Source: an optimization exercise on an open RTL-to-GDS flow (aim: small area and few clock cycles per item). Production flows keep margins and buffers that such runs may drop. Only simulation tests tie the RTL to the original design; equivalence was not proved. Some runs may be left out. An edit can pass the tests and still lose a function that they never use.

==> design/flow/design.v <==
    module MAZE(
    input clk,
    input rst_n,
	input in_valid,
	input [1:0] in,
    output reg out_valid,
    output reg [1:0] out
);
reg [1:0] graph[0:18][0:18];
parameter [1:0] ROAD = 2'b00, WALL = 2'b01, SWORD = 2'b10, MONSTER = 2'b11;
parameter [1:0] MOVE_RIGHT = 2'b00, MOVE_DOWN = 2'b01, MOVE_LEFT = 2'b10, MOVE_UP = 2'b11;
reg P_cur;
reg P_next;
parameter S_IDLE = 1'd0, S_DELETE_ROAD = 1'd1;
wire data_in_available;
reg delete_flag_counter;
wire reach_endpoint;
wire move_with_sword;
reg sword_available;
reg [4:0] counter_i_move,counter_j_move;
integer i,j;
assign data_in_available = (P_cur == S_IDLE) & in_valid;
assign reach_endpoint = (counter_i_move == 5'd17) & (counter_j_move == 5'd17);
assign move_with_sword = (sword_available);
always @(posedge clk or negedge rst_n) begin
    if(!rst_n) P_cur <= S_IDLE;
    else P_cur <= P_next;
end
always @(*) begin 
    if(!rst_n) P_next = S_IDLE;
    else begin
        case (P_cur)
        S_IDLE:
            if((counter_i_move == 5'd17) & (counter_j_move == 5'd17)) P_next = S_DELETE_ROAD;
            else if(in_valid) P_next = S_IDLE;
            else P_next = S_IDLE;
        S_DELETE_ROAD:
            if((counter_i_move == 5'd17) & (counter_j_move == 5'd17)) P_next = S_IDLE;
            else P_next = S_DELETE_ROAD;
        default: P_next = S_IDLE;
        endcase
    end
end
always @(posedge clk) begin
    if(data_in_available) begin
        graph[counter_i_move][counter_j_move] <= in;
        for(i = 0;i < 19;i = i + 1) begin
            graph[i][0] <= 2'b01;
            graph[i][18] <= 2'b01;
        end
        for(j = 1;j < 18;j = j + 1) begin
            graph[0][j] <= 2'b01;
            graph[18][j] <= 2'b01;
        end
    end
    else begin
        for(j = 2;j < 18;j = j + 1) begin
            if(!graph[1][j]) begin
                casez({graph[1][j-1], graph[1][j+1], graph[2][j]})
                    6'b0101??,6'b01??01,6'b??0101: begin
                        graph[1][j] <= 2'd1;
                    end
                    default: begin
                        graph[1][j] <= graph[1][j];
                    end
                endcase
            end
        end
        for(i = 2;i < 17;i = i + 1) begin
            if(!graph[i][1]) begin
                casez({graph[i-1][1], graph[i][2], graph[i+1][1]})
                    6'b0101??,6'b01??01,6'b??0101: begin
                        graph[i][1] <= 2'd1;
                    end
                    default: begin
                        graph[i][1] <= graph[i][1];
                    end
                endcase
            end
        end 
        for(i = 2;i < 17;i = i + 1) begin
            for(j = 2;j < 17;j = j + 1) begin
                if(!graph[i][j]) begin
                    casez({graph[i][j-1], graph[i-1][j], graph[i][j+1], graph[i+1][j]})
                        8'b010101??,8'b0101??01,8'b01??0101,8'b??010101: begin
                            graph[i][j] <= 2'd1;
                        end
                        default: begin
                            graph[i][j] <= graph[i][j];
                        end
                    endcase
                end
            end
        end
        for(i = 2;i < 17;i = i + 1) begin
            if(!graph[i][17]) begin
                casez({graph[i-1][17], graph[i][16], graph[i+1][17]})
                    6'b0101??,6'b01??01,6'b??0101: begin
                        graph[i][17] <= 2'd1;
                    end
                    default: begin
                        graph[i][17] <= graph[i][17];
                    end
                endcase
            end
        end 
        for(j = 1;j < 17;j = j + 1) begin
            if(!graph[17][j]) begin
                casez({graph[17][j-1], graph[16][j], graph[17][j+1]})
                    6'b0101??,6'b01??01,6'b??0101: begin
                        graph[17][j] <= 2'd1;
                    end
                    default: begin
                        graph[17][j] <= graph[17][j];
                    end
                endcase
            end
        end 
    end
end
always @(posedge clk or negedge rst_n) begin
    if(!rst_n) begin
        counter_i_move <= 5'd1;
        counter_j_move <= 5'd1;
        sword_available <= 1'b0;
        out <= 2'd0;
        out_valid <= 1'b0;
    end
    else if(data_in_available) begin
        if((counter_j_move == 5'd17) & (counter_i_move == 5'd17)) begin
            counter_i_move <= 5'd1;
            counter_j_move <= 5'd1;
            if(graph[1][1] == SWORD) begin
                sword_available <= 1'b1;
            end
            else begin
                sword_available <= 1'b0;
            end
        end
        else if(counter_j_move == 5'd17) begin
            counter_i_move <= counter_i_move + 1;
            counter_j_move <= 5'd1;
        end 
        else begin
            counter_i_move <= counter_i_move;
            counter_j_move <= counter_j_move + 1;
        end
    end
    else if((P_cur == S_DELETE_ROAD) & (!reach_endpoint)) begin
        if(move_with_sword) begin
            if(out == MOVE_RIGHT) begin
                if((graph[counter_i_move - 1][counter_j_move] != WALL)) begin  
                    counter_i_move <= counter_i_move - 1;
                    counter_j_move <= counter_j_move;
                    sword_available <= sword_available;
                    out <= MOVE_UP; 
                    out_valid <= 1'b1;
                end
                else if((graph[counter_i_move][counter_j_move + 1] != WALL)) begin  
                    counter_i_move <= counter_i_move;
                    counter_j_move <= counter_j_move + 1;
                    sword_available <= sword_available;
                    out <= MOVE_RIGHT; 
                    out_valid <= 1'b1;
                end
                else if((graph[counter_i_move + 1][counter_j_move] != WALL)) begin  
                    counter_i_move <= counter_i_move + 1;
                    counter_j_move <= counter_j_move;
                    sword_available <= sword_available;
                    out <= MOVE_DOWN; 
                    out_valid <= 1'b1;
                end
                else begin  
                    counter_i_move <= counter_i_move;
                    counter_j_move <= counter_j_move - 1;
                    sword_available <= sword_available;
                    out <= MOVE_LEFT; 
                    out_valid <= 1'b1;
                end
            end
            else if(out == MOVE_DOWN) begin
                if((graph[counter_i_move][counter_j_move + 1] != WALL)) begin  
                    counter_i_move <= counter_i_move;
                    counter_j_move <= counter_j_move + 1;
                    sword_available <= sword_available;
                    out <= MOVE_RIGHT; 
                    out_valid <= 1'b1;
                end
                else if((graph[counter_i_move + 1][counter_j_move] != WALL)) begin  
                    counter_i_move <= counter_i_move + 1;
                    counter_j_move <= counter_j_move;
                    sword_available <= sword_available;
                    out <= MOVE_DOWN; 
                    out_valid <= 1'b1;
                end
                else if((graph[counter_i_move][counter_j_move - 1] != WALL)) begin  
                    counter_i_move <= counter_i_move;
                    counter_j_move <= counter_j_move - 1;
                    sword_available <= sword_available;
                    out <= MOVE_LEFT; 
                    out_valid <= 1'b1;
                end
                else begin  
                    counter_i_move <= counter_i_move - 1;
                    counter_j_move <= counter_j_move;
                    sword_available <= sword_available;
                    out <= MOVE_UP; 
                    out_valid <= 1'b1;
                end
            end
            else if(out == MOVE_LEFT) begin
                if((graph[counter_i_move + 1][counter_j_move] != WALL)) begin  
                    counter_i_move <= counter_i_move + 1;
                    counter_j_move <= counter_j_move;
                    sword_available <= sword_available;
                    out <= MOVE_DOWN; 
                    out_valid <= 1'b1;
                end
                else if((graph[counter_i_move][counter_j_move - 1] != WALL)) begin  
                    counter_i_move <= counter_i_move;
                    counter_j_move <= counter_j_move - 1;
                    sword_available <= sword_available;
                    out <= MOVE_LEFT; 
                    out_valid <= 1'b1;
                end
                else if((graph[counter_i_move - 1][counter_j_move] != WALL)) begin  
                    counter_i_move <= counter_i_move - 1;
                    counter_j_move <= counter_j_move;
                    sword_available <= sword_available;
                    out <= MOVE_UP; 
                    out_valid <= 1'b1;
                end
                else begin  
                    counter_i_move <= counter_i_move;
                    counter_j_move <= counter_j_move + 1;
                    sword_available <= sword_available;
                    out <= MOVE_RIGHT; 
                    out_valid <= 1'b1;
                end
            end
            else begin  
                if((graph[counter_i_move][counter_j_move - 1] != WALL)) begin  
                    counter_i_move <= counter_i_move;
                    counter_j_move <= counter_j_move - 1;
                    sword_available <= sword_available;
                    out <= MOVE_LEFT; 
                    out_valid <= 1'b1;
                end
                else if((graph[counter_i_move - 1][counter_j_move] != WALL)) begin  
                    counter_i_move <= counter_i_move - 1;
                    counter_j_move <= counter_j_move;
                    sword_available <= sword_available;
                    out <= MOVE_UP; 
                    out_valid <= 1'b1;
                end
                else if((graph[counter_i_move][counter_j_move + 1] != WALL)) begin  
                    counter_i_move <= counter_i_move;
                    counter_j_move <= counter_j_move + 1;
                    sword_available <= sword_available;
                    out <= MOVE_RIGHT; 
                    out_valid <= 1'b1;
                end
                else begin  
                    counter_i_move <= counter_i_move + 1;
                    counter_j_move <= counter_j_move;
                    sword_available <= sword_available;
                    out <= MOVE_DOWN; 
                    out_valid <= 1'b1;
                end
            end
        end
        else begin
            if(out == MOVE_RIGHT) begin
                if((graph[counter_i_move - 1][counter_j_move] == ROAD) | (graph[counter_i_move - 1][counter_j_move] == SWORD)) begin  
                    counter_i_move <= counter_i_move - 1;
                    counter_j_move <= counter_j_move;
                    sword_available <= (graph[counter_i_move - 1][counter_j_move] == SWORD)?1'b1:sword_available;
                    out <= MOVE_UP; 
                    out_valid <= 1'b1;
                end
                else if((graph[counter_i_move][counter_j_move + 1] == ROAD) | (graph[counter_i_move][counter_j_move + 1] == SWORD)) begin  
                    counter_i_move <= counter_i_move;
                    counter_j_move <= counter_j_move + 1;
                    sword_available <= (graph[counter_i_move][counter_j_move + 1] == SWORD)?1'b1:sword_available;
                    out <= MOVE_RIGHT; 
                    out_valid <= 1'b1;
                end
                else if((graph[counter_i_move + 1][counter_j_move] == ROAD) | (graph[counter_i_move + 1][counter_j_move] == SWORD)) begin  
                    counter_i_move <= counter_i_move + 1;
                    counter_j_move <= counter_j_move;
                    sword_available <= (graph[counter_i_move + 1][counter_j_move] == SWORD)?1'b1:sword_available;
                    out <= MOVE_DOWN; 
                    out_valid <= 1'b1;
                end
                else begin  
                    counter_i_move <= counter_i_move;
                    counter_j_move <= counter_j_move - 1;
                    sword_available <= sword_available;
                    out <= MOVE_LEFT; 
                    out_valid <= 1'b1;
                end
            end
            else if(out == MOVE_DOWN) begin
                if((graph[counter_i_move][counter_j_move + 1] == ROAD) | (graph[counter_i_move][counter_j_move + 1] == SWORD)) begin  
                    counter_i_move <= counter_i_move;
                    counter_j_move <= counter_j_move + 1;
                    sword_available <= (graph[counter_i_move][counter_j_move + 1] == SWORD)?1'b1:sword_available;
                    out <= MOVE_RIGHT; 
                    out_valid <= 1'b1;
                end
                else if((graph[counter_i_move + 1][counter_j_move] == ROAD) | (graph[counter_i_move + 1][counter_j_move] == SWORD)) begin  
                    counter_i_move <= counter_i_move + 1;
                    counter_j_move <= counter_j_move;
                    sword_available <= (graph[counter_i_move + 1][counter_j_move] == SWORD)?1'b1:sword_available;
                    out <= MOVE_DOWN; 
                    out_valid <= 1'b1;
                end
                else if((graph[counter_i_move][counter_j_move - 1] == ROAD) | (graph[counter_i_move][counter_j_move - 1] == SWORD)) begin  
                    counter_i_move <= counter_i_move;
                    counter_j_move <= counter_j_move - 1;
                    sword_available <= (graph[counter_i_move][counter_j_move - 1] == SWORD)?1'b1:sword_available;
                    out <= MOVE_LEFT; 
                    out_valid <= 1'b1;
                end
                else begin  
                    counter_i_move <= counter_i_move - 1;
                    counter_j_move <= counter_j_move;
                    sword_available <= sword_available;
                    out <= MOVE_UP; 
                    out_valid <= 1'b1;
                end
            end
            else if(out == MOVE_LEFT) begin
                if((graph[counter_i_move + 1][counter_j_move] == ROAD) | (graph[counter_i_move + 1][counter_j_move] == SWORD)) begin  
                    counter_i_move <= counter_i_move + 1;
                    counter_j_move <= counter_j_move;
                    sword_available <= (graph[counter_i_move + 1][counter_j_move] == SWORD)?1'b1:sword_available;
                    out <= MOVE_DOWN; 
                    out_valid <= 1'b1;
                end
                else if((graph[counter_i_move][counter_j_move - 1] == ROAD) | (graph[counter_i_move][counter_j_move - 1] == SWORD)) begin  
                    counter_i_move <= counter_i_move;
                    counter_j_move <= counter_j_move - 1;
                    sword_available <= (graph[counter_i_move][counter_j_move - 1] == SWORD)?1'b1:sword_available;
                    out <= MOVE_LEFT; 
                    out_valid <= 1'b1;
                end
                else if((graph[counter_i_move - 1][counter_j_move] == ROAD) | (graph[counter_i_move - 1][counter_j_move] == SWORD)) begin  
                    counter_i_move <= counter_i_move - 1;
                    counter_j_move <= counter_j_move;
                    sword_available <= (graph[counter_i_move - 1][counter_j_move] == SWORD)?1'b1:sword_available;
                    out <= MOVE_UP; 
                    out_valid <= 1'b1;
                end
                else begin  
                    counter_i_move <= counter_i_move;
                    counter_j_move <= counter_j_move + 1;
                    sword_available <= sword_available;
                    out <= MOVE_RIGHT; 
                    out_valid <= 1'b1;
                end
            end
            else begin  
                if((graph[counter_i_move][counter_j_move - 1] == ROAD) | (graph[counter_i_move][counter_j_move - 1] == SWORD)) begin  
                    counter_i_move <= counter_i_move;
                    counter_j_move <= counter_j_move - 1;
                    sword_available <= (graph[counter_i_move][counter_j_move - 1] == SWORD)?1'b1:sword_available;
                    out <= MOVE_LEFT; 
                    out_valid <= 1'b1;
                end
                else if((graph[counter_i_move - 1][counter_j_move] == ROAD) | (graph[counter_i_move - 1][counter_j_move] == SWORD)) begin  
                    counter_i_move <= counter_i_move - 1;
                    counter_j_move <= counter_j_move;
                    sword_available <= (graph[counter_i_move - 1][counter_j_move] == SWORD)?1'b1:sword_available;
                    out <= MOVE_UP; 
                    out_valid <= 1'b1;
                end
                else if((graph[counter_i_move][counter_j_move + 1] == ROAD) | (graph[counter_i_move][counter_j_move + 1] == SWORD)) begin  
                    counter_i_move <= counter_i_move;
                    counter_j_move <= counter_j_move + 1;
                    sword_available <= (graph[counter_i_move][counter_j_move + 1] == SWORD)?1'b1:sword_available;
                    out <= MOVE_RIGHT; 
                    out_valid <= 1'b1;
                end
                else begin  
                    counter_i_move <= counter_i_move + 1;
                    counter_j_move <= counter_j_move;
                    sword_available <= sword_available;
                    out <= MOVE_DOWN; 
                    out_valid <= 1'b1;
                end
            end
        end
    end
    else begin
        counter_i_move <= 5'd1;
        counter_j_move <= 5'd1;
        sword_available <= 1'b0;
        out <= 2'd0;
        out_valid <= 1'b0;
    end
end
endmodule
==> design/flow/run.sh <==
#!/bin/bash
# synth_recipe.tcl (not shown) runs the flow's synth.tcl, then flattens the netlist and writes it again
# the make line also repeats each setting of config.mk as NAME=value (left out here)
make -C /OpenROAD-flow-scripts/flow DESIGN_CONFIG=/design/flow/config.mk WORK_HOME=/design/flow/orfs CLKGATE_MAP_FILE= SYNTH_SCRIPT=/design/flow/synth_recipe.tcl finish
==> design/flow/config.mk <==
export PLATFORM = sky130hd
export DESIGN_NAME = MAZE
export DESIGN_NICKNAME = MAZE
export VERILOG_FILES = /design/flow/design.v
export SDC_FILE = /design/flow/constraint.sdc
export NUM_CORES = 4
export LEC_CHECK = 0
export CAP_MARGIN = 20
export CORE_MARGIN = 2
export CORE_UTILIZATION = 40
export SLEW_MARGIN = 20
==> design/flow/constraint.sdc <==
create_clock -name core_clock -period 15.0 [get_ports {clk}]
set_input_delay 3.0000 -clock core_clock [delete_from_list [all_inputs] [get_ports {clk}]]
set_output_delay 3.0000 -clock core_clock [all_outputs]
set_load 0.01 [all_outputs]
Fig. 1: run 1, cell classes on the final placement
Scale: 1 px per um.
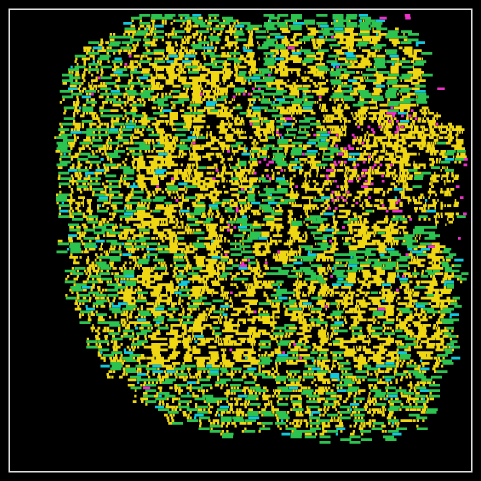
- remaining buffers and delay cells: magenta (cells 151)
- sequential cells: green (cells 1039)
- clock drivers and dummy loads: cyan (cells 242)
- remaining logic cells: yellow (cells 5688)
final core utilization: 43.3%
row cnt: 167
Finished Cell Area: 89800 um^2
core area: 207000 um^2

Fig. 2: run 1, path with the least slack
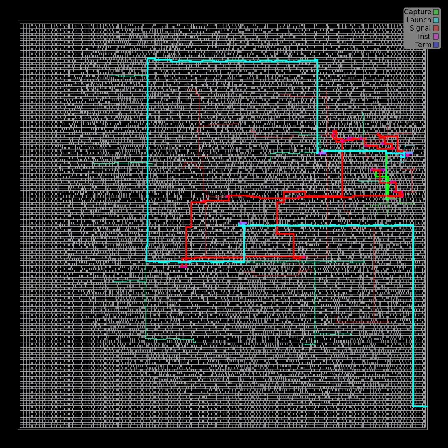
Non-Filler Instances: 9924
setup TNS: 0 ns

==> run notes, run 1 <==
status no timing/DRC/antenna violations; Worst Hold Class flop to flop; Seq/total area 33.1%; r2r startpoint counter_i_move[0]$_DFFE_PN1P_; mean post-synth cell area 11.4 um^2; Buf/Inv on CP 3; n_taps 2788; Yosys reg bits 1039; drt drc 0; startpoint types flop; post-synthesis cell area 83500 um^2; port bufs 7; crit-path most repeated cell ha_1; Clock-cell share 4.69%; setup ws final 5.52 ns; CP startpoint counter_i_move[0]$_DFFE_PN1P_; fmax 105 MHz; Final Net Count 7112; Hold Path End graph[16][0]$_SDFFE_PP1P_; RSZ-0062 raised after global routing no; Worst Path Class, Setup flop to flop; n_diodes 16; num ports 8; TritonRoute pass-1 iters 9; multi-input combinational area share 56.4%; Final setup viols 0; Final HPWL DP 247000 um; Setup WS pre-CTS 5.92 ns; max FFs per register 1024; Cells after Synth 7307; wirelength, routed 362000 um; Stages on worst setup path 23; mux contribution to synthesized area 28.2%; post-CTS setup buffer count 0; compound-cell area share of the yosys netlist 10.2%; nonclk buf count 151; sequential cells 1039; syn nets 7408; final slew viol count 0; CP required 15.74 ns; R2R Setup Slk 5.52 ns; dominant synthesized flop cell edfxtp_1; Slew headroom 14.5%; worst hold slack 0.447 ns; Synth Warn # 1; CTS Sinks 1039; Largest Register graph; area of the multi-input gates 50600 um^2; Yosys top cell area share 31.6%; Cells after DPL 9664; fill cell count 19300; invs w/o clock 99; max layer used met5; CP top delay family compound AO/OA/AOI/OAI gates; Post-Synth Simple-Gate Area 17.4%; Initial Util 40.3%; Adder-Cell Fraction of Synth Area 3.69%; EDFF count, synth 880; average routed wire per standard cell 36.5 um; Tightest Pin Transition 1.27 ns; critical-path cell list inv_1 > ha_1 > xnor2_1 > inv_1 > ha_1 > ha_1 > fa_1 > ha_1 > or2_2 > a21oi_1 > or2_2 > buf_4 > mux4_2 > mux2i_1 > a221oi_1 > o2111ai_1 > o21ai_1 > nand2b_1 > nand2_1 > nor4_1 > a2111o_1 > a211o_4 > mux2_4; r2r endpoint counter_j_move[1]$_DFFE_PN0P_; Synth-to-Final Area Change 7.49%; final hold violations 0; Starting DRT DRC Count 12300; initial antenna violation count 17; sequential element share of the synthesized area 35.5%; Signal buf overhead 1.48%; layout cells sized above 1 19.4%; Die Footprint 212000 um^2; die height 461 um; max-cap violations 0; GRT Util Overall 33.4%; GPL Wtd Cong 1.01; DR vias/cell 7.20; Multi-In Gates 5589; WP data arrival 10.22 ns; min Tclk post-route 9.48 ns; die width 461 um; most frequent cells in the layout 880 x edfxtp_1, 839 x mux4_2, 505 x nand2_1, 484 x nand2b_1, 428 x and2_1; Met3 Routed Length 53100 um; Crit-path slowest cell or2_2; grt ovf 0; top flop regs graph x1024, counter_i_move x5, counter_j_move x5; Inserted Clock Buffers 131
Testbench counts for the RTL of run 1, summed over its fixed seeds: cycles 32,700, items 96.
Fig. 3: run 1, clock wires, drivers and flops
Scale: 1 px per um.
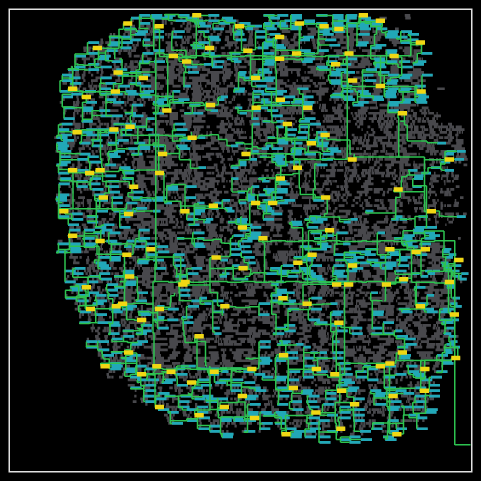
- flip-flops: cyan (count 1039)
- clock-net drivers: yellow (count 131)
- clock wires: green (length 16500 um)
- flops lie: spread over the die
- routed clock nets: 132
clk latency of the worst-skew pair: 0.85 ns
clock skew: 0.0463 ns

Fig. 4: run 1, met3 routing
Scale: 1.5 px per um.
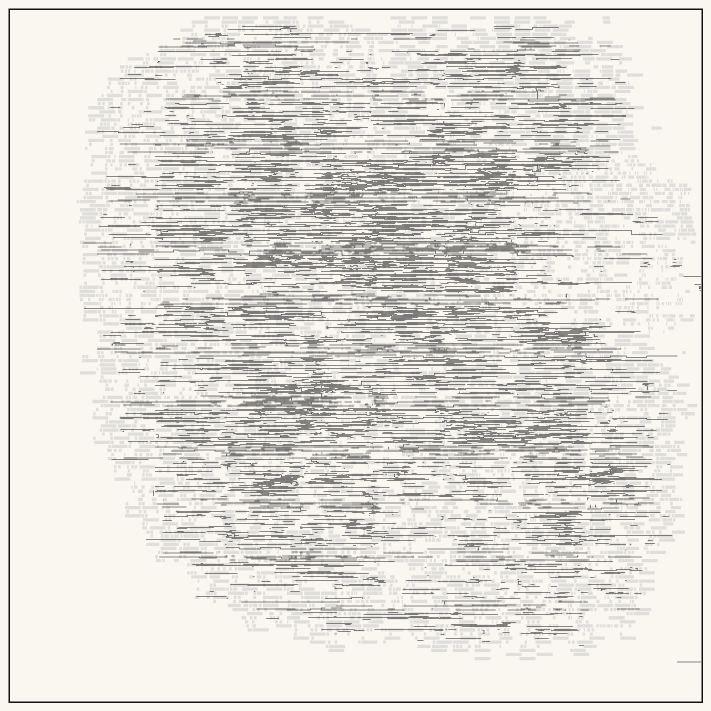

==> run 2: a larger rewrite; changed files in full <==
==> design/flow/design.v <==
module MAZE(
    input clk,
    input rst_n,
    input in_valid,
    input [1:0] in,
    output reg out_valid,
    output reg [1:0] out
);
reg        walk;           
reg  [4:0] r, c;           
reg  [1:0] hd;             
reg        sw;             
reg  [1:0] ch [0:143];     
reg  [1:0] nd [0:8];       
wire load = in_valid & ~walk;
wire r_odd = r[0];
wire c_odd = c[0];
wire is_node  = load & ~r_odd & ~c_odd;
wire is_hedge = load & ~r_odd &  c_odd;
wire is_vedge = load &  r_odd & ~c_odd;
wire push = is_hedge | is_vedge;
wire at_node = ~r[0] & ~c[0];
wire last_in = load & (r == 5'd16) & (c == 5'd16);
function [1:0] fold_raw;
    input [1:0] e;
    input [1:0] n;
    begin
        case (e)
            2'd1: fold_raw = 2'b00;
            2'd2: fold_raw = 2'b11;
            2'd3: fold_raw = 2'b01;
            default: fold_raw = (n == 2'd2) ? 2'b11 : (n == 2'd3) ? 2'b01 : 2'b10;
        endcase
    end
endfunction
function [1:0] fold_st;
    input [1:0] x;
    input [1:0] n;
    begin
        fold_st = (x == 2'b10) ? ((n == 2'd2) ? 2'b11 : (n == 2'd3) ? 2'b01 : 2'b10) : x;
    end
endfunction
wire [1:0] push_val = fold_raw(in, c_odd ? nd[0] : nd[8]);
wire [1:0] H [0:8][0:9];    
wire [1:0] V [0:9][0:8];    
genvar gi, gj;
generate
    for (gi = 0; gi < 9; gi = gi + 1) begin : g_h
        assign H[gi][0] = 2'b00;
        assign H[gi][9] = 2'b00;
        for (gj = 0; gj < 8; gj = gj + 1) begin : g_hc
            assign H[gi][gj+1] = ch[143 - 17*gi - gj];
        end
    end
    for (gj = 0; gj < 9; gj = gj + 1) begin : g_v
        assign V[0][gj] = 2'b00;
        assign V[9][gj] = 2'b00;
        for (gi = 0; gi < 8; gi = gi + 1) begin : g_vr
            assign V[gi+1][gj] = ch[135 - 17*gi - gj];
        end
    end
endgenerate
wire [8:0] rowm, colm;
generate
    for (gi = 0; gi < 9; gi = gi + 1) begin : g_m
        assign rowm[gi] = ~walk | (r == 2*gi) | (r == 2*gi + 1) | (r == 2*gi - 1) |
                          (at_node & ((r == 2*gi + 2) | (r == 2*gi - 2)));
        assign colm[gi] = ~walk | (c == 2*gi) | (c == 2*gi + 1) | (c == 2*gi - 1) |
                          (at_node & ((c == 2*gi + 2) | (c == 2*gi - 2)));
    end
endgenerate
wire dead [0:8][0:8];
generate
    for (gi = 0; gi < 9; gi = gi + 1) begin : g_dr
        for (gj = 0; gj < 9; gj = gj + 1) begin : g_dc
            if ((gi == 0 && gj == 0) || (gi == 8 && gj == 8)) begin : g_keep
                assign dead[gi][gj] = 1'b0;
            end else begin : g_fill
                wire [1:0] e0 = H[gi][gj+1];
                wire [1:0] e1 = V[gi+1][gj];
                wire [1:0] e2 = H[gi][gj];
                wire [1:0] e3 = V[gi][gj];
                wire o0 = |e0, o1 = |e1, o2 = |e2, o3 = |e3;
                wire s = (&e0) | (&e1) | (&e2) | (&e3);
                wire many = (o0 & o1) | (o0 & o2) | (o0 & o3) | (o1 & o2) | (o1 & o3) | (o2 & o3);
                assign dead[gi][gj] = ~many & ~s & ~(rowm[gi] & colm[gj]);
            end
        end
    end
endgenerate
wire clr [0:143];
generate
    for (gi = 0; gi < 9; gi = gi + 1) begin : g_ch
        for (gj = 0; gj < 8; gj = gj + 1) begin : g_chc
            assign clr[143 - 17*gi - gj] = dead[gi][gj] | dead[gi][gj+1];
        end
    end
    for (gi = 0; gi < 8; gi = gi + 1) begin : g_cv
        for (gj = 0; gj < 9; gj = gj + 1) begin : g_cvc
            assign clr[135 - 17*gi - gj] = dead[gi][gj] | dead[gi+1][gj];
        end
    end
endgenerate
integer k;
always @(posedge clk) begin
    if (push) begin
        ch[0] <= push_val;
        for (k = 1; k < 144; k = k + 1) ch[k] <= ch[k-1];
    end else begin
        for (k = 0; k < 144; k = k + 1)
            if (clr[k]) ch[k] <= 2'b00;
        if (is_node & (c != 5'd0)) ch[0] <= fold_st(ch[0], in);
        if (is_node & (r != 5'd0)) ch[8] <= fold_st(ch[8], in);
    end
end
always @(posedge clk) begin
    if (load & ~c_odd) begin
        nd[0] <= in;
        for (k = 1; k < 9; k = k + 1) nd[k] <= nd[k-1];
    end
end
wire [3:0] R = r[4:1];
wire [3:0] C = c[4:1];
wire [179:0] Hf;    
wire [179:0] Vf;    
generate
    for (gi = 0; gi < 9; gi = gi + 1) begin : g_hf
        for (gj = 0; gj < 10; gj = gj + 1) begin : g_hfc
            assign Hf[(gi*10+gj)*2 +: 2] = H[gi][gj];
        end
    end
    for (gi = 0; gi < 10; gi = gi + 1) begin : g_vf
        for (gj = 0; gj < 9; gj = gj + 1) begin : g_vfc
            assign Vf[(gi*9+gj)*2 +: 2] = V[gi][gj];
        end
    end
endgenerate
wire [7:0] hidx = R*10 + C;
wire [7:0] vidx = R*9 + C;
wire [1:0] eg [0:3];
assign eg[0] = Hf[(hidx+1)*2 +: 2];
assign eg[1] = Vf[(vidx+9)*2 +: 2];
assign eg[2] = Hf[hidx*2 +: 2];
assign eg[3] = Vf[vidx*2 +: 2];
wire [3:0] pass;
assign pass[0] = eg[0][1] | (eg[0][0] & sw);
assign pass[1] = eg[1][1] | (eg[1][0] & sw);
assign pass[2] = eg[2][1] | (eg[2][0] & sw);
assign pass[3] = eg[3][1] | (eg[3][0] & sw);
wire [1:0] hl = hd + 2'd3;
wire [1:0] hr = hd + 2'd1;
wire [1:0] hb = hd + 2'd2;
wire [1:0] dn = ~at_node ? hd :
                pass[hl] ? hl :
                pass[hd] ? hd :
                pass[hr] ? hr : hb;
wire got = at_node & (&eg[dn]);
wire [1:0] e00 = ch[143];
wire sw0 = sw;
wire d0 = ~(e00[1] | (e00[0] & sw0));    
wire at_end = (r == 5'd16) & (c == 5'd16);
always @(posedge clk or negedge rst_n) begin
    if (!rst_n) begin
        walk <= 1'b0;
        r <= 5'd0;
        c <= 5'd0;
        out_valid <= 1'b0;
        out <= 2'd0;
    end else if (walk) begin
        if (at_end) begin
            walk <= 1'b0;
            r <= 5'd0;
            c <= 5'd0;
            out_valid <= 1'b0;
            out <= 2'd0;
        end else begin
            out_valid <= 1'b1;
            out <= dn;
            case (dn)
                2'd0: c <= c + 5'd1;
                2'd1: r <= r + 5'd1;
                2'd2: c <= c - 5'd1;
                default: r <= r - 5'd1;
            endcase
        end
    end else if (load) begin
        if (last_in) begin
            walk <= 1'b1;
            out_valid <= 1'b1;
            out <= {1'b0, d0};
            r <= {4'd0, d0};
            c <= {4'd0, ~d0};
        end else if (c == 5'd16) begin
            c <= 5'd0;
            r <= r + 5'd1;
        end else begin
            c <= c + 5'd1;
        end
    end
end
always @(posedge clk) begin
    if (walk) begin
        hd <= dn;
        if (got) sw <= 1'b1;
    end else if (load) begin
        if (last_in) begin
            hd <= {1'b0, d0};
            if (d0 ? (&ch[135]) : (&ch[143])) sw <= 1'b1;
        end
        if ((r == 5'd0) & (c == 5'd0)) sw <= (in == 2'd2);
    end
end
endmodule
Fig. 5: run 2, met3 routing
Scale: 3 px per um.
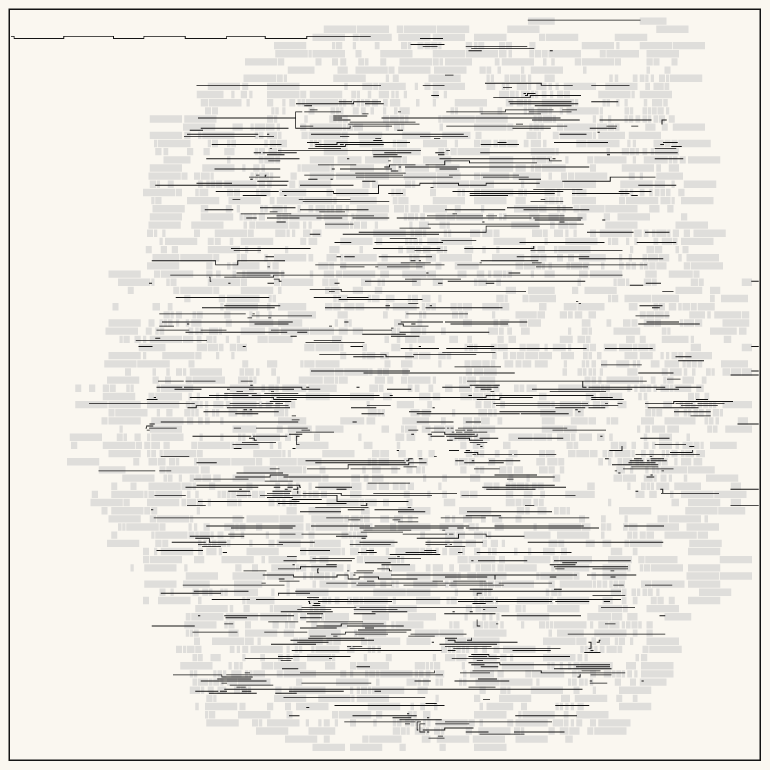
- nets with wire on the layer: 467
- main direction: horizontal
- share of all routed wire: 12%
- longest straight run: 119 um
- wire length on this layer: 10400 um

==> run 2 against run 1 <==
Against the previous run:
- critical path depth shrank 11
- cell count decreased by 68%
- register-to-register slack improved by 3.4 ns
- worst setup slack gained 3.4 ns
- die area fell by 71%
- clock skew is 0.027 ns lower
- global-route usage down 5.0 points
- worst hold slack got worse by 0.027 ns
- non-clock buffer count decreased by 113
- utilization increased by 0.18 points
==> run notes, run 2 <==
Yosys top cell area share 38.4%; Post-Synth Simple-Gate Area 24.0%; Slew headroom 17.3%; multi-input combinational area share 52.6%; Adder-Cell Fraction of Synth Area 4.54%; r2r startpoint c[1]$_DFFE_PN0P_; min Tclk post-route 6.04 ns; GRT Util Overall 28.4%; Worst Path Class, Setup flop to flop; TritonRoute pass-1 iters 5; nonclk buf count 38; Clock-cell share 4.84%; RSZ-0062 raised after global routing no; R2R Setup Slk 8.96 ns; fill cell count 5721; Setup WS pre-CTS 8.60 ns; Buf/Inv on CP 1; Signal buf overhead 1.27%; num ports 8; Crit-path slowest cell dfrtp_4; Stages on worst setup path 12; fmax 165 MHz; sequential element share of the synthesized area 39.8%; Initial Util 40.3%; Met3 Routed Length 10400 um; compound-cell area share of the yosys netlist 13.0%; max-cap violations 0; mean post-synth cell area 9.87 um^2; layout cells sized above 1 9.77%; DR vias/cell 6.86; die width 250 um; setup TNS 0 ns; Tightest Pin Transition 1.24 ns; Non-Filler Instances 3192; CP required 15.49 ns; CP startpoint c[1]$_DFFE_PN0P_; mux contribution to synthesized area 14.4%; clock skew 0.0190 ns; status no timing/DRC/antenna violations; Cells after DPL 3116; Synth Warn # 3; top flop regs ch x288, nd x18; final core utilization 43.5%; CP top delay family compound AO/OA/AOI/OAI gates; Starting DRT DRC Count 3450; core area 60000 um^2; Synth-to-Final Area Change 7.93%; max layer used met5; Final Net Count 2415
Testbench counts for the RTL of run 2, summed over its fixed seeds: cycles 32,192, items 96.
Fig. 6: run 2, top view of the die
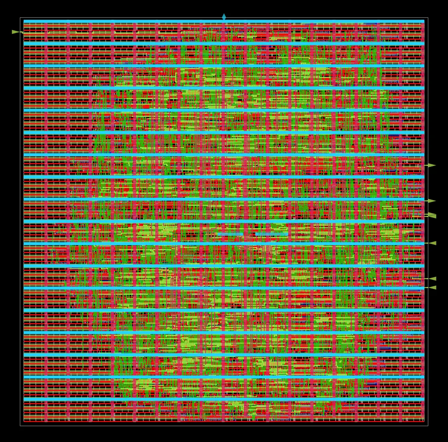
row cnt: 90
die height: 250 um
Die Footprint: 62400 um^2
wirelength, routed: 90600 um

## Run 3: files that changed since run 2, shown whole
==> design/flow/design.v <==
module MAZE(
    input clk,
    input rst_n,
    input in_valid,
    input [1:0] in,
    output reg out_valid,
    output reg [1:0] out
);
reg        walk;           
reg  [4:0] r, c;           
reg  [1:0] hd;             
reg        sw;             
reg  [1:0] ch [0:143];     
reg  [1:0] nd [0:8];       
wire load = in_valid & ~walk;
wire at_node = ~r[0] & ~c[0];
wire is_node = load & at_node;
wire push = load & (r[0] ^ c[0]);
wire last_in = load & (r == 5'd16) & (c == 5'd16);
function [1:0] fold_raw;
    input [1:0] e;
    input [1:0] n;
    begin
        case (e)
            2'd1: fold_raw = 2'b00;
            2'd2: fold_raw = 2'b11;
            2'd3: fold_raw = 2'b01;
            default: fold_raw = (n == 2'd2) ? 2'b11 : (n == 2'd3) ? 2'b01 : 2'b10;
        endcase
    end
endfunction
function [1:0] fold_st;
    input [1:0] x;
    input [1:0] n;
    begin
        fold_st = (x == 2'b10) ? ((n == 2'd2) ? 2'b11 : (n == 2'd3) ? 2'b01 : 2'b10) : x;
    end
endfunction
wire [1:0] push_val = fold_raw(in, c[0] ? nd[0] : nd[8]);
wire [1:0] H [0:8][0:9];    
wire [1:0] V [0:9][0:8];    
genvar gi, gj;
generate
    for (gi = 0; gi < 9; gi = gi + 1) begin : g_h
        assign H[gi][0] = 2'b00;
        assign H[gi][9] = 2'b00;
        for (gj = 0; gj < 8; gj = gj + 1) begin : g_hc
            assign H[gi][gj+1] = ch[143 - 17*gi - gj];
        end
    end
    for (gj = 0; gj < 9; gj = gj + 1) begin : g_v
        assign V[0][gj] = 2'b00;
        assign V[9][gj] = 2'b00;
        for (gi = 0; gi < 8; gi = gi + 1) begin : g_vr
            assign V[gi+1][gj] = ch[135 - 17*gi - gj];
        end
    end
endgenerate
wire [8:0] rh, chh;         
wire [8:0] rowm, colm;      
generate
    for (gi = 0; gi < 9; gi = gi + 1) begin : g_dec
        assign rh[gi]  = (r[4:1] == gi);
        assign chh[gi] = (c[4:1] == gi);
    end
    for (gi = 0; gi < 9; gi = gi + 1) begin : g_m
        if (gi == 0) begin : g_m0
            assign rowm[gi] = ~walk | rh[0] | rh[1];
            assign colm[gi] = ~walk | chh[0] | chh[1];
        end else if (gi == 8) begin : g_m8
            assign rowm[gi] = ~walk | rh[7] | rh[8];
            assign colm[gi] = ~walk | chh[7] | chh[8];
        end else begin : g_mm
            assign rowm[gi] = ~walk | rh[gi-1] | rh[gi] | rh[gi+1];
            assign colm[gi] = ~walk | chh[gi-1] | chh[gi] | chh[gi+1];
        end
    end
endgenerate
wire dead [0:8][0:8];
generate
    for (gi = 0; gi < 9; gi = gi + 1) begin : g_dr
        for (gj = 0; gj < 9; gj = gj + 1) begin : g_dc
            if ((gi == 0 && gj == 0) || (gi == 8 && gj == 8)) begin : g_keep
                assign dead[gi][gj] = 1'b0;
            end else begin : g_fill
                wire [7:0] b = {H[gi][gj+1], V[gi+1][gj], H[gi][gj], V[gi][gj]};
                wire o0 = b[7] | b[6], o1 = b[5] | b[4], o2 = b[3] | b[2], o3 = b[1] | b[0];
                wire le1 = ~((o0 | o1) & (o2 | o3)) & ~(o0 & o1) & ~(o2 & o3);
                assign dead[gi][gj] = le1 & ~(rowm[gi] & colm[gj]);
            end
        end
    end
endgenerate
wire keep [0:143];
generate
    for (gi = 0; gi < 9; gi = gi + 1) begin : g_kh
        for (gj = 0; gj < 8; gj = gj + 1) begin : g_khc
            assign keep[143 - 17*gi - gj] = ~push & (~(dead[gi][gj] | dead[gi][gj+1]) | (&ch[143 - 17*gi - gj]));
        end
    end
    for (gi = 0; gi < 8; gi = gi + 1) begin : g_kv
        for (gj = 0; gj < 9; gj = gj + 1) begin : g_kvc
            assign keep[135 - 17*gi - gj] = ~push & (~(dead[gi][gj] | dead[gi+1][gj]) | (&ch[135 - 17*gi - gj]));
        end
    end
endgenerate
wire [1:0] ch_d [0:143];
wire tap0 = is_node & (c != 5'd0);
wire tap8 = is_node & (r != 5'd0);
generate
    for (gi = 0; gi < 144; gi = gi + 1) begin : g_cd
        if (gi == 0) begin : g_c0
            assign ch_d[gi] = push ? push_val : tap0 ? fold_st(ch[0], in) : ({2{keep[gi]}} & ch[gi]);
        end else if (gi == 8) begin : g_c8
            assign ch_d[gi] = push ? ch[gi-1] : tap8 ? fold_st(ch[8], in) : ({2{keep[gi]}} & ch[gi]);
        end else begin : g_cn
            assign ch_d[gi] = ({2{push}} & ch[gi-1]) | ({2{keep[gi]}} & ch[gi]);
        end
    end
endgenerate
integer k;
always @(posedge clk) begin
    for (k = 0; k < 144; k = k + 1) ch[k] <= ch_d[k];
end
always @(posedge clk) begin
    if (load & ~c[0]) begin
        nd[0] <= in;
        for (k = 1; k < 9; k = k + 1) nd[k] <= nd[k-1];
    end
end
reg [19:0] hrow;
reg [19:0] vcol;
integer a, b2;
always @(*) begin
    hrow = 20'd0;
    vcol = 20'd0;
    for (a = 0; a < 9; a = a + 1)
        for (b2 = 0; b2 < 10; b2 = b2 + 1) begin
            hrow[2*b2 +: 2] = hrow[2*b2 +: 2] | ({2{rh[a]}} & H[a][b2]);
            vcol[2*b2 +: 2] = vcol[2*b2 +: 2] | ({2{chh[a]}} & V[b2][a]);
        end
end
reg [1:0] eg0, eg1, eg2, eg3;
always @(*) begin
    eg0 = 2'd0; eg1 = 2'd0; eg2 = 2'd0; eg3 = 2'd0;
    for (a = 0; a < 9; a = a + 1) begin
        eg0 = eg0 | ({2{chh[a]}} & hrow[2*a+2 +: 2]);
        eg2 = eg2 | ({2{chh[a]}} & hrow[2*a +: 2]);
        eg1 = eg1 | ({2{rh[a]}} & vcol[2*a+2 +: 2]);
        eg3 = eg3 | ({2{rh[a]}} & vcol[2*a +: 2]);
    end
end
wire [1:0] eg [0:3];
assign eg[0] = eg0;
assign eg[1] = eg1;
assign eg[2] = eg2;
assign eg[3] = eg3;
wire [3:0] pass;
assign pass[0] = eg0[1] | (eg0[0] & sw);
assign pass[1] = eg1[1] | (eg1[0] & sw);
assign pass[2] = eg2[1] | (eg2[0] & sw);
assign pass[3] = eg3[1] | (eg3[0] & sw);
wire [1:0] hl = hd + 2'd3;
wire [1:0] hr = hd + 2'd1;
wire [1:0] hb = hd + 2'd2;
wire [1:0] dn = ~at_node ? hd :
                pass[hl] ? hl :
                pass[hd] ? hd :
                pass[hr] ? hr : hb;
wire got = at_node & (&eg[dn]);
wire [1:0] e00 = ch[143];
wire d0 = ~(e00[1] | (e00[0] & sw));    
wire at_end = (r == 5'd16) & (c == 5'd16);
always @(posedge clk or negedge rst_n) begin
    if (!rst_n) begin
        walk <= 1'b0;
        r <= 5'd0;
        c <= 5'd0;
        out_valid <= 1'b0;
        out <= 2'd0;
    end else if (walk) begin
        if (at_end) begin
            walk <= 1'b0;
            r <= 5'd0;
            c <= 5'd0;
            out_valid <= 1'b0;
            out <= 2'd0;
        end else begin
            out_valid <= 1'b1;
            out <= dn;
            case (dn)
                2'd0: c <= c + 5'd1;
                2'd1: r <= r + 5'd1;
                2'd2: c <= c - 5'd1;
                default: r <= r - 5'd1;
            endcase
        end
    end else if (load) begin
        if (last_in) begin
            walk <= 1'b1;
            out_valid <= 1'b1;
            out <= {1'b0, d0};
            r <= {4'd0, d0};
            c <= {4'd0, ~d0};
        end else if (c == 5'd16) begin
            c <= 5'd0;
            r <= r + 5'd1;
        end else begin
            c <= c + 5'd1;
        end
    end
end
always @(posedge clk) begin
    if (walk) begin
        hd <= dn;
        if (got) sw <= 1'b1;
    end else if (load) begin
        if (last_in) begin
            hd <= {1'b0, d0};
            if (d0 ? (&ch[135]) : (&ch[143])) sw <= 1'b1;
        end
        if ((r == 5'd0) & (c == 5'd0)) sw <= (in == 2'd2);
    end
end
endmodule
Fig. 7: run 3, met3 routing
Scale: 3 px per um.
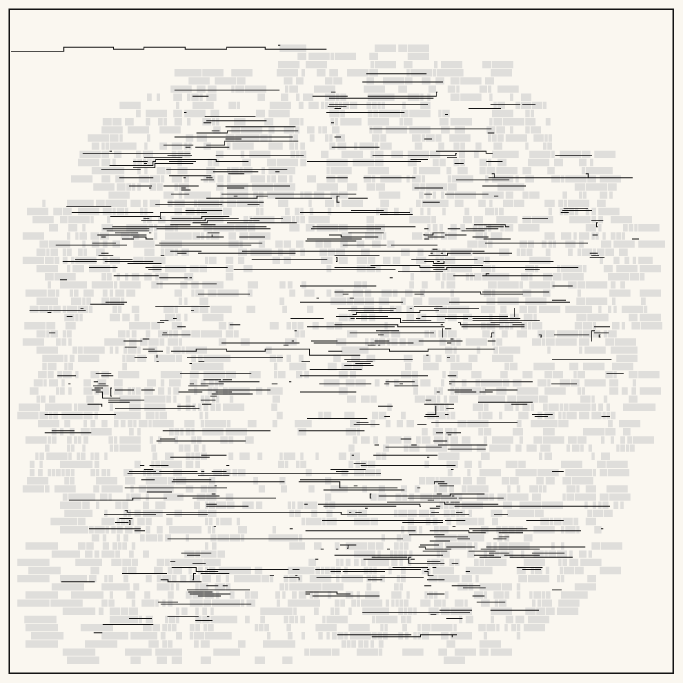
- main direction: horizontal
- nets with wire on the layer: 317
- share of all routed wire: 8.7%

Fig. 8: run 3, path with the least slack
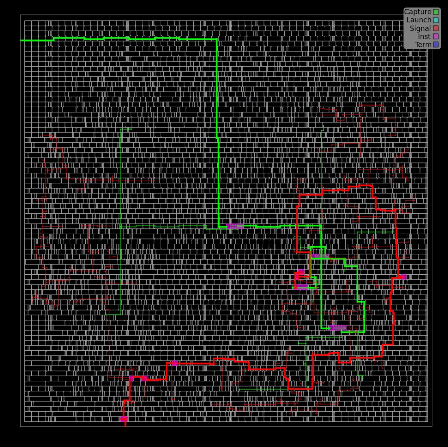
min Tclk post-route: 6.57 ns
final core utilization: 43.9%
Non-Filler Instances: 2823
setup ws final: 8.43 ns

==> run 3 against run 2 <==
Against the previous run:
- critical endpoint is now ch[34][1]$_DFF_P_
- worst hold slack gained 0.00095 ns
- routed wire length decreased by 15%
- maximum frequency shrank 8.0%
- sequential cell count unchanged
- sequential share of layout area down 3.6 points
==> run notes, run 3 <==
Signal buf overhead 1.19%; most frequent cells in the layout 329 x nor2_1, 284 x dfxtp_1, 233 x a22o_1, 180 x nand2_1, 175 x o21ai_0; dominant synthesized flop cell dfxtp_1; CP top delay family buffers and inverters; Post-Synth Simple-Gate Area 20.9%; post-CTS setup buffer count 0; compound-cell area share of the yosys netlist 32.1%; n_taps 607; average routed wire per standard cell 27.2 um; post-synthesis cell area 18800 um^2; max layer used met4; Synth Warn # 3; CTS Sinks 323; sequential cells 323; layout cells sized above 1 7.76%; Crit-path slowest cell buf_4; Final Net Count 2203; post-synthesis xor/xnor area fraction 0.0466%; final hold violations 0; multi-input combinational area share 55.3%; Finished Cell Area 20400 um^2; EDFF count, synth 25; drt drc 0; Slew headroom 18.9%; n_diodes 0; r2r startpoint c[3]$_DFFE_PN0P_; WP data arrival 7.02 ns; clock skew 0.0193 ns; mux contribution to synthesized area 3.93%; grt ovf 0; top flop regs ch x288, nd x18; RSZ-0062 raised after global routing no; area of the multi-input gates 11300 um^2; core area 46500 um^2; Die Footprint 48800 um^2; Final HPWL DP 55800 um; wirelength, routed 76700 um; worst hold slack 0.422 ns; Synth-to-Final Area Change 8.49%; max-cap violations 0; Multi-In Gates 1768; GPL Wtd Cong 1.02; DR vias/cell 6.64; Buf/Inv on CP 3; Cells after DPL 2761; mean post-synth cell area 8.34 um^2; Yosys reg bits 323; num ports 8; Final setup viols 0; critical-path cell list clkdlybuf4s50_1 > nor2b_1 > and2_4 > buf_4 > buf_4 > nor2_1 > a22o_1; Adder-Cell Fraction of Synth Area 2.89%; Tightest Pin Transition 1.21 ns; Worst Path Class, Setup primary input to flop; Inserted Clock Buffers 37; Starting DRT DRC Count 2890; port bufs 7; final slew viol count 0; Met3 Routed Length 6710 um; startpoint types primary input; status no timing/DRC/antenna violations; Yosys top cell area share 30.2%; CP required 15.45 ns; Stages on worst setup path 7; GRT Util Overall 30.4%; Cells after Synth 2254; Seq/total area 33.3%; max FFs per register 288; crit-path most repeated cell buf_4; Worst Hold Class flop to flop; sequential element share of the synthesized area 36.1%; Distinct cells, synth 93; Initial Util 40.5%; initial antenna violation count 1; Commonest cells post-synth 329 x nor2_1, 284 x dfxtp_1, 233 x a22o_1, 180 x nand2_1, 175 x o21ai_0; die height 221 um; TritonRoute pass-1 iters 8; nonclk buf count 30; die width 221 um; Clock-cell share 5.87%; Largest Register ch; fill cell count 4651; R2R Setup Slk 9.06 ns
Testbench counts for the RTL of run 3, summed over its fixed seeds: cycles 32,364, items 96.
Fig. 9: run 3, cell classes on the final placement
Scale: 1.5 px per um.
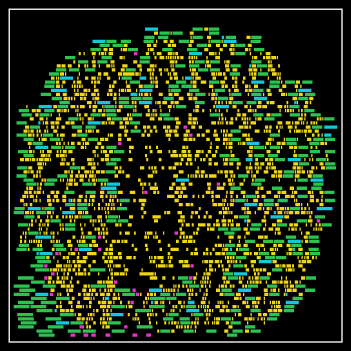

==> inputs of run 4 (changes only) <==
--- a/design/flow/config.mk
+++ b/design/flow/config.mk
@@ -5,6 +5,7 @@
 export SDC_FILE = /design/flow/constraint.sdc
 export NUM_CORES = 4
 export LEC_CHECK = 0
+export ABC_AREA = 1
 export CAP_MARGIN = 20
 export CORE_MARGIN = 2
 export CORE_UTILIZATION = 40
Fig. 10: run 4, cell classes on the final placement
Scale: 1.5 px per um.
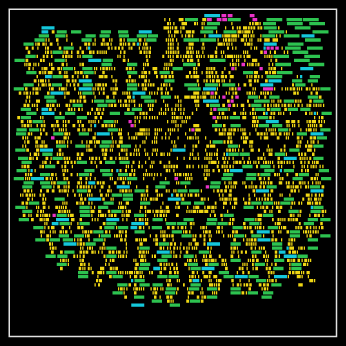
- remaining buffers and delay cells: magenta (cells 30)
- remaining logic cells: yellow (cells 2294)
- sequential cells: green (cells 323)
- clock drivers and dummy loads: cyan (cells 68)

==> run 4 against run 3 <==
Against the previous run:
- sequential share of layout area increased by 0.46 points
- first-iteration DRC count decreased by 29%
- synthesized area decreased by 3.3%
- largest cell class unchanged
- still clean
- worst hold slack got worse by 0.0018 ns
==> run notes, run 4 <==
sequential element share of the synthesized area 37.3%; port bufs 7; wirelength, routed 69800 um; fill cell count 4707; Tightest Pin Transition 1.18 ns; Final Net Count 2697; CP startpoint in_valid; mean post-synth cell area 6.73 um^2; Post-Synth Simple-Gate Area 26.5%; post-CTS setup buffer count 0; Setup WS pre-CTS 9.19 ns; row cnt 78; die height 217 um; max FFs per register 288; Yosys top cell area share 31.3%; Synth Warn # 3; Cells after Synth 2703; grt ovf 0; Non-Filler Instances 3315; final core utilization 44.6%; critical-path cell list clkdlybuf4s50_1 > inv_1 > nor2_1 > inv_1 > nor2_1 > inv_8 > buf_12 > nand2_1 > o22ai_1; Worst Hold Class flop to flop; fmax 188 MHz; Finished Cell Area 20100 um^2; Clock-cell share 6.36%; Starting DRT DRC Count 2047; GRT Util Overall 29.0%; CTS Sinks 323; most frequent cells in the layout 581 x nand2_1, 399 x inv_1, 381 x o22ai_1, 319 x nor2_1, 284 x dfxtp_1; post-synthesis cell area 18200 um^2; r2r endpoint sw$_SDFFCE_PP1P_; EDFF count, synth 25; Largest Register ch; Inserted Clock Buffers 38; Commonest cells post-synth 581 x nand2_1, 399 x inv_1, 381 x o22ai_1, 324 x nor2_1, 284 x dfxtp_1; Distinct cells, synth 50; Worst Path Class, Setup primary input to flop; final hold violations 0; Met3 Routed Length 5850 um; num ports 8; Slew headroom 20.9%; area of the multi-input gates 9460 um^2; initial antenna violation count 0; worst hold slack 0.420 ns; DR vias/cell 5.92; Buf/Inv on CP 5; Cells after DPL 3247; CP required 15.46 ns; post-synthesis xor/xnor area fraction 0.385%; status no timing/DRC/antenna violations; startpoint types primary input; drt drc 0; WP data arrival 5.79 ns
Fig. 11: run 4, path with the least slack
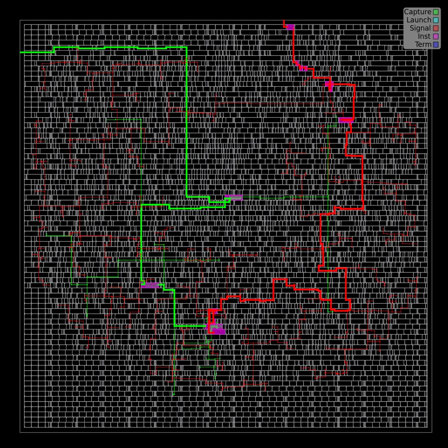
setup ws final: 9.67 ns
min Tclk post-route: 5.33 ns

==> inputs of run 5 (changes only) <==
--- a/design/flow/config.mk
+++ b/design/flow/config.mk
@@ -9,4 +9,7 @@
 export CAP_MARGIN = 20
 export CORE_MARGIN = 2
 export CORE_UTILIZATION = 40
+export CTS_BUF_LIST = sky130_fd_sc_hd__clkbuf_16
+export CTS_CLUSTER_DIAMETER = 80
+export CTS_CLUSTER_SIZE = 24
 export SLEW_MARGIN = 20
Fig. 12: run 5, the metal 1 layer
Scale: 1.5 px per um.
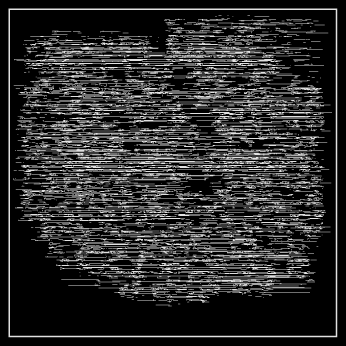
- nets with wire on the layer: 2583
- longest straight run: 68.3 um
met1 Usage GRT: 38.3%
wirelength, routed: 69200 um
via count: 19400

Fig. 13: run 5, clock wires, drivers and flops
Scale: 1.5 px per um.
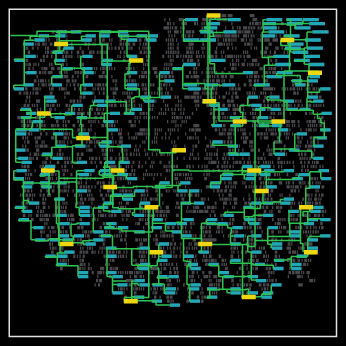
- flip-flops: cyan (count 323)
- clock-net drivers: yellow (count 24)
- clock wires: green (length 4330 um)
- routed clock nets: 25

==> run 5 against run 4 <==
Against the previous run:
- still clean on timing, DRC and antenna
- first-iteration DRC count increased by 6.6%
- non-clock buffer count unchanged
- maximum frequency increased by 0.12%
- cell count decreased by 0.72%
- worst hold slack got worse by 0.0061 ns
==> run notes, run 5 <==
status no timing/DRC/antenna violations; worst hold slack 0.414 ns; Stages on worst setup path 9; Clock-cell share 4.40%; EDFF count, synth 25; Worst Path Class, Setup primary input to flop; Final HPWL DP 51300 um; setup TNS 0 ns; Synth Warn # 3; Setup WS pre-CTS 9.19 ns; compound-cell area share of the yosys netlist 24.0%; post-synthesis cell area 18200 um^2; Non-Filler Instances 3291; die width 217 um; CP required 15.48 ns; Initial Util 40.3%; invs w/o clock 416; final hold violations 0; CP top delay family buffers and inverters; Finished Cell Area 19700 um^2; CTS Sinks 323; most frequent cells in the layout 581 x nand2_1, 400 x inv_1, 381 x o22ai_1, 319 x nor2_1, 284 x dfxtp_1; DR vias/cell 5.91; TritonRoute pass-1 iters 5; Die Footprint 47200 um^2; layout cells sized above 1 4.76%; dominant synthesized flop cell dfxtp_1; setup ws final 9.67 ns; core area 45100 um^2; fill cell count 4749; area of the multi-input gates 9460 um^2; Inserted Clock Buffers 24; syn nets 2713; fmax 188 MHz; final slew viol count 0; Final setup viols 0; die height 217 um; clock skew 0.0235 ns; Signal buf overhead 1.30%; Hold Path End nd[6][1]$_DFFE_PP_; final core utilization 43.7%; Yosys top cell area share 31.3%; sequential cells 323; Met3 Routed Length 6200 um; R2R Setup Slk 10.34 ns; max layer used met4; max FFs per register 288; Post-Synth Simple-Gate Area 26.5%; Commonest cells post-synth 581 x nand2_1, 399 x inv_1, 381 x o22ai_1, 324 x nor2_1, 284 x dfxtp_1; Cells after DPL 3247; multi-input combinational area share 48.0%; Buf/Inv on CP 5; mux contribution to synthesized area 0%; startpoint types primary input; Crit-path slowest cell buf_12; GRT Util Overall 28.5%; mean post-synth cell area 6.73 um^2; WP data arrival 5.80 ns; sequential element share of the synthesized area 37.3%; post-CTS setup buffer count 0; GPL Wtd Cong 0.982; nonclk buf count 30; Distinct cells, synth 50; num ports 8; n_taps 600; grt ovf 0; Largest Register ch; r2r startpoint c[3]$_DFFE_PN0P_
==> inputs of run 6 (changes only) <==
--- a/design/flow/config.mk
+++ b/design/flow/config.mk
@@ -12,4 +12,6 @@
 export CTS_BUF_LIST = sky130_fd_sc_hd__clkbuf_16
 export CTS_CLUSTER_DIAMETER = 80
 export CTS_CLUSTER_SIZE = 24
+export GPL_ROUTABILITY_DRIVEN = 0
+export GPL_TIMING_DRIVEN = 0
 export SLEW_MARGIN = 20
Fig. 14: run 6, clock wires, drivers and flops
Scale: 1.5 px per um.
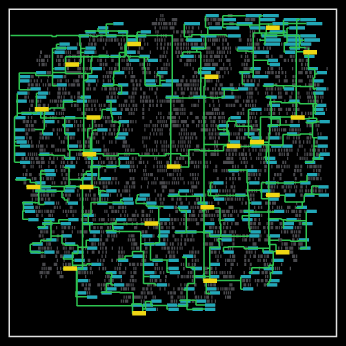
- flip-flops: cyan (count 323)
- clock wires: green (length 4340 um)
- clock-net drivers: yellow (count 21)
- flops lie: spread over the die
- routed clock nets: 22

==> run 6 against run 5 <==
Against the previous run:
- still clean
- via count grew 4.8%
- first-iteration DRC count up 33%
- critical path depth increased by 1
- critical endpoint is now ch[116][0]$_DFF_P_
- highest routed layer unchanged
==> run notes, run 6 <==
Hold Path End nd[4][0]$_DFFE_PP_; Final HPWL DP 59000 um; Stages on worst setup path 10; status no timing/DRC/antenna violations; Post-Synth Simple-Gate Area 26.5%; critical-path cell list clkdlybuf4s50_1 > inv_1 > nor2_1 > inv_1 > nor2_1 > inv_2 > clkbuf_1 > buf_1 > nand2_1 > o22ai_1; mean post-synth cell area 6.73 um^2; Met3 Routed Length 8720 um; clk latency of the worst-skew pair 0.57 ns; CTS Sinks 323; fill cell count 4699; Tightest Pin Transition 1.00 ns; Worst Path Class, Setup primary input to flop; met1 Usage GRT 41.3%; post-CTS setup buffer count 0; core area 45100 um^2; syn nets 2713; max FFs per register 288; Cells after DPL 3324; RSZ-0062 raised after global routing no; Worst Hold Class flop to flop; Final Net Count 2758; sequential element share of the synthesized area 37.3%; n_taps 600; TritonRoute pass-1 iters 9; CP startpoint in_valid; via count 20400; EDFF count, synth 25; max-cap violations 0; min Tclk post-route 5.03 ns; invs w/o clock 416; CP required 15.47 ns; port bufs 7; Starting DRT DRC Count 2894; Initial Util 40.3%; Setup WS pre-CTS 9.46 ns; Largest Register ch; GRT Util Overall 31.5%; setup TNS 0 ns; DR vias/cell 6.06; Adder-Cell Fraction of Synth Area 0.950%; Seq/total area 34.1%; post-synthesis xor/xnor area fraction 0.385%; post-synthesis cell area 18200 um^2; mux contribution to synthesized area 0%; r2r startpoint c[1]$_DFFE_PN0P_; Final setup viols 0; compound-cell area share of the yosys netlist 24.0%; Signal buf overhead 2.98%; worst hold slack 0.428 ns; clock skew 0.0275 ns; Cells after Synth 2703; Clock-cell share 3.46%; Synth-to-Final Area Change 9.30%; grt ovf 0; area of the multi-input gates 9490 um^2; Inserted Clock Buffers 21; drt drc 0; Commonest cells post-synth 581 x nand2_1, 399 x inv_1, 381 x o22ai_1, 324 x nor2_1, 284 x dfxtp_1; Multi-In Gates 1878; CP top delay family buffers and inverters; Slew headroom 33.0%; nonclk buf count 108; Synth Warn # 3; final hold violations 0; num ports 8; r2r endpoint sw$_SDFFCE_PP1P_; fmax 199 MHz; Yosys reg bits 323; Finished Cell Area 19900 um^2; dominant synthesized flop cell dfxtp_1
Fig. 15: run 6, met3 routing
Scale: 3 px per um.
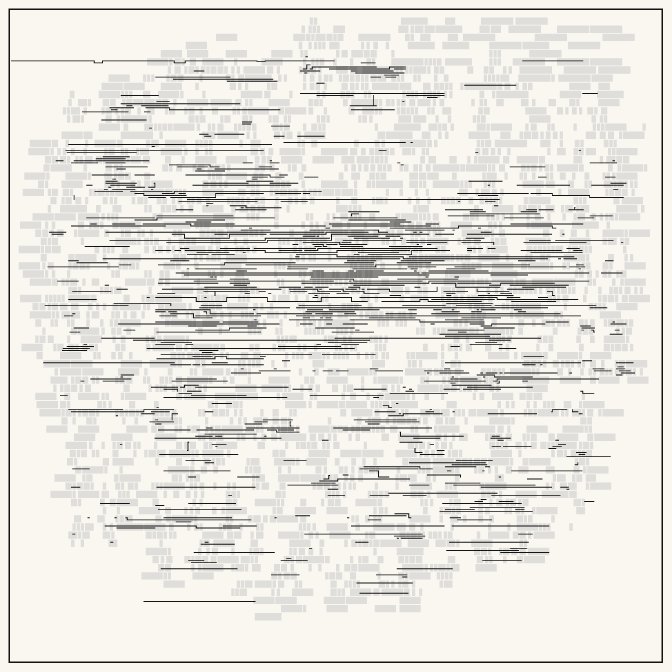
- nets with wire on the layer: 421
- longest straight run: 104 um
- main direction: horizontal

==> inputs of run 7 (changes only) <==
--- a/design/flow/config.mk
+++ b/design/flow/config.mk
@@ -8,10 +8,8 @@
 export ABC_AREA = 1
 export CAP_MARGIN = 20
 export CORE_MARGIN = 2
-export CORE_UTILIZATION = 40
+export CORE_UTILIZATION = 60
 export CTS_BUF_LIST = sky130_fd_sc_hd__clkbuf_16
 export CTS_CLUSTER_DIAMETER = 80
 export CTS_CLUSTER_SIZE = 24
-export GPL_ROUTABILITY_DRIVEN = 0
-export GPL_TIMING_DRIVEN = 0
 export SLEW_MARGIN = 20
Fig. 16: run 7, top view of the die
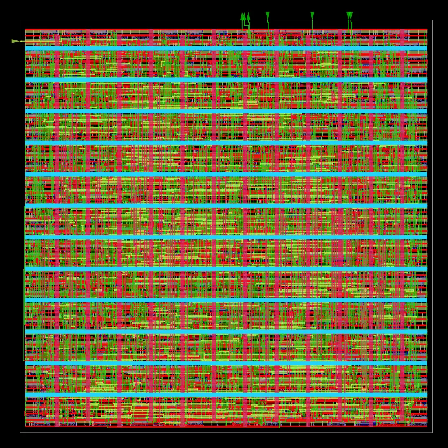
Finished Cell Area: 19200 um^2
Non-Filler Instances: 3067
Die Footprint: 31700 um^2

Fig. 17: run 7, clock wires, drivers and flops
Scale: 2 px per um.
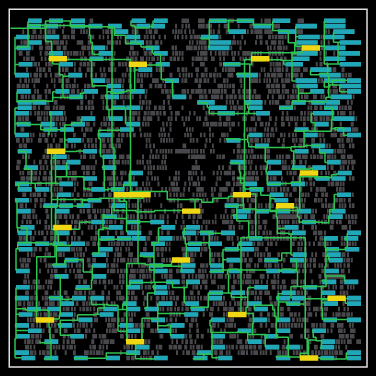
- flip-flops: cyan (count 323)
- clock-net drivers: yellow (count 18)
- clock wires: green (length 3840 um)
- routed clock nets: 19

==> run 7 against run 6 <==
Against the previous run:
- clock skew is 0.013 ns lower
- design area is 3.6% lower
- clock-buffer cell count is 2 lower
- via count is 3.3% lower
- routed wire length is 13% lower
- sequential cell count stayed put
- die area is 33% lower
- worst setup slack worse by 1.4 ns
- maximum frequency is 22% lower
==> run notes, run 7 <==
status no timing/DRC/antenna violations; Slew headroom 9.88%; post-synthesis cell area 18200 um^2; Signal buf overhead 1.33%; GPL Wtd Cong 1.04; Post-Synth Simple-Gate Area 26.5%; post-synthesis xor/xnor area fraction 0.385%; fill cell count 2776; layout cells sized above 1 4.22%; final hold violations 0; critical-path cell list clkdlybuf4s50_1 > inv_1 > nor2_1 > inv_1 > nor2_1 > inv_8 > buf_6 > buf_4 > nand2_1 > o22ai_1; final core utilization 64.5%; Multi-In Gates 1878; Final Net Count 2678; Final setup viols 0; syn nets 2713; Yosys top cell area share 31.3%; clk latency of the worst-skew pair 0.55 ns; Crit-path slowest cell buf_4; Inserted Clock Buffers 18; R2R Setup Slk 10.11 ns; startpoint types primary input; clock skew 0.0149 ns; multi-input combinational area share 49.5%; dpl cell area 18600 um^2; Met3 Routed Length 7290 um; CTS Sinks 323; fmax 156 MHz; Tightest Pin Transition 1.35 ns; setup TNS 0 ns; Initial Util 61.2%; RSZ-0062 raised after global routing no; DR vias/cell 6.43; sequential cells 323; WP data arrival 6.87 ns; Distinct cells, synth 50; Cells after DPL 3038; r2r endpoint sw$_SDFFCE_PP1P_; final slew viol count 0; average routed wire per standard cell 21.8 um; max FFs per register 288; max-cap violations 0; nonclk buf count 31; Final HPWL DP 49300 um; dominant synthesized flop cell dfxtp_1; r2r startpoint c[2]$_DFFE_PN0P_; TritonRoute pass-1 iters 6; post-CTS setup buffer count 0; max layer used met4; min Tclk post-route 6.42 ns; Largest Register ch; area of the multi-input gates 9480 um^2; num ports 8; Worst Hold Class flop to flop; compound-cell area share of the yosys netlist 24.0%; met1 Usage GRT 53.9%; Hold Path End nd[4][0]$_DFFE_PP_; Synth-to-Final Area Change 5.40%; worst hold slack 0.436 ns; CP top delay family buffers and inverters; n_diodes 0; Worst Path Class, Setup primary input to flop; Setup WS pre-CTS 8.00 ns; wirelength, routed 66900 um; CP required 15.44 ns; core area 29700 um^2; Stages on worst setup path 10; die width 178 um; GRT Util Overall 41.7%; CP startpoint in_valid; drt drc 0; setup ws final 8.58 ns; Adder-Cell Fraction of Synth Area 0.950%; Seq/total area 35.4%; Commonest cells post-synth 581 x nand2_1, 399 x inv_1, 381 x o22ai_1, 324 x nor2_1, 284 x dfxtp_1; Yosys reg bits 323; Buf/Inv on CP 6; invs w/o clock 416; top flop regs ch x288, nd x18; via count 19700; initial antenna violation count 0; synth top area cells dfxtp_1 31%, o22ai_1 13%, nand2_1 12%, inv_1 8.2%, nor2_1 6.7%; n_taps 390; mean post-synth cell area 6.73 um^2; row cnt 63; port bufs 7; Cells after Synth 2703; Starting DRT DRC Count 2672; post_cts resized 0; EDFF count, synth 25; Synth Warn # 3
==> inputs of run 8 (changes only) <==
--- a/design/flow/config.mk
+++ b/design/flow/config.mk
@@ -8,7 +8,7 @@
 export ABC_AREA = 1
 export CAP_MARGIN = 20
 export CORE_MARGIN = 2
-export CORE_UTILIZATION = 60
+export CORE_UTILIZATION = 80
 export CTS_BUF_LIST = sky130_fd_sc_hd__clkbuf_16
 export CTS_CLUSTER_DIAMETER = 80
 export CTS_CLUSTER_SIZE = 24
Fig. 18: run 8, met3 routing
Scale: 4 px per um.
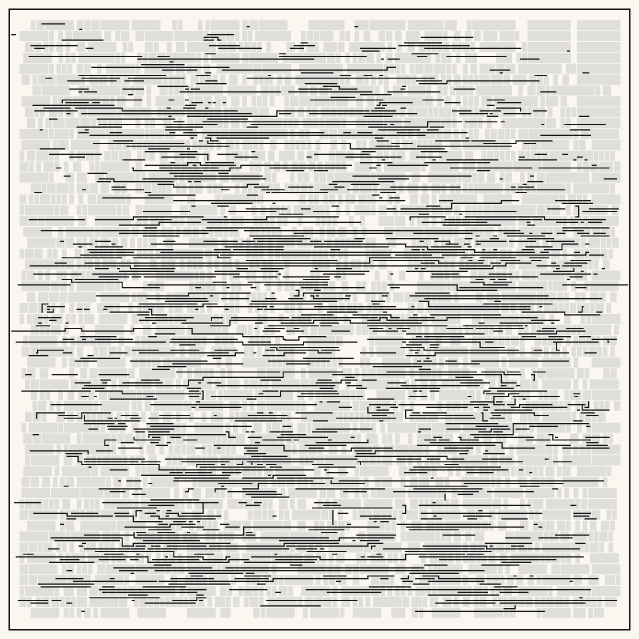
- share of all routed wire: 16%
- nets with wire on the layer: 561

==> run 8 against run 7 <==
Against the previous run:
- clock skew rose by 0.013 ns
- synthesized cell count did not move
- non-clock buffer count fell by 3
- maximum frequency rose by 17%
- worst hold slack got worse by 0.00055 ns
- register-to-register slack got worse by 0.09 ns
- cell count fell by 3.7%
- sequential cell count did not move
==> run notes, run 8 <==
status no timing/DRC/antenna violations; mux contribution to synthesized area 0%; met1 Usage GRT 64.2%; Worst Hold Class flop to flop; synth top area cells dfxtp_1 31%, o22ai_1 13%, nand2_1 12%, inv_1 8.2%, nor2_1 6.7%; Commonest cells post-synth 581 x nand2_1, 399 x inv_1, 381 x o22ai_1, 324 x nor2_1, 284 x dfxtp_1; r2r startpoint c[2]$_DFFE_PN0P_; Cells after Synth 2703; DR vias/cell 7.07; row cnt 55; grt ovf 0; Met3 Routed Length 10600 um; sequential cells 323; dominant synthesized flop cell dfxtp_1; Yosys top cell area share 31.3%; setup TNS 0 ns; max FFs per register 288; WP data arrival 5.94 ns; clk latency of the worst-skew pair 0.55 ns; Final setup viols 0; worst hold slack 0.436 ns; Distinct cells, synth 50; Setup WS pre-CTS 8.87 ns; GPL Wtd Cong 1.07; Slew headroom 17.4%; R2R Setup Slk 10.02 ns; dpl cell area 18400 um^2; Yosys reg bits 323; Initial Util 80.8%; die width 155 um; CP required 15.45 ns; area of the multi-input gates 9480 um^2; Multi-In Gates 1878; max-cap violations 0; top flop regs ch x288, nd x18; nonclk buf count 28; post-CTS setup buffer count 0; port bufs 7; CP startpoint in_valid; Inserted Clock Buffers 17; Seq/total area 35.9%; average routed wire per standard cell 22.3 um; Synth-to-Final Area Change 4.06%; Cells after DPL 2928; Signal buf overhead 1.35%; clock skew 0.0281 ns; CP top delay family buffers and inverters; critical-path cell list clkdlybuf4s50_1 > inv_1 > nor2_1 > inv_1 > nor2_1 > inv_8 > buf_16 > buf_6 > nand2_1 > o22ai_1; post-synthesis xor/xnor area fraction 0.385%; wirelength, routed 66000 um; n_diodes 2; Hold Path End nd[2][1]$_DFFE_PP_; most frequent cells in the layout 581 x nand2_1, 403 x inv_1, 381 x o22ai_1, 320 x nor2_1, 284 x dfxtp_1; Buf/Inv on CP 6; Final Net Count 2674; setup ws final 9.51 ns
Fig. 19: run 8, top view of the die
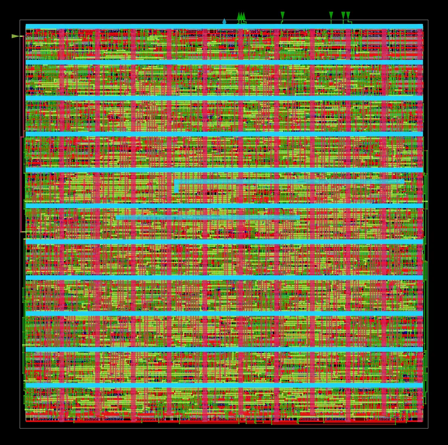
Die Footprint: 24000 um^2
Non-Filler Instances: 2955
Finished Cell Area: 18900 um^2

==> inputs of run 9 (changes only) <==
--- a/design/flow/config.mk
+++ b/design/flow/config.mk
@@ -8,7 +8,7 @@
 export ABC_AREA = 1
 export CAP_MARGIN = 20
 export CORE_MARGIN = 2
-export CORE_UTILIZATION = 80
+export CORE_UTILIZATION = 70
 export CTS_BUF_LIST = sky130_fd_sc_hd__clkbuf_16
 export CTS_CLUSTER_DIAMETER = 80
 export CTS_CLUSTER_SIZE = 24
Fig. 20: run 9, top view of the die
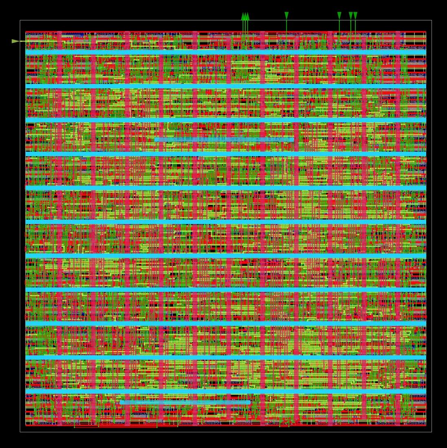
wirelength, routed: 66200 um
num ports: 8
Finished Cell Area: 19000 um^2
Non-Filler Instances: 2997
die height: 165 um

Fig. 21: run 9, clock wires, drivers and flops
Scale: 2 px per um.
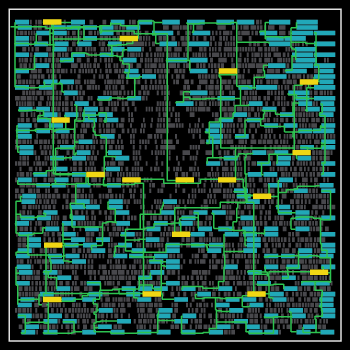
- flip-flops: cyan (count 323)
- clock wires: green (length 3640 um)
- clock-net drivers: yellow (count 17)
- routed clock nets: 18
- flops lie: spread over the die

==> run 9 against run 8 <==
Against the previous run:
- synthesized area did not move
- critical path depth down 1
- clock skew shrank 0.0037 ns
- die area grew 14%
- worst setup slack got worse by 0.085 ns
- synthesized cell count is the same
- routed wire length up 0.19%
- worst hold slack hardly changed
- sequential cell count stayed put
- maximum frequency shrank 1.5%
- register-to-register slack got worse by 0.04 ns
- cell count is 1.4% higher
- still clean
==> run notes, run 9 <==
Buf/Inv on CP 5; Starting DRT DRC Count 3193; status no timing/DRC/antenna violations; invs w/o clock 416; fmax 179 MHz; CP top delay family buffers and inverters; setup TNS 0 ns; nonclk buf count 27; Final Net Count 2673; clock skew 0.0244 ns; port bufs 7; dominant synthesized flop cell dfxtp_1; die width 165 um; CP required 15.38 ns; Final setup viols 0; Crit-path slowest cell clkinv_8; n_taps 330; Commonest cells post-synth 581 x nand2_1, 399 x inv_1, 381 x o22ai_1, 324 x nor2_1, 284 x dfxtp_1; top flop regs ch x288, nd x18; post-CTS setup buffer count 0; GRT Util Overall 47.8%; setup ws final 9.42 ns; most frequent cells in the layout 581 x nand2_1, 401 x inv_1, 381 x o22ai_1, 320 x nor2_1, 284 x dfxtp_1; post-synthesis xor/xnor area fraction 0.385%; final slew viol count 0; syn nets 2713; initial antenna violation count 2; Seq/total area 35.8%; layout cells sized above 1 3.94%; Inserted Clock Buffers 17; Met3 Routed Length 9250 um; Die Footprint 27300 um^2; fill cell count 2077; Distinct cells, synth 50; Final HPWL DP 47300 um; GPL Wtd Cong 1.07; clk latency of the worst-skew pair 0.54 ns
Fig. 22: run 9, met3 routing
Scale: 4 px per um.
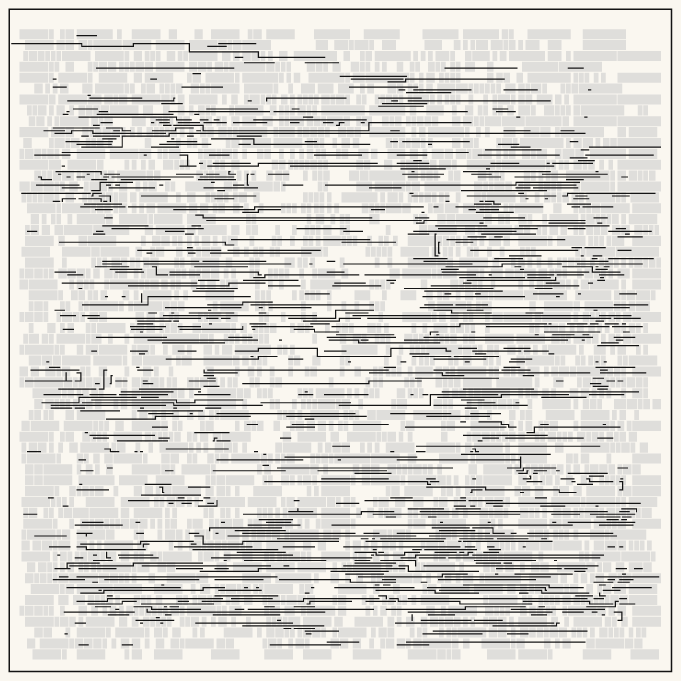

==> inputs of run 10 (changes only) <==
--- a/design/flow/design.v
+++ b/design/flow/design.v
@@ -58,6 +58,7 @@
 endgenerate
 wire [8:0] rh, chh;         
 wire [8:0] rowm, colm;      
+wire fill_on = walk | last_in;
 generate
     for (gi = 0; gi < 9; gi = gi + 1) begin : g_dec
         assign rh[gi]  = (r[4:1] == gi);
@@ -65,14 +66,14 @@
     end
     for (gi = 0; gi < 9; gi = gi + 1) begin : g_m
         if (gi == 0) begin : g_m0
-            assign rowm[gi] = ~walk | rh[0] | rh[1];
-            assign colm[gi] = ~walk | chh[0] | chh[1];
+            assign rowm[gi] = ~fill_on | rh[0] | rh[1];
+            assign colm[gi] = ~fill_on | chh[0] | chh[1];
         end else if (gi == 8) begin : g_m8
-            assign rowm[gi] = ~walk | rh[7] | rh[8];
-            assign colm[gi] = ~walk | chh[7] | chh[8];
+            assign rowm[gi] = ~fill_on | rh[7] | rh[8];
+            assign colm[gi] = ~fill_on | chh[7] | chh[8];
         end else begin : g_mm
-            assign rowm[gi] = ~walk | rh[gi-1] | rh[gi] | rh[gi+1];
-            assign colm[gi] = ~walk | chh[gi-1] | chh[gi] | chh[gi+1];
+            assign rowm[gi] = ~fill_on | rh[gi-1] | rh[gi] | rh[gi+1];
+            assign colm[gi] = ~fill_on | chh[gi-1] | chh[gi] | chh[gi+1];
         end
     end
 endgenerate
@@ -95,12 +96,12 @@
 generate
     for (gi = 0; gi < 9; gi = gi + 1) begin : g_kh
         for (gj = 0; gj < 8; gj = gj + 1) begin : g_khc
-            assign keep[143 - 17*gi - gj] = ~push & (~(dead[gi][gj] | dead[gi][gj+1]) | (&ch[143 - 17*gi - gj]));
+            assign keep[143 - 17*gi - gj] = ~push & (~(dead[gi][gj] | dead[gi][gj+1]) | ch[143 - 17*gi - gj][0]);
         end
     end
     for (gi = 0; gi < 8; gi = gi + 1) begin : g_kv
         for (gj = 0; gj < 9; gj = gj + 1) begin : g_kvc
-            assign keep[135 - 17*gi - gj] = ~push & (~(dead[gi][gj] | dead[gi+1][gj]) | (&ch[135 - 17*gi - gj]));
+            assign keep[135 - 17*gi - gj] = ~push & (~(dead[gi][gj] | dead[gi+1][gj]) | ch[135 - 17*gi - gj][0]);
         end
     end
 endgenerate
Fig. 23: run 10, met3 routing
Scale: 4 px per um.
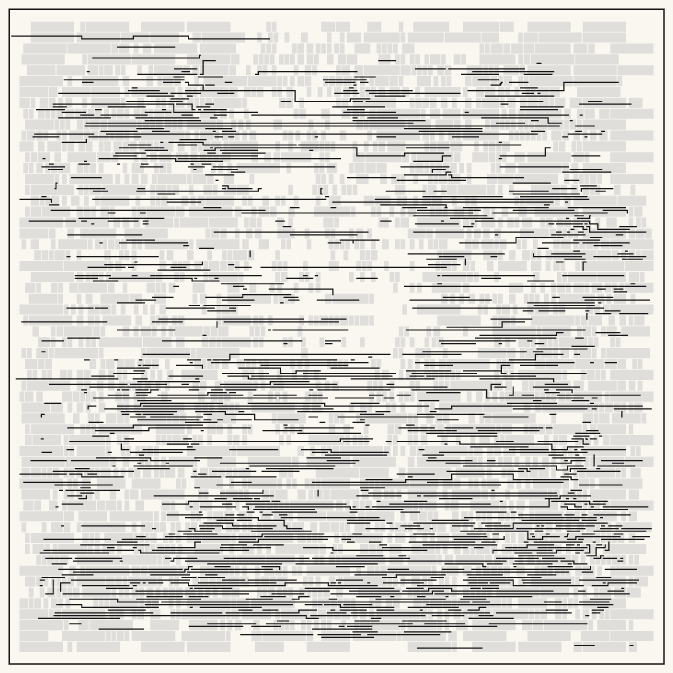
- wire length on this layer: 10500 um
- main direction: horizontal
- longest straight run: 119 um
- nets with wire on the layer: 485

==> run 10 against run 9 <==
Against the previous run:
- still clean
- maximum frequency fell by 13%
- utilization is 0.34 points lower
- clock-buffer cell count down 1
- cell count fell by 10%
- clock skew shrank 0.0022 ns
==> run notes, run 10 <==
final slew viol count 0; Setup WS pre-CTS 8.25 ns; post-synthesis cell area 17800 um^2; Cells after Synth 2366; final hold violations 0; syn nets 2376; setup TNS 0 ns; Cells after DPL 2654; sequential cells 323; Buf/Inv on CP 6; Worst Hold Class flop to flop; pin count of the biggest net entering global routing 100; worst hold slack 0.428 ns; fill cell count 1910; post_cts resized 0; WP data arrival 6.67 ns; Worst Path Class, Setup primary input to flop; Final HPWL DP 46800 um; average routed wire per standard cell 24.6 um; post-CTS setup buffer count 0; Starting DRT DRC Count 3649; Tightest Pin Transition 1.30 ns; drt drc 0; CP required 15.28 ns; R2R Setup Slk 9.75 ns; Non-Filler Instances 2685; status no timing/DRC/antenna violations; CP startpoint in_valid; Yosys reg bits 323; Hold Path End nd[6][1]$_DFFE_PP_; synth top area cells edfxtp_1 28%, dfxtp_1 16%, nand2_1 12%, nor2_1 6.6%, nand3_1 6.6%; compound-cell area share of the yosys netlist 17.4%; CP top delay family simple AND/OR/NAND/NOR gates; Met3 Routed Length 10500 um; Multi-In Gates 1720; Crit-path slowest cell nor4_2; post-synthesis xor/xnor area fraction 0.394%; Synth Warn # 3; Adder-Cell Fraction of Synth Area 1.37%; Distinct cells, synth 44; met1 Usage GRT 60.0%; Yosys top cell area share 28.2%; grt ovf 0; r2r startpoint c[2]$_DFFE_PN0P_; mux contribution to synthesized area 0.0564%; TritonRoute pass-1 iters 7; GPL Wtd Cong 1.07; Inserted Clock Buffers 17; dpl cell area 18200 um^2; Post-Synth Simple-Gate Area 27.3%; max-cap violations 0; Slew headroom 13.1%; sequential element share of the synthesized area 46.2%; clock skew 0.0222 ns; multi-input combinational area share 44.7%; area of the multi-input gates 8340 um^2; row cnt 58; CTS Sinks 323; r2r endpoint sw$_SDFFCE_PP1P_; invs w/o clock 246; GRT Util Overall 48.8%; die width 163 um; Clock-cell share 2.58%; critical-path cell list clkdlybuf4s50_1 > inv_1 > nor2_1 > clkinv_1 > nor3_1 > nor2_1 > buf_4 > nor4_2 > buf_4 > o221ai_1 > o211ai_1 > inv_1 > o21ai_0 > nand2_1; fmax 156 MHz; dominant synthesized flop cell edfxtp_1; Stages on worst setup path 14; layout cells sized above 1 4.08%; setup ws final 8.60 ns; Final Net Count 2353; port bufs 7; Synth-to-Final Area Change 5.04%; core area 25000 um^2; nonclk buf count 35; RSZ-0062 raised after global routing no; EDFF count, synth 167; min Tclk post-route 6.40 ns; Commonest cells post-synth 588 x nand2_1, 313 x nor2_1, 234 x nand3_1, 230 x inv_1, 181 x a21oi_1; Final setup viols 0
Testbench counts for the RTL of run 10, summed over its fixed seeds: cycles 32,408, items 96.
Fig. 24: run 10, top view of the die
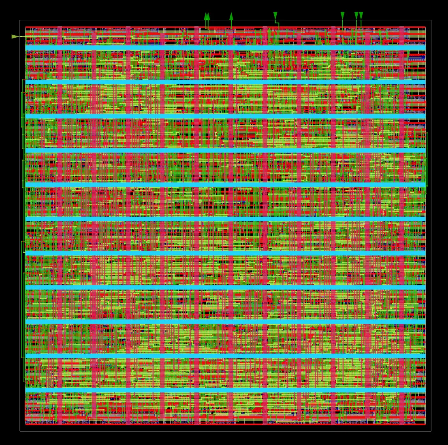
Die Footprint: 26700 um^2
Finished Cell Area: 18700 um^2
die height: 163 um
wirelength, routed: 66100 um
final core utilization: 74.5%

Fig. 25: run 10, clock wires, drivers and flops
Scale: 2 px per um.
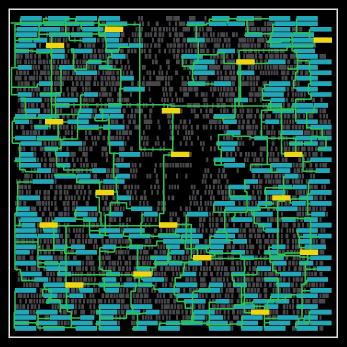

==> inputs of run 11 (changes only) <==
--- a/design/flow/config.mk
+++ b/design/flow/config.mk
@@ -11,5 +11,5 @@
 export CORE_UTILIZATION = 70
 export CTS_BUF_LIST = sky130_fd_sc_hd__clkbuf_16
 export CTS_CLUSTER_DIAMETER = 80
-export CTS_CLUSTER_SIZE = 24
+export CTS_CLUSTER_SIZE = 28
 export SLEW_MARGIN = 20
Fig. 26: run 11, clock wires, drivers and flops
Scale: 2 px per um.
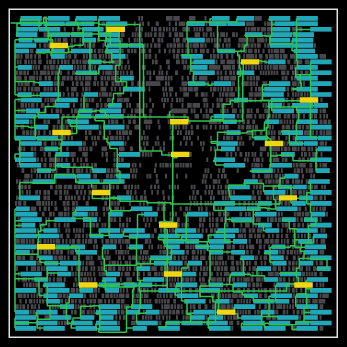
- flip-flops: cyan (count 323)
- clock wires: green (length 3540 um)
- clock-net drivers: yellow (count 16)
- flops lie: spread over the die
- routed clock nets: 17
clk latency of the worst-skew pair: 0.55 ns
clock skew: 0.0317 ns

==> run 11 against run 10 <==
Against the previous run:
- first-iteration DRC count rose by 0.11%
- critical path depth did not move
- global-route usage fell by 0.15 points
- maximum frequency fell by 1.6%
- register-to-register slack improved by 0.03 ns
- design area barely moved
- clock skew rose by 0.0095 ns
- synthesized cell count did not move
- clock-buffer cell count did not move
- routed wire length barely moved
==> run notes, run 11 <==
R2R Setup Slk 9.78 ns; Commonest cells post-synth 588 x nand2_1, 313 x nor2_1, 234 x nand3_1, 230 x inv_1, 181 x a21oi_1; sequential element share of the synthesized area 46.2%; Seq/total area 44.0%; Cells after DPL 2654; Buf/Inv on CP 6; fill cell count 1899; grt ovf 0; final slew viol count 0; met1 Usage GRT 59.7%; Adder-Cell Fraction of Synth Area 1.37%; Slew headroom 16.8%; Inserted Clock Buffers 16; drt drc 0; Final Net Count 2352; Worst Hold Class flop to flop; Tightest Pin Transition 1.25 ns; invs w/o clock 246; r2r startpoint c[2]$_DFFE_PN0P_; post-synthesis cell area 17800 um^2; Starting DRT DRC Count 3653; status no timing/DRC/antenna violations; setup TNS 0 ns; multi-input combinational area share 44.7%; max-cap violations 0; Hold Path End nd[3][1]$_DFFE_PP_; TritonRoute pass-1 iters 9; worst hold slack 0.432 ns; Finished Cell Area 18700 um^2; nonclk buf count 35; min Tclk post-route 6.50 ns; WP data arrival 6.77 ns; Signal buf overhead 1.50%; EDFF count, synth 167; post-synthesis xor/xnor area fraction 0.394%; Met3 Routed Length 10400 um; layout cells sized above 1 4.12%; syn nets 2376; post_cts resized 0; Final HPWL DP 46800 um; Setup WS pre-CTS 8.25 ns; critical-path cell list clkdlybuf4s50_1 > inv_1 > nor2_1 > clkinv_1 > nor3_1 > nor2_1 > buf_4 > nor4_2 > buf_4 > o221ai_1 > o211ai_1 > inv_1 > o21ai_0 > nand2_1; final core utilization 74.6%; die width 163 um; final hold violations 0; Non-Filler Instances 2685; dpl cell area 18200 um^2; Worst Path Class, Setup primary input to flop; RSZ-0062 raised after global routing no; row cnt 58; Stages on worst setup path 14; die height 163 um; Initial Util 70.9%; port bufs 7; CP top delay family simple AND/OR/NAND/NOR gates; mux contribution to synthesized area 0.0564%; max layer used met5; post-CTS setup buffer count 0; DR vias/cell 6.90; initial antenna violation count 1
Fig. 27: run 11, the metal 1 layer
Scale: 2 px per um.
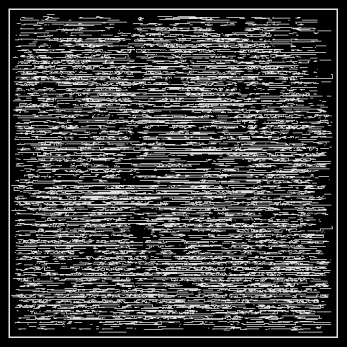
- nets with wire on the layer: 2245
- main direction: horizontal
- wire length on this layer: 22.3 mm
- longest straight run: 56.6 um


==> layout pictures side by side <==
Met3 routing.
picture 1
Scale: 3 px per um.
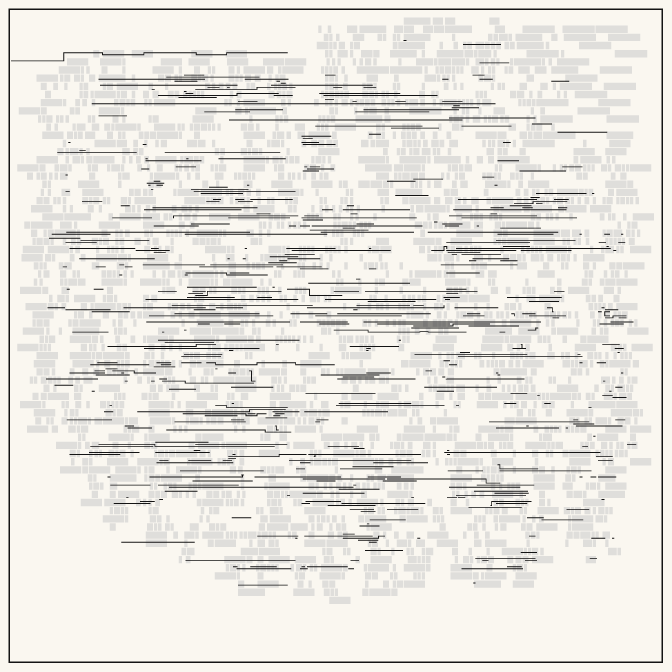
picture 2
Scale: 4 px per um.
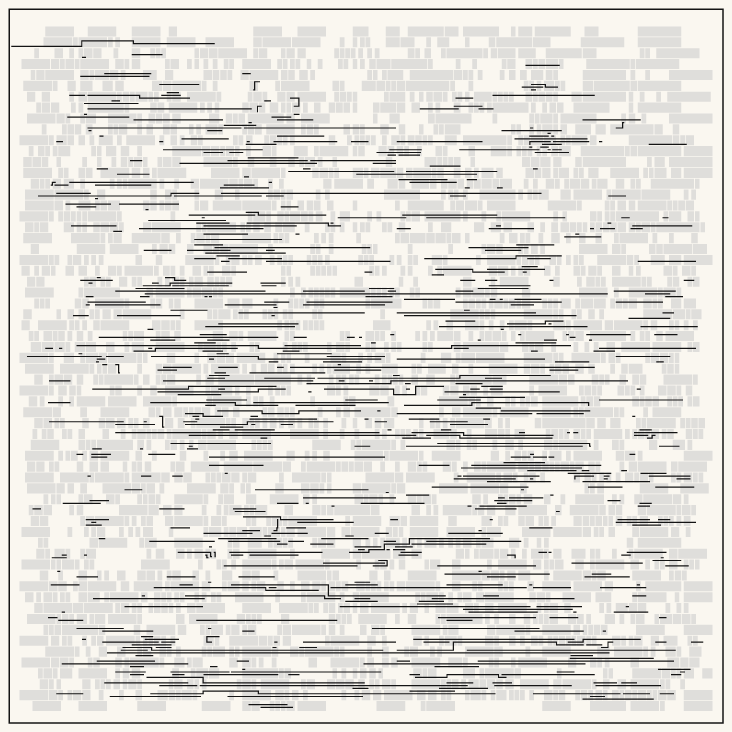
picture 3
Scale: 4 px per um.
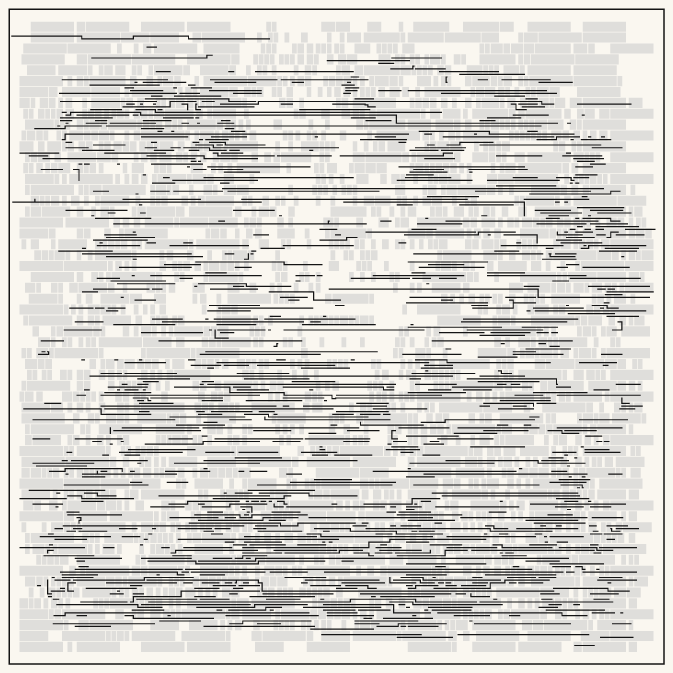
- picture 2 = run 7
- picture 3 = run 11
- picture 1 = run 5
- smallest die: picture 3


## Gallery

Clock wires, drivers and flops.
image #1
Scale: 2 px per um.
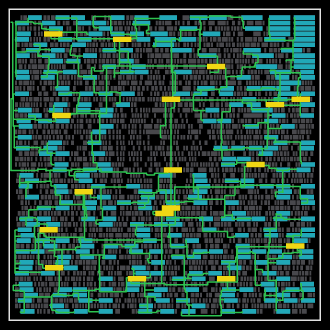
image #2
Scale: 1.5 px per um.
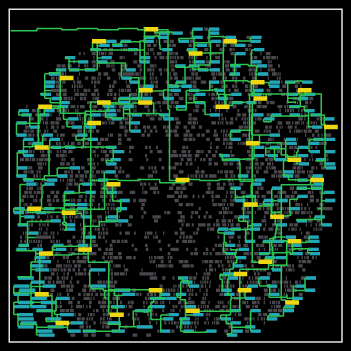
image #3
Scale: 1.5 px per um.
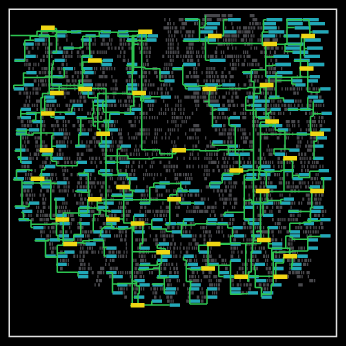
image #4
Scale: 1.5 px per um.
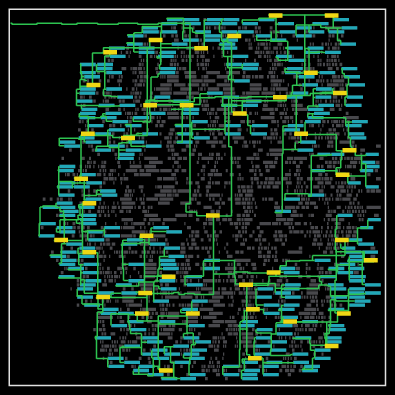
Image #2 is run 3.
Image #3 is run 4.
Image #4 is run 2.
Image #1 is run 8.
Of these, largest die: image #4

re-timing with driven ports:
In the flow no input, the clock included, has a driving cell. The finished layouts below were timed again as built, in two steps. Step 1 sets driving cells, clkbuf_16 on the clock port and buf_2 on the other inputs (assumed; they add their load-dependent delay and slew). Step 2 adds t to the input delays and takes it off the output delays; t is the mean of the earliest and latest rising clock arrival at the registers after step 1. Input paths then give back, and output paths get back, about the clock's delay inside the block. a / b / c = ideal / step 1 / step 2; a / b = the first two.
| run | shift t [ns] | slack for setup (ns) | cell pins on the clock port's net |
|---|---|---|---|
| run 1 | 0.929 | 5.516 / 5.516 / 5.516 | 1 |
| run 2 | 0.628 | 8.957 / 8.957 / 8.838 | 1 |
| run 3 | 0.610 | 8.431 / 8.466 / 7.856 | 1 |
| run 4 | 0.613 | 9.668 / 9.705 / 9.092 | 1 |
| run 5 | 0.627 | 9.674 / 9.708 / 9.081 | 1 |
| run 6 | 0.613 | 9.967 / 9.997 / 9.383 | 1 |
| run 7 | 0.593 | 8.579 / 8.614 / 8.021 | 1 |
| run 8 | 0.585 | 9.509 / 9.540 / 8.956 | 1 |
| run 9 | 0.577 | 9.424 / 9.450 / 8.873 | 1 |
| run 10 | 0.582 | 8.602 / 8.617 / 8.035 | 1 |
| run 11 | 0.585 | 8.497 / 8.515 / 7.930 | 1 |
After both steps setup and hold are still met in every run listed. For run 5, which loses most, drivers alone change the setup slack by +0.034 ns; drivers and shift together by -0.593 ns.
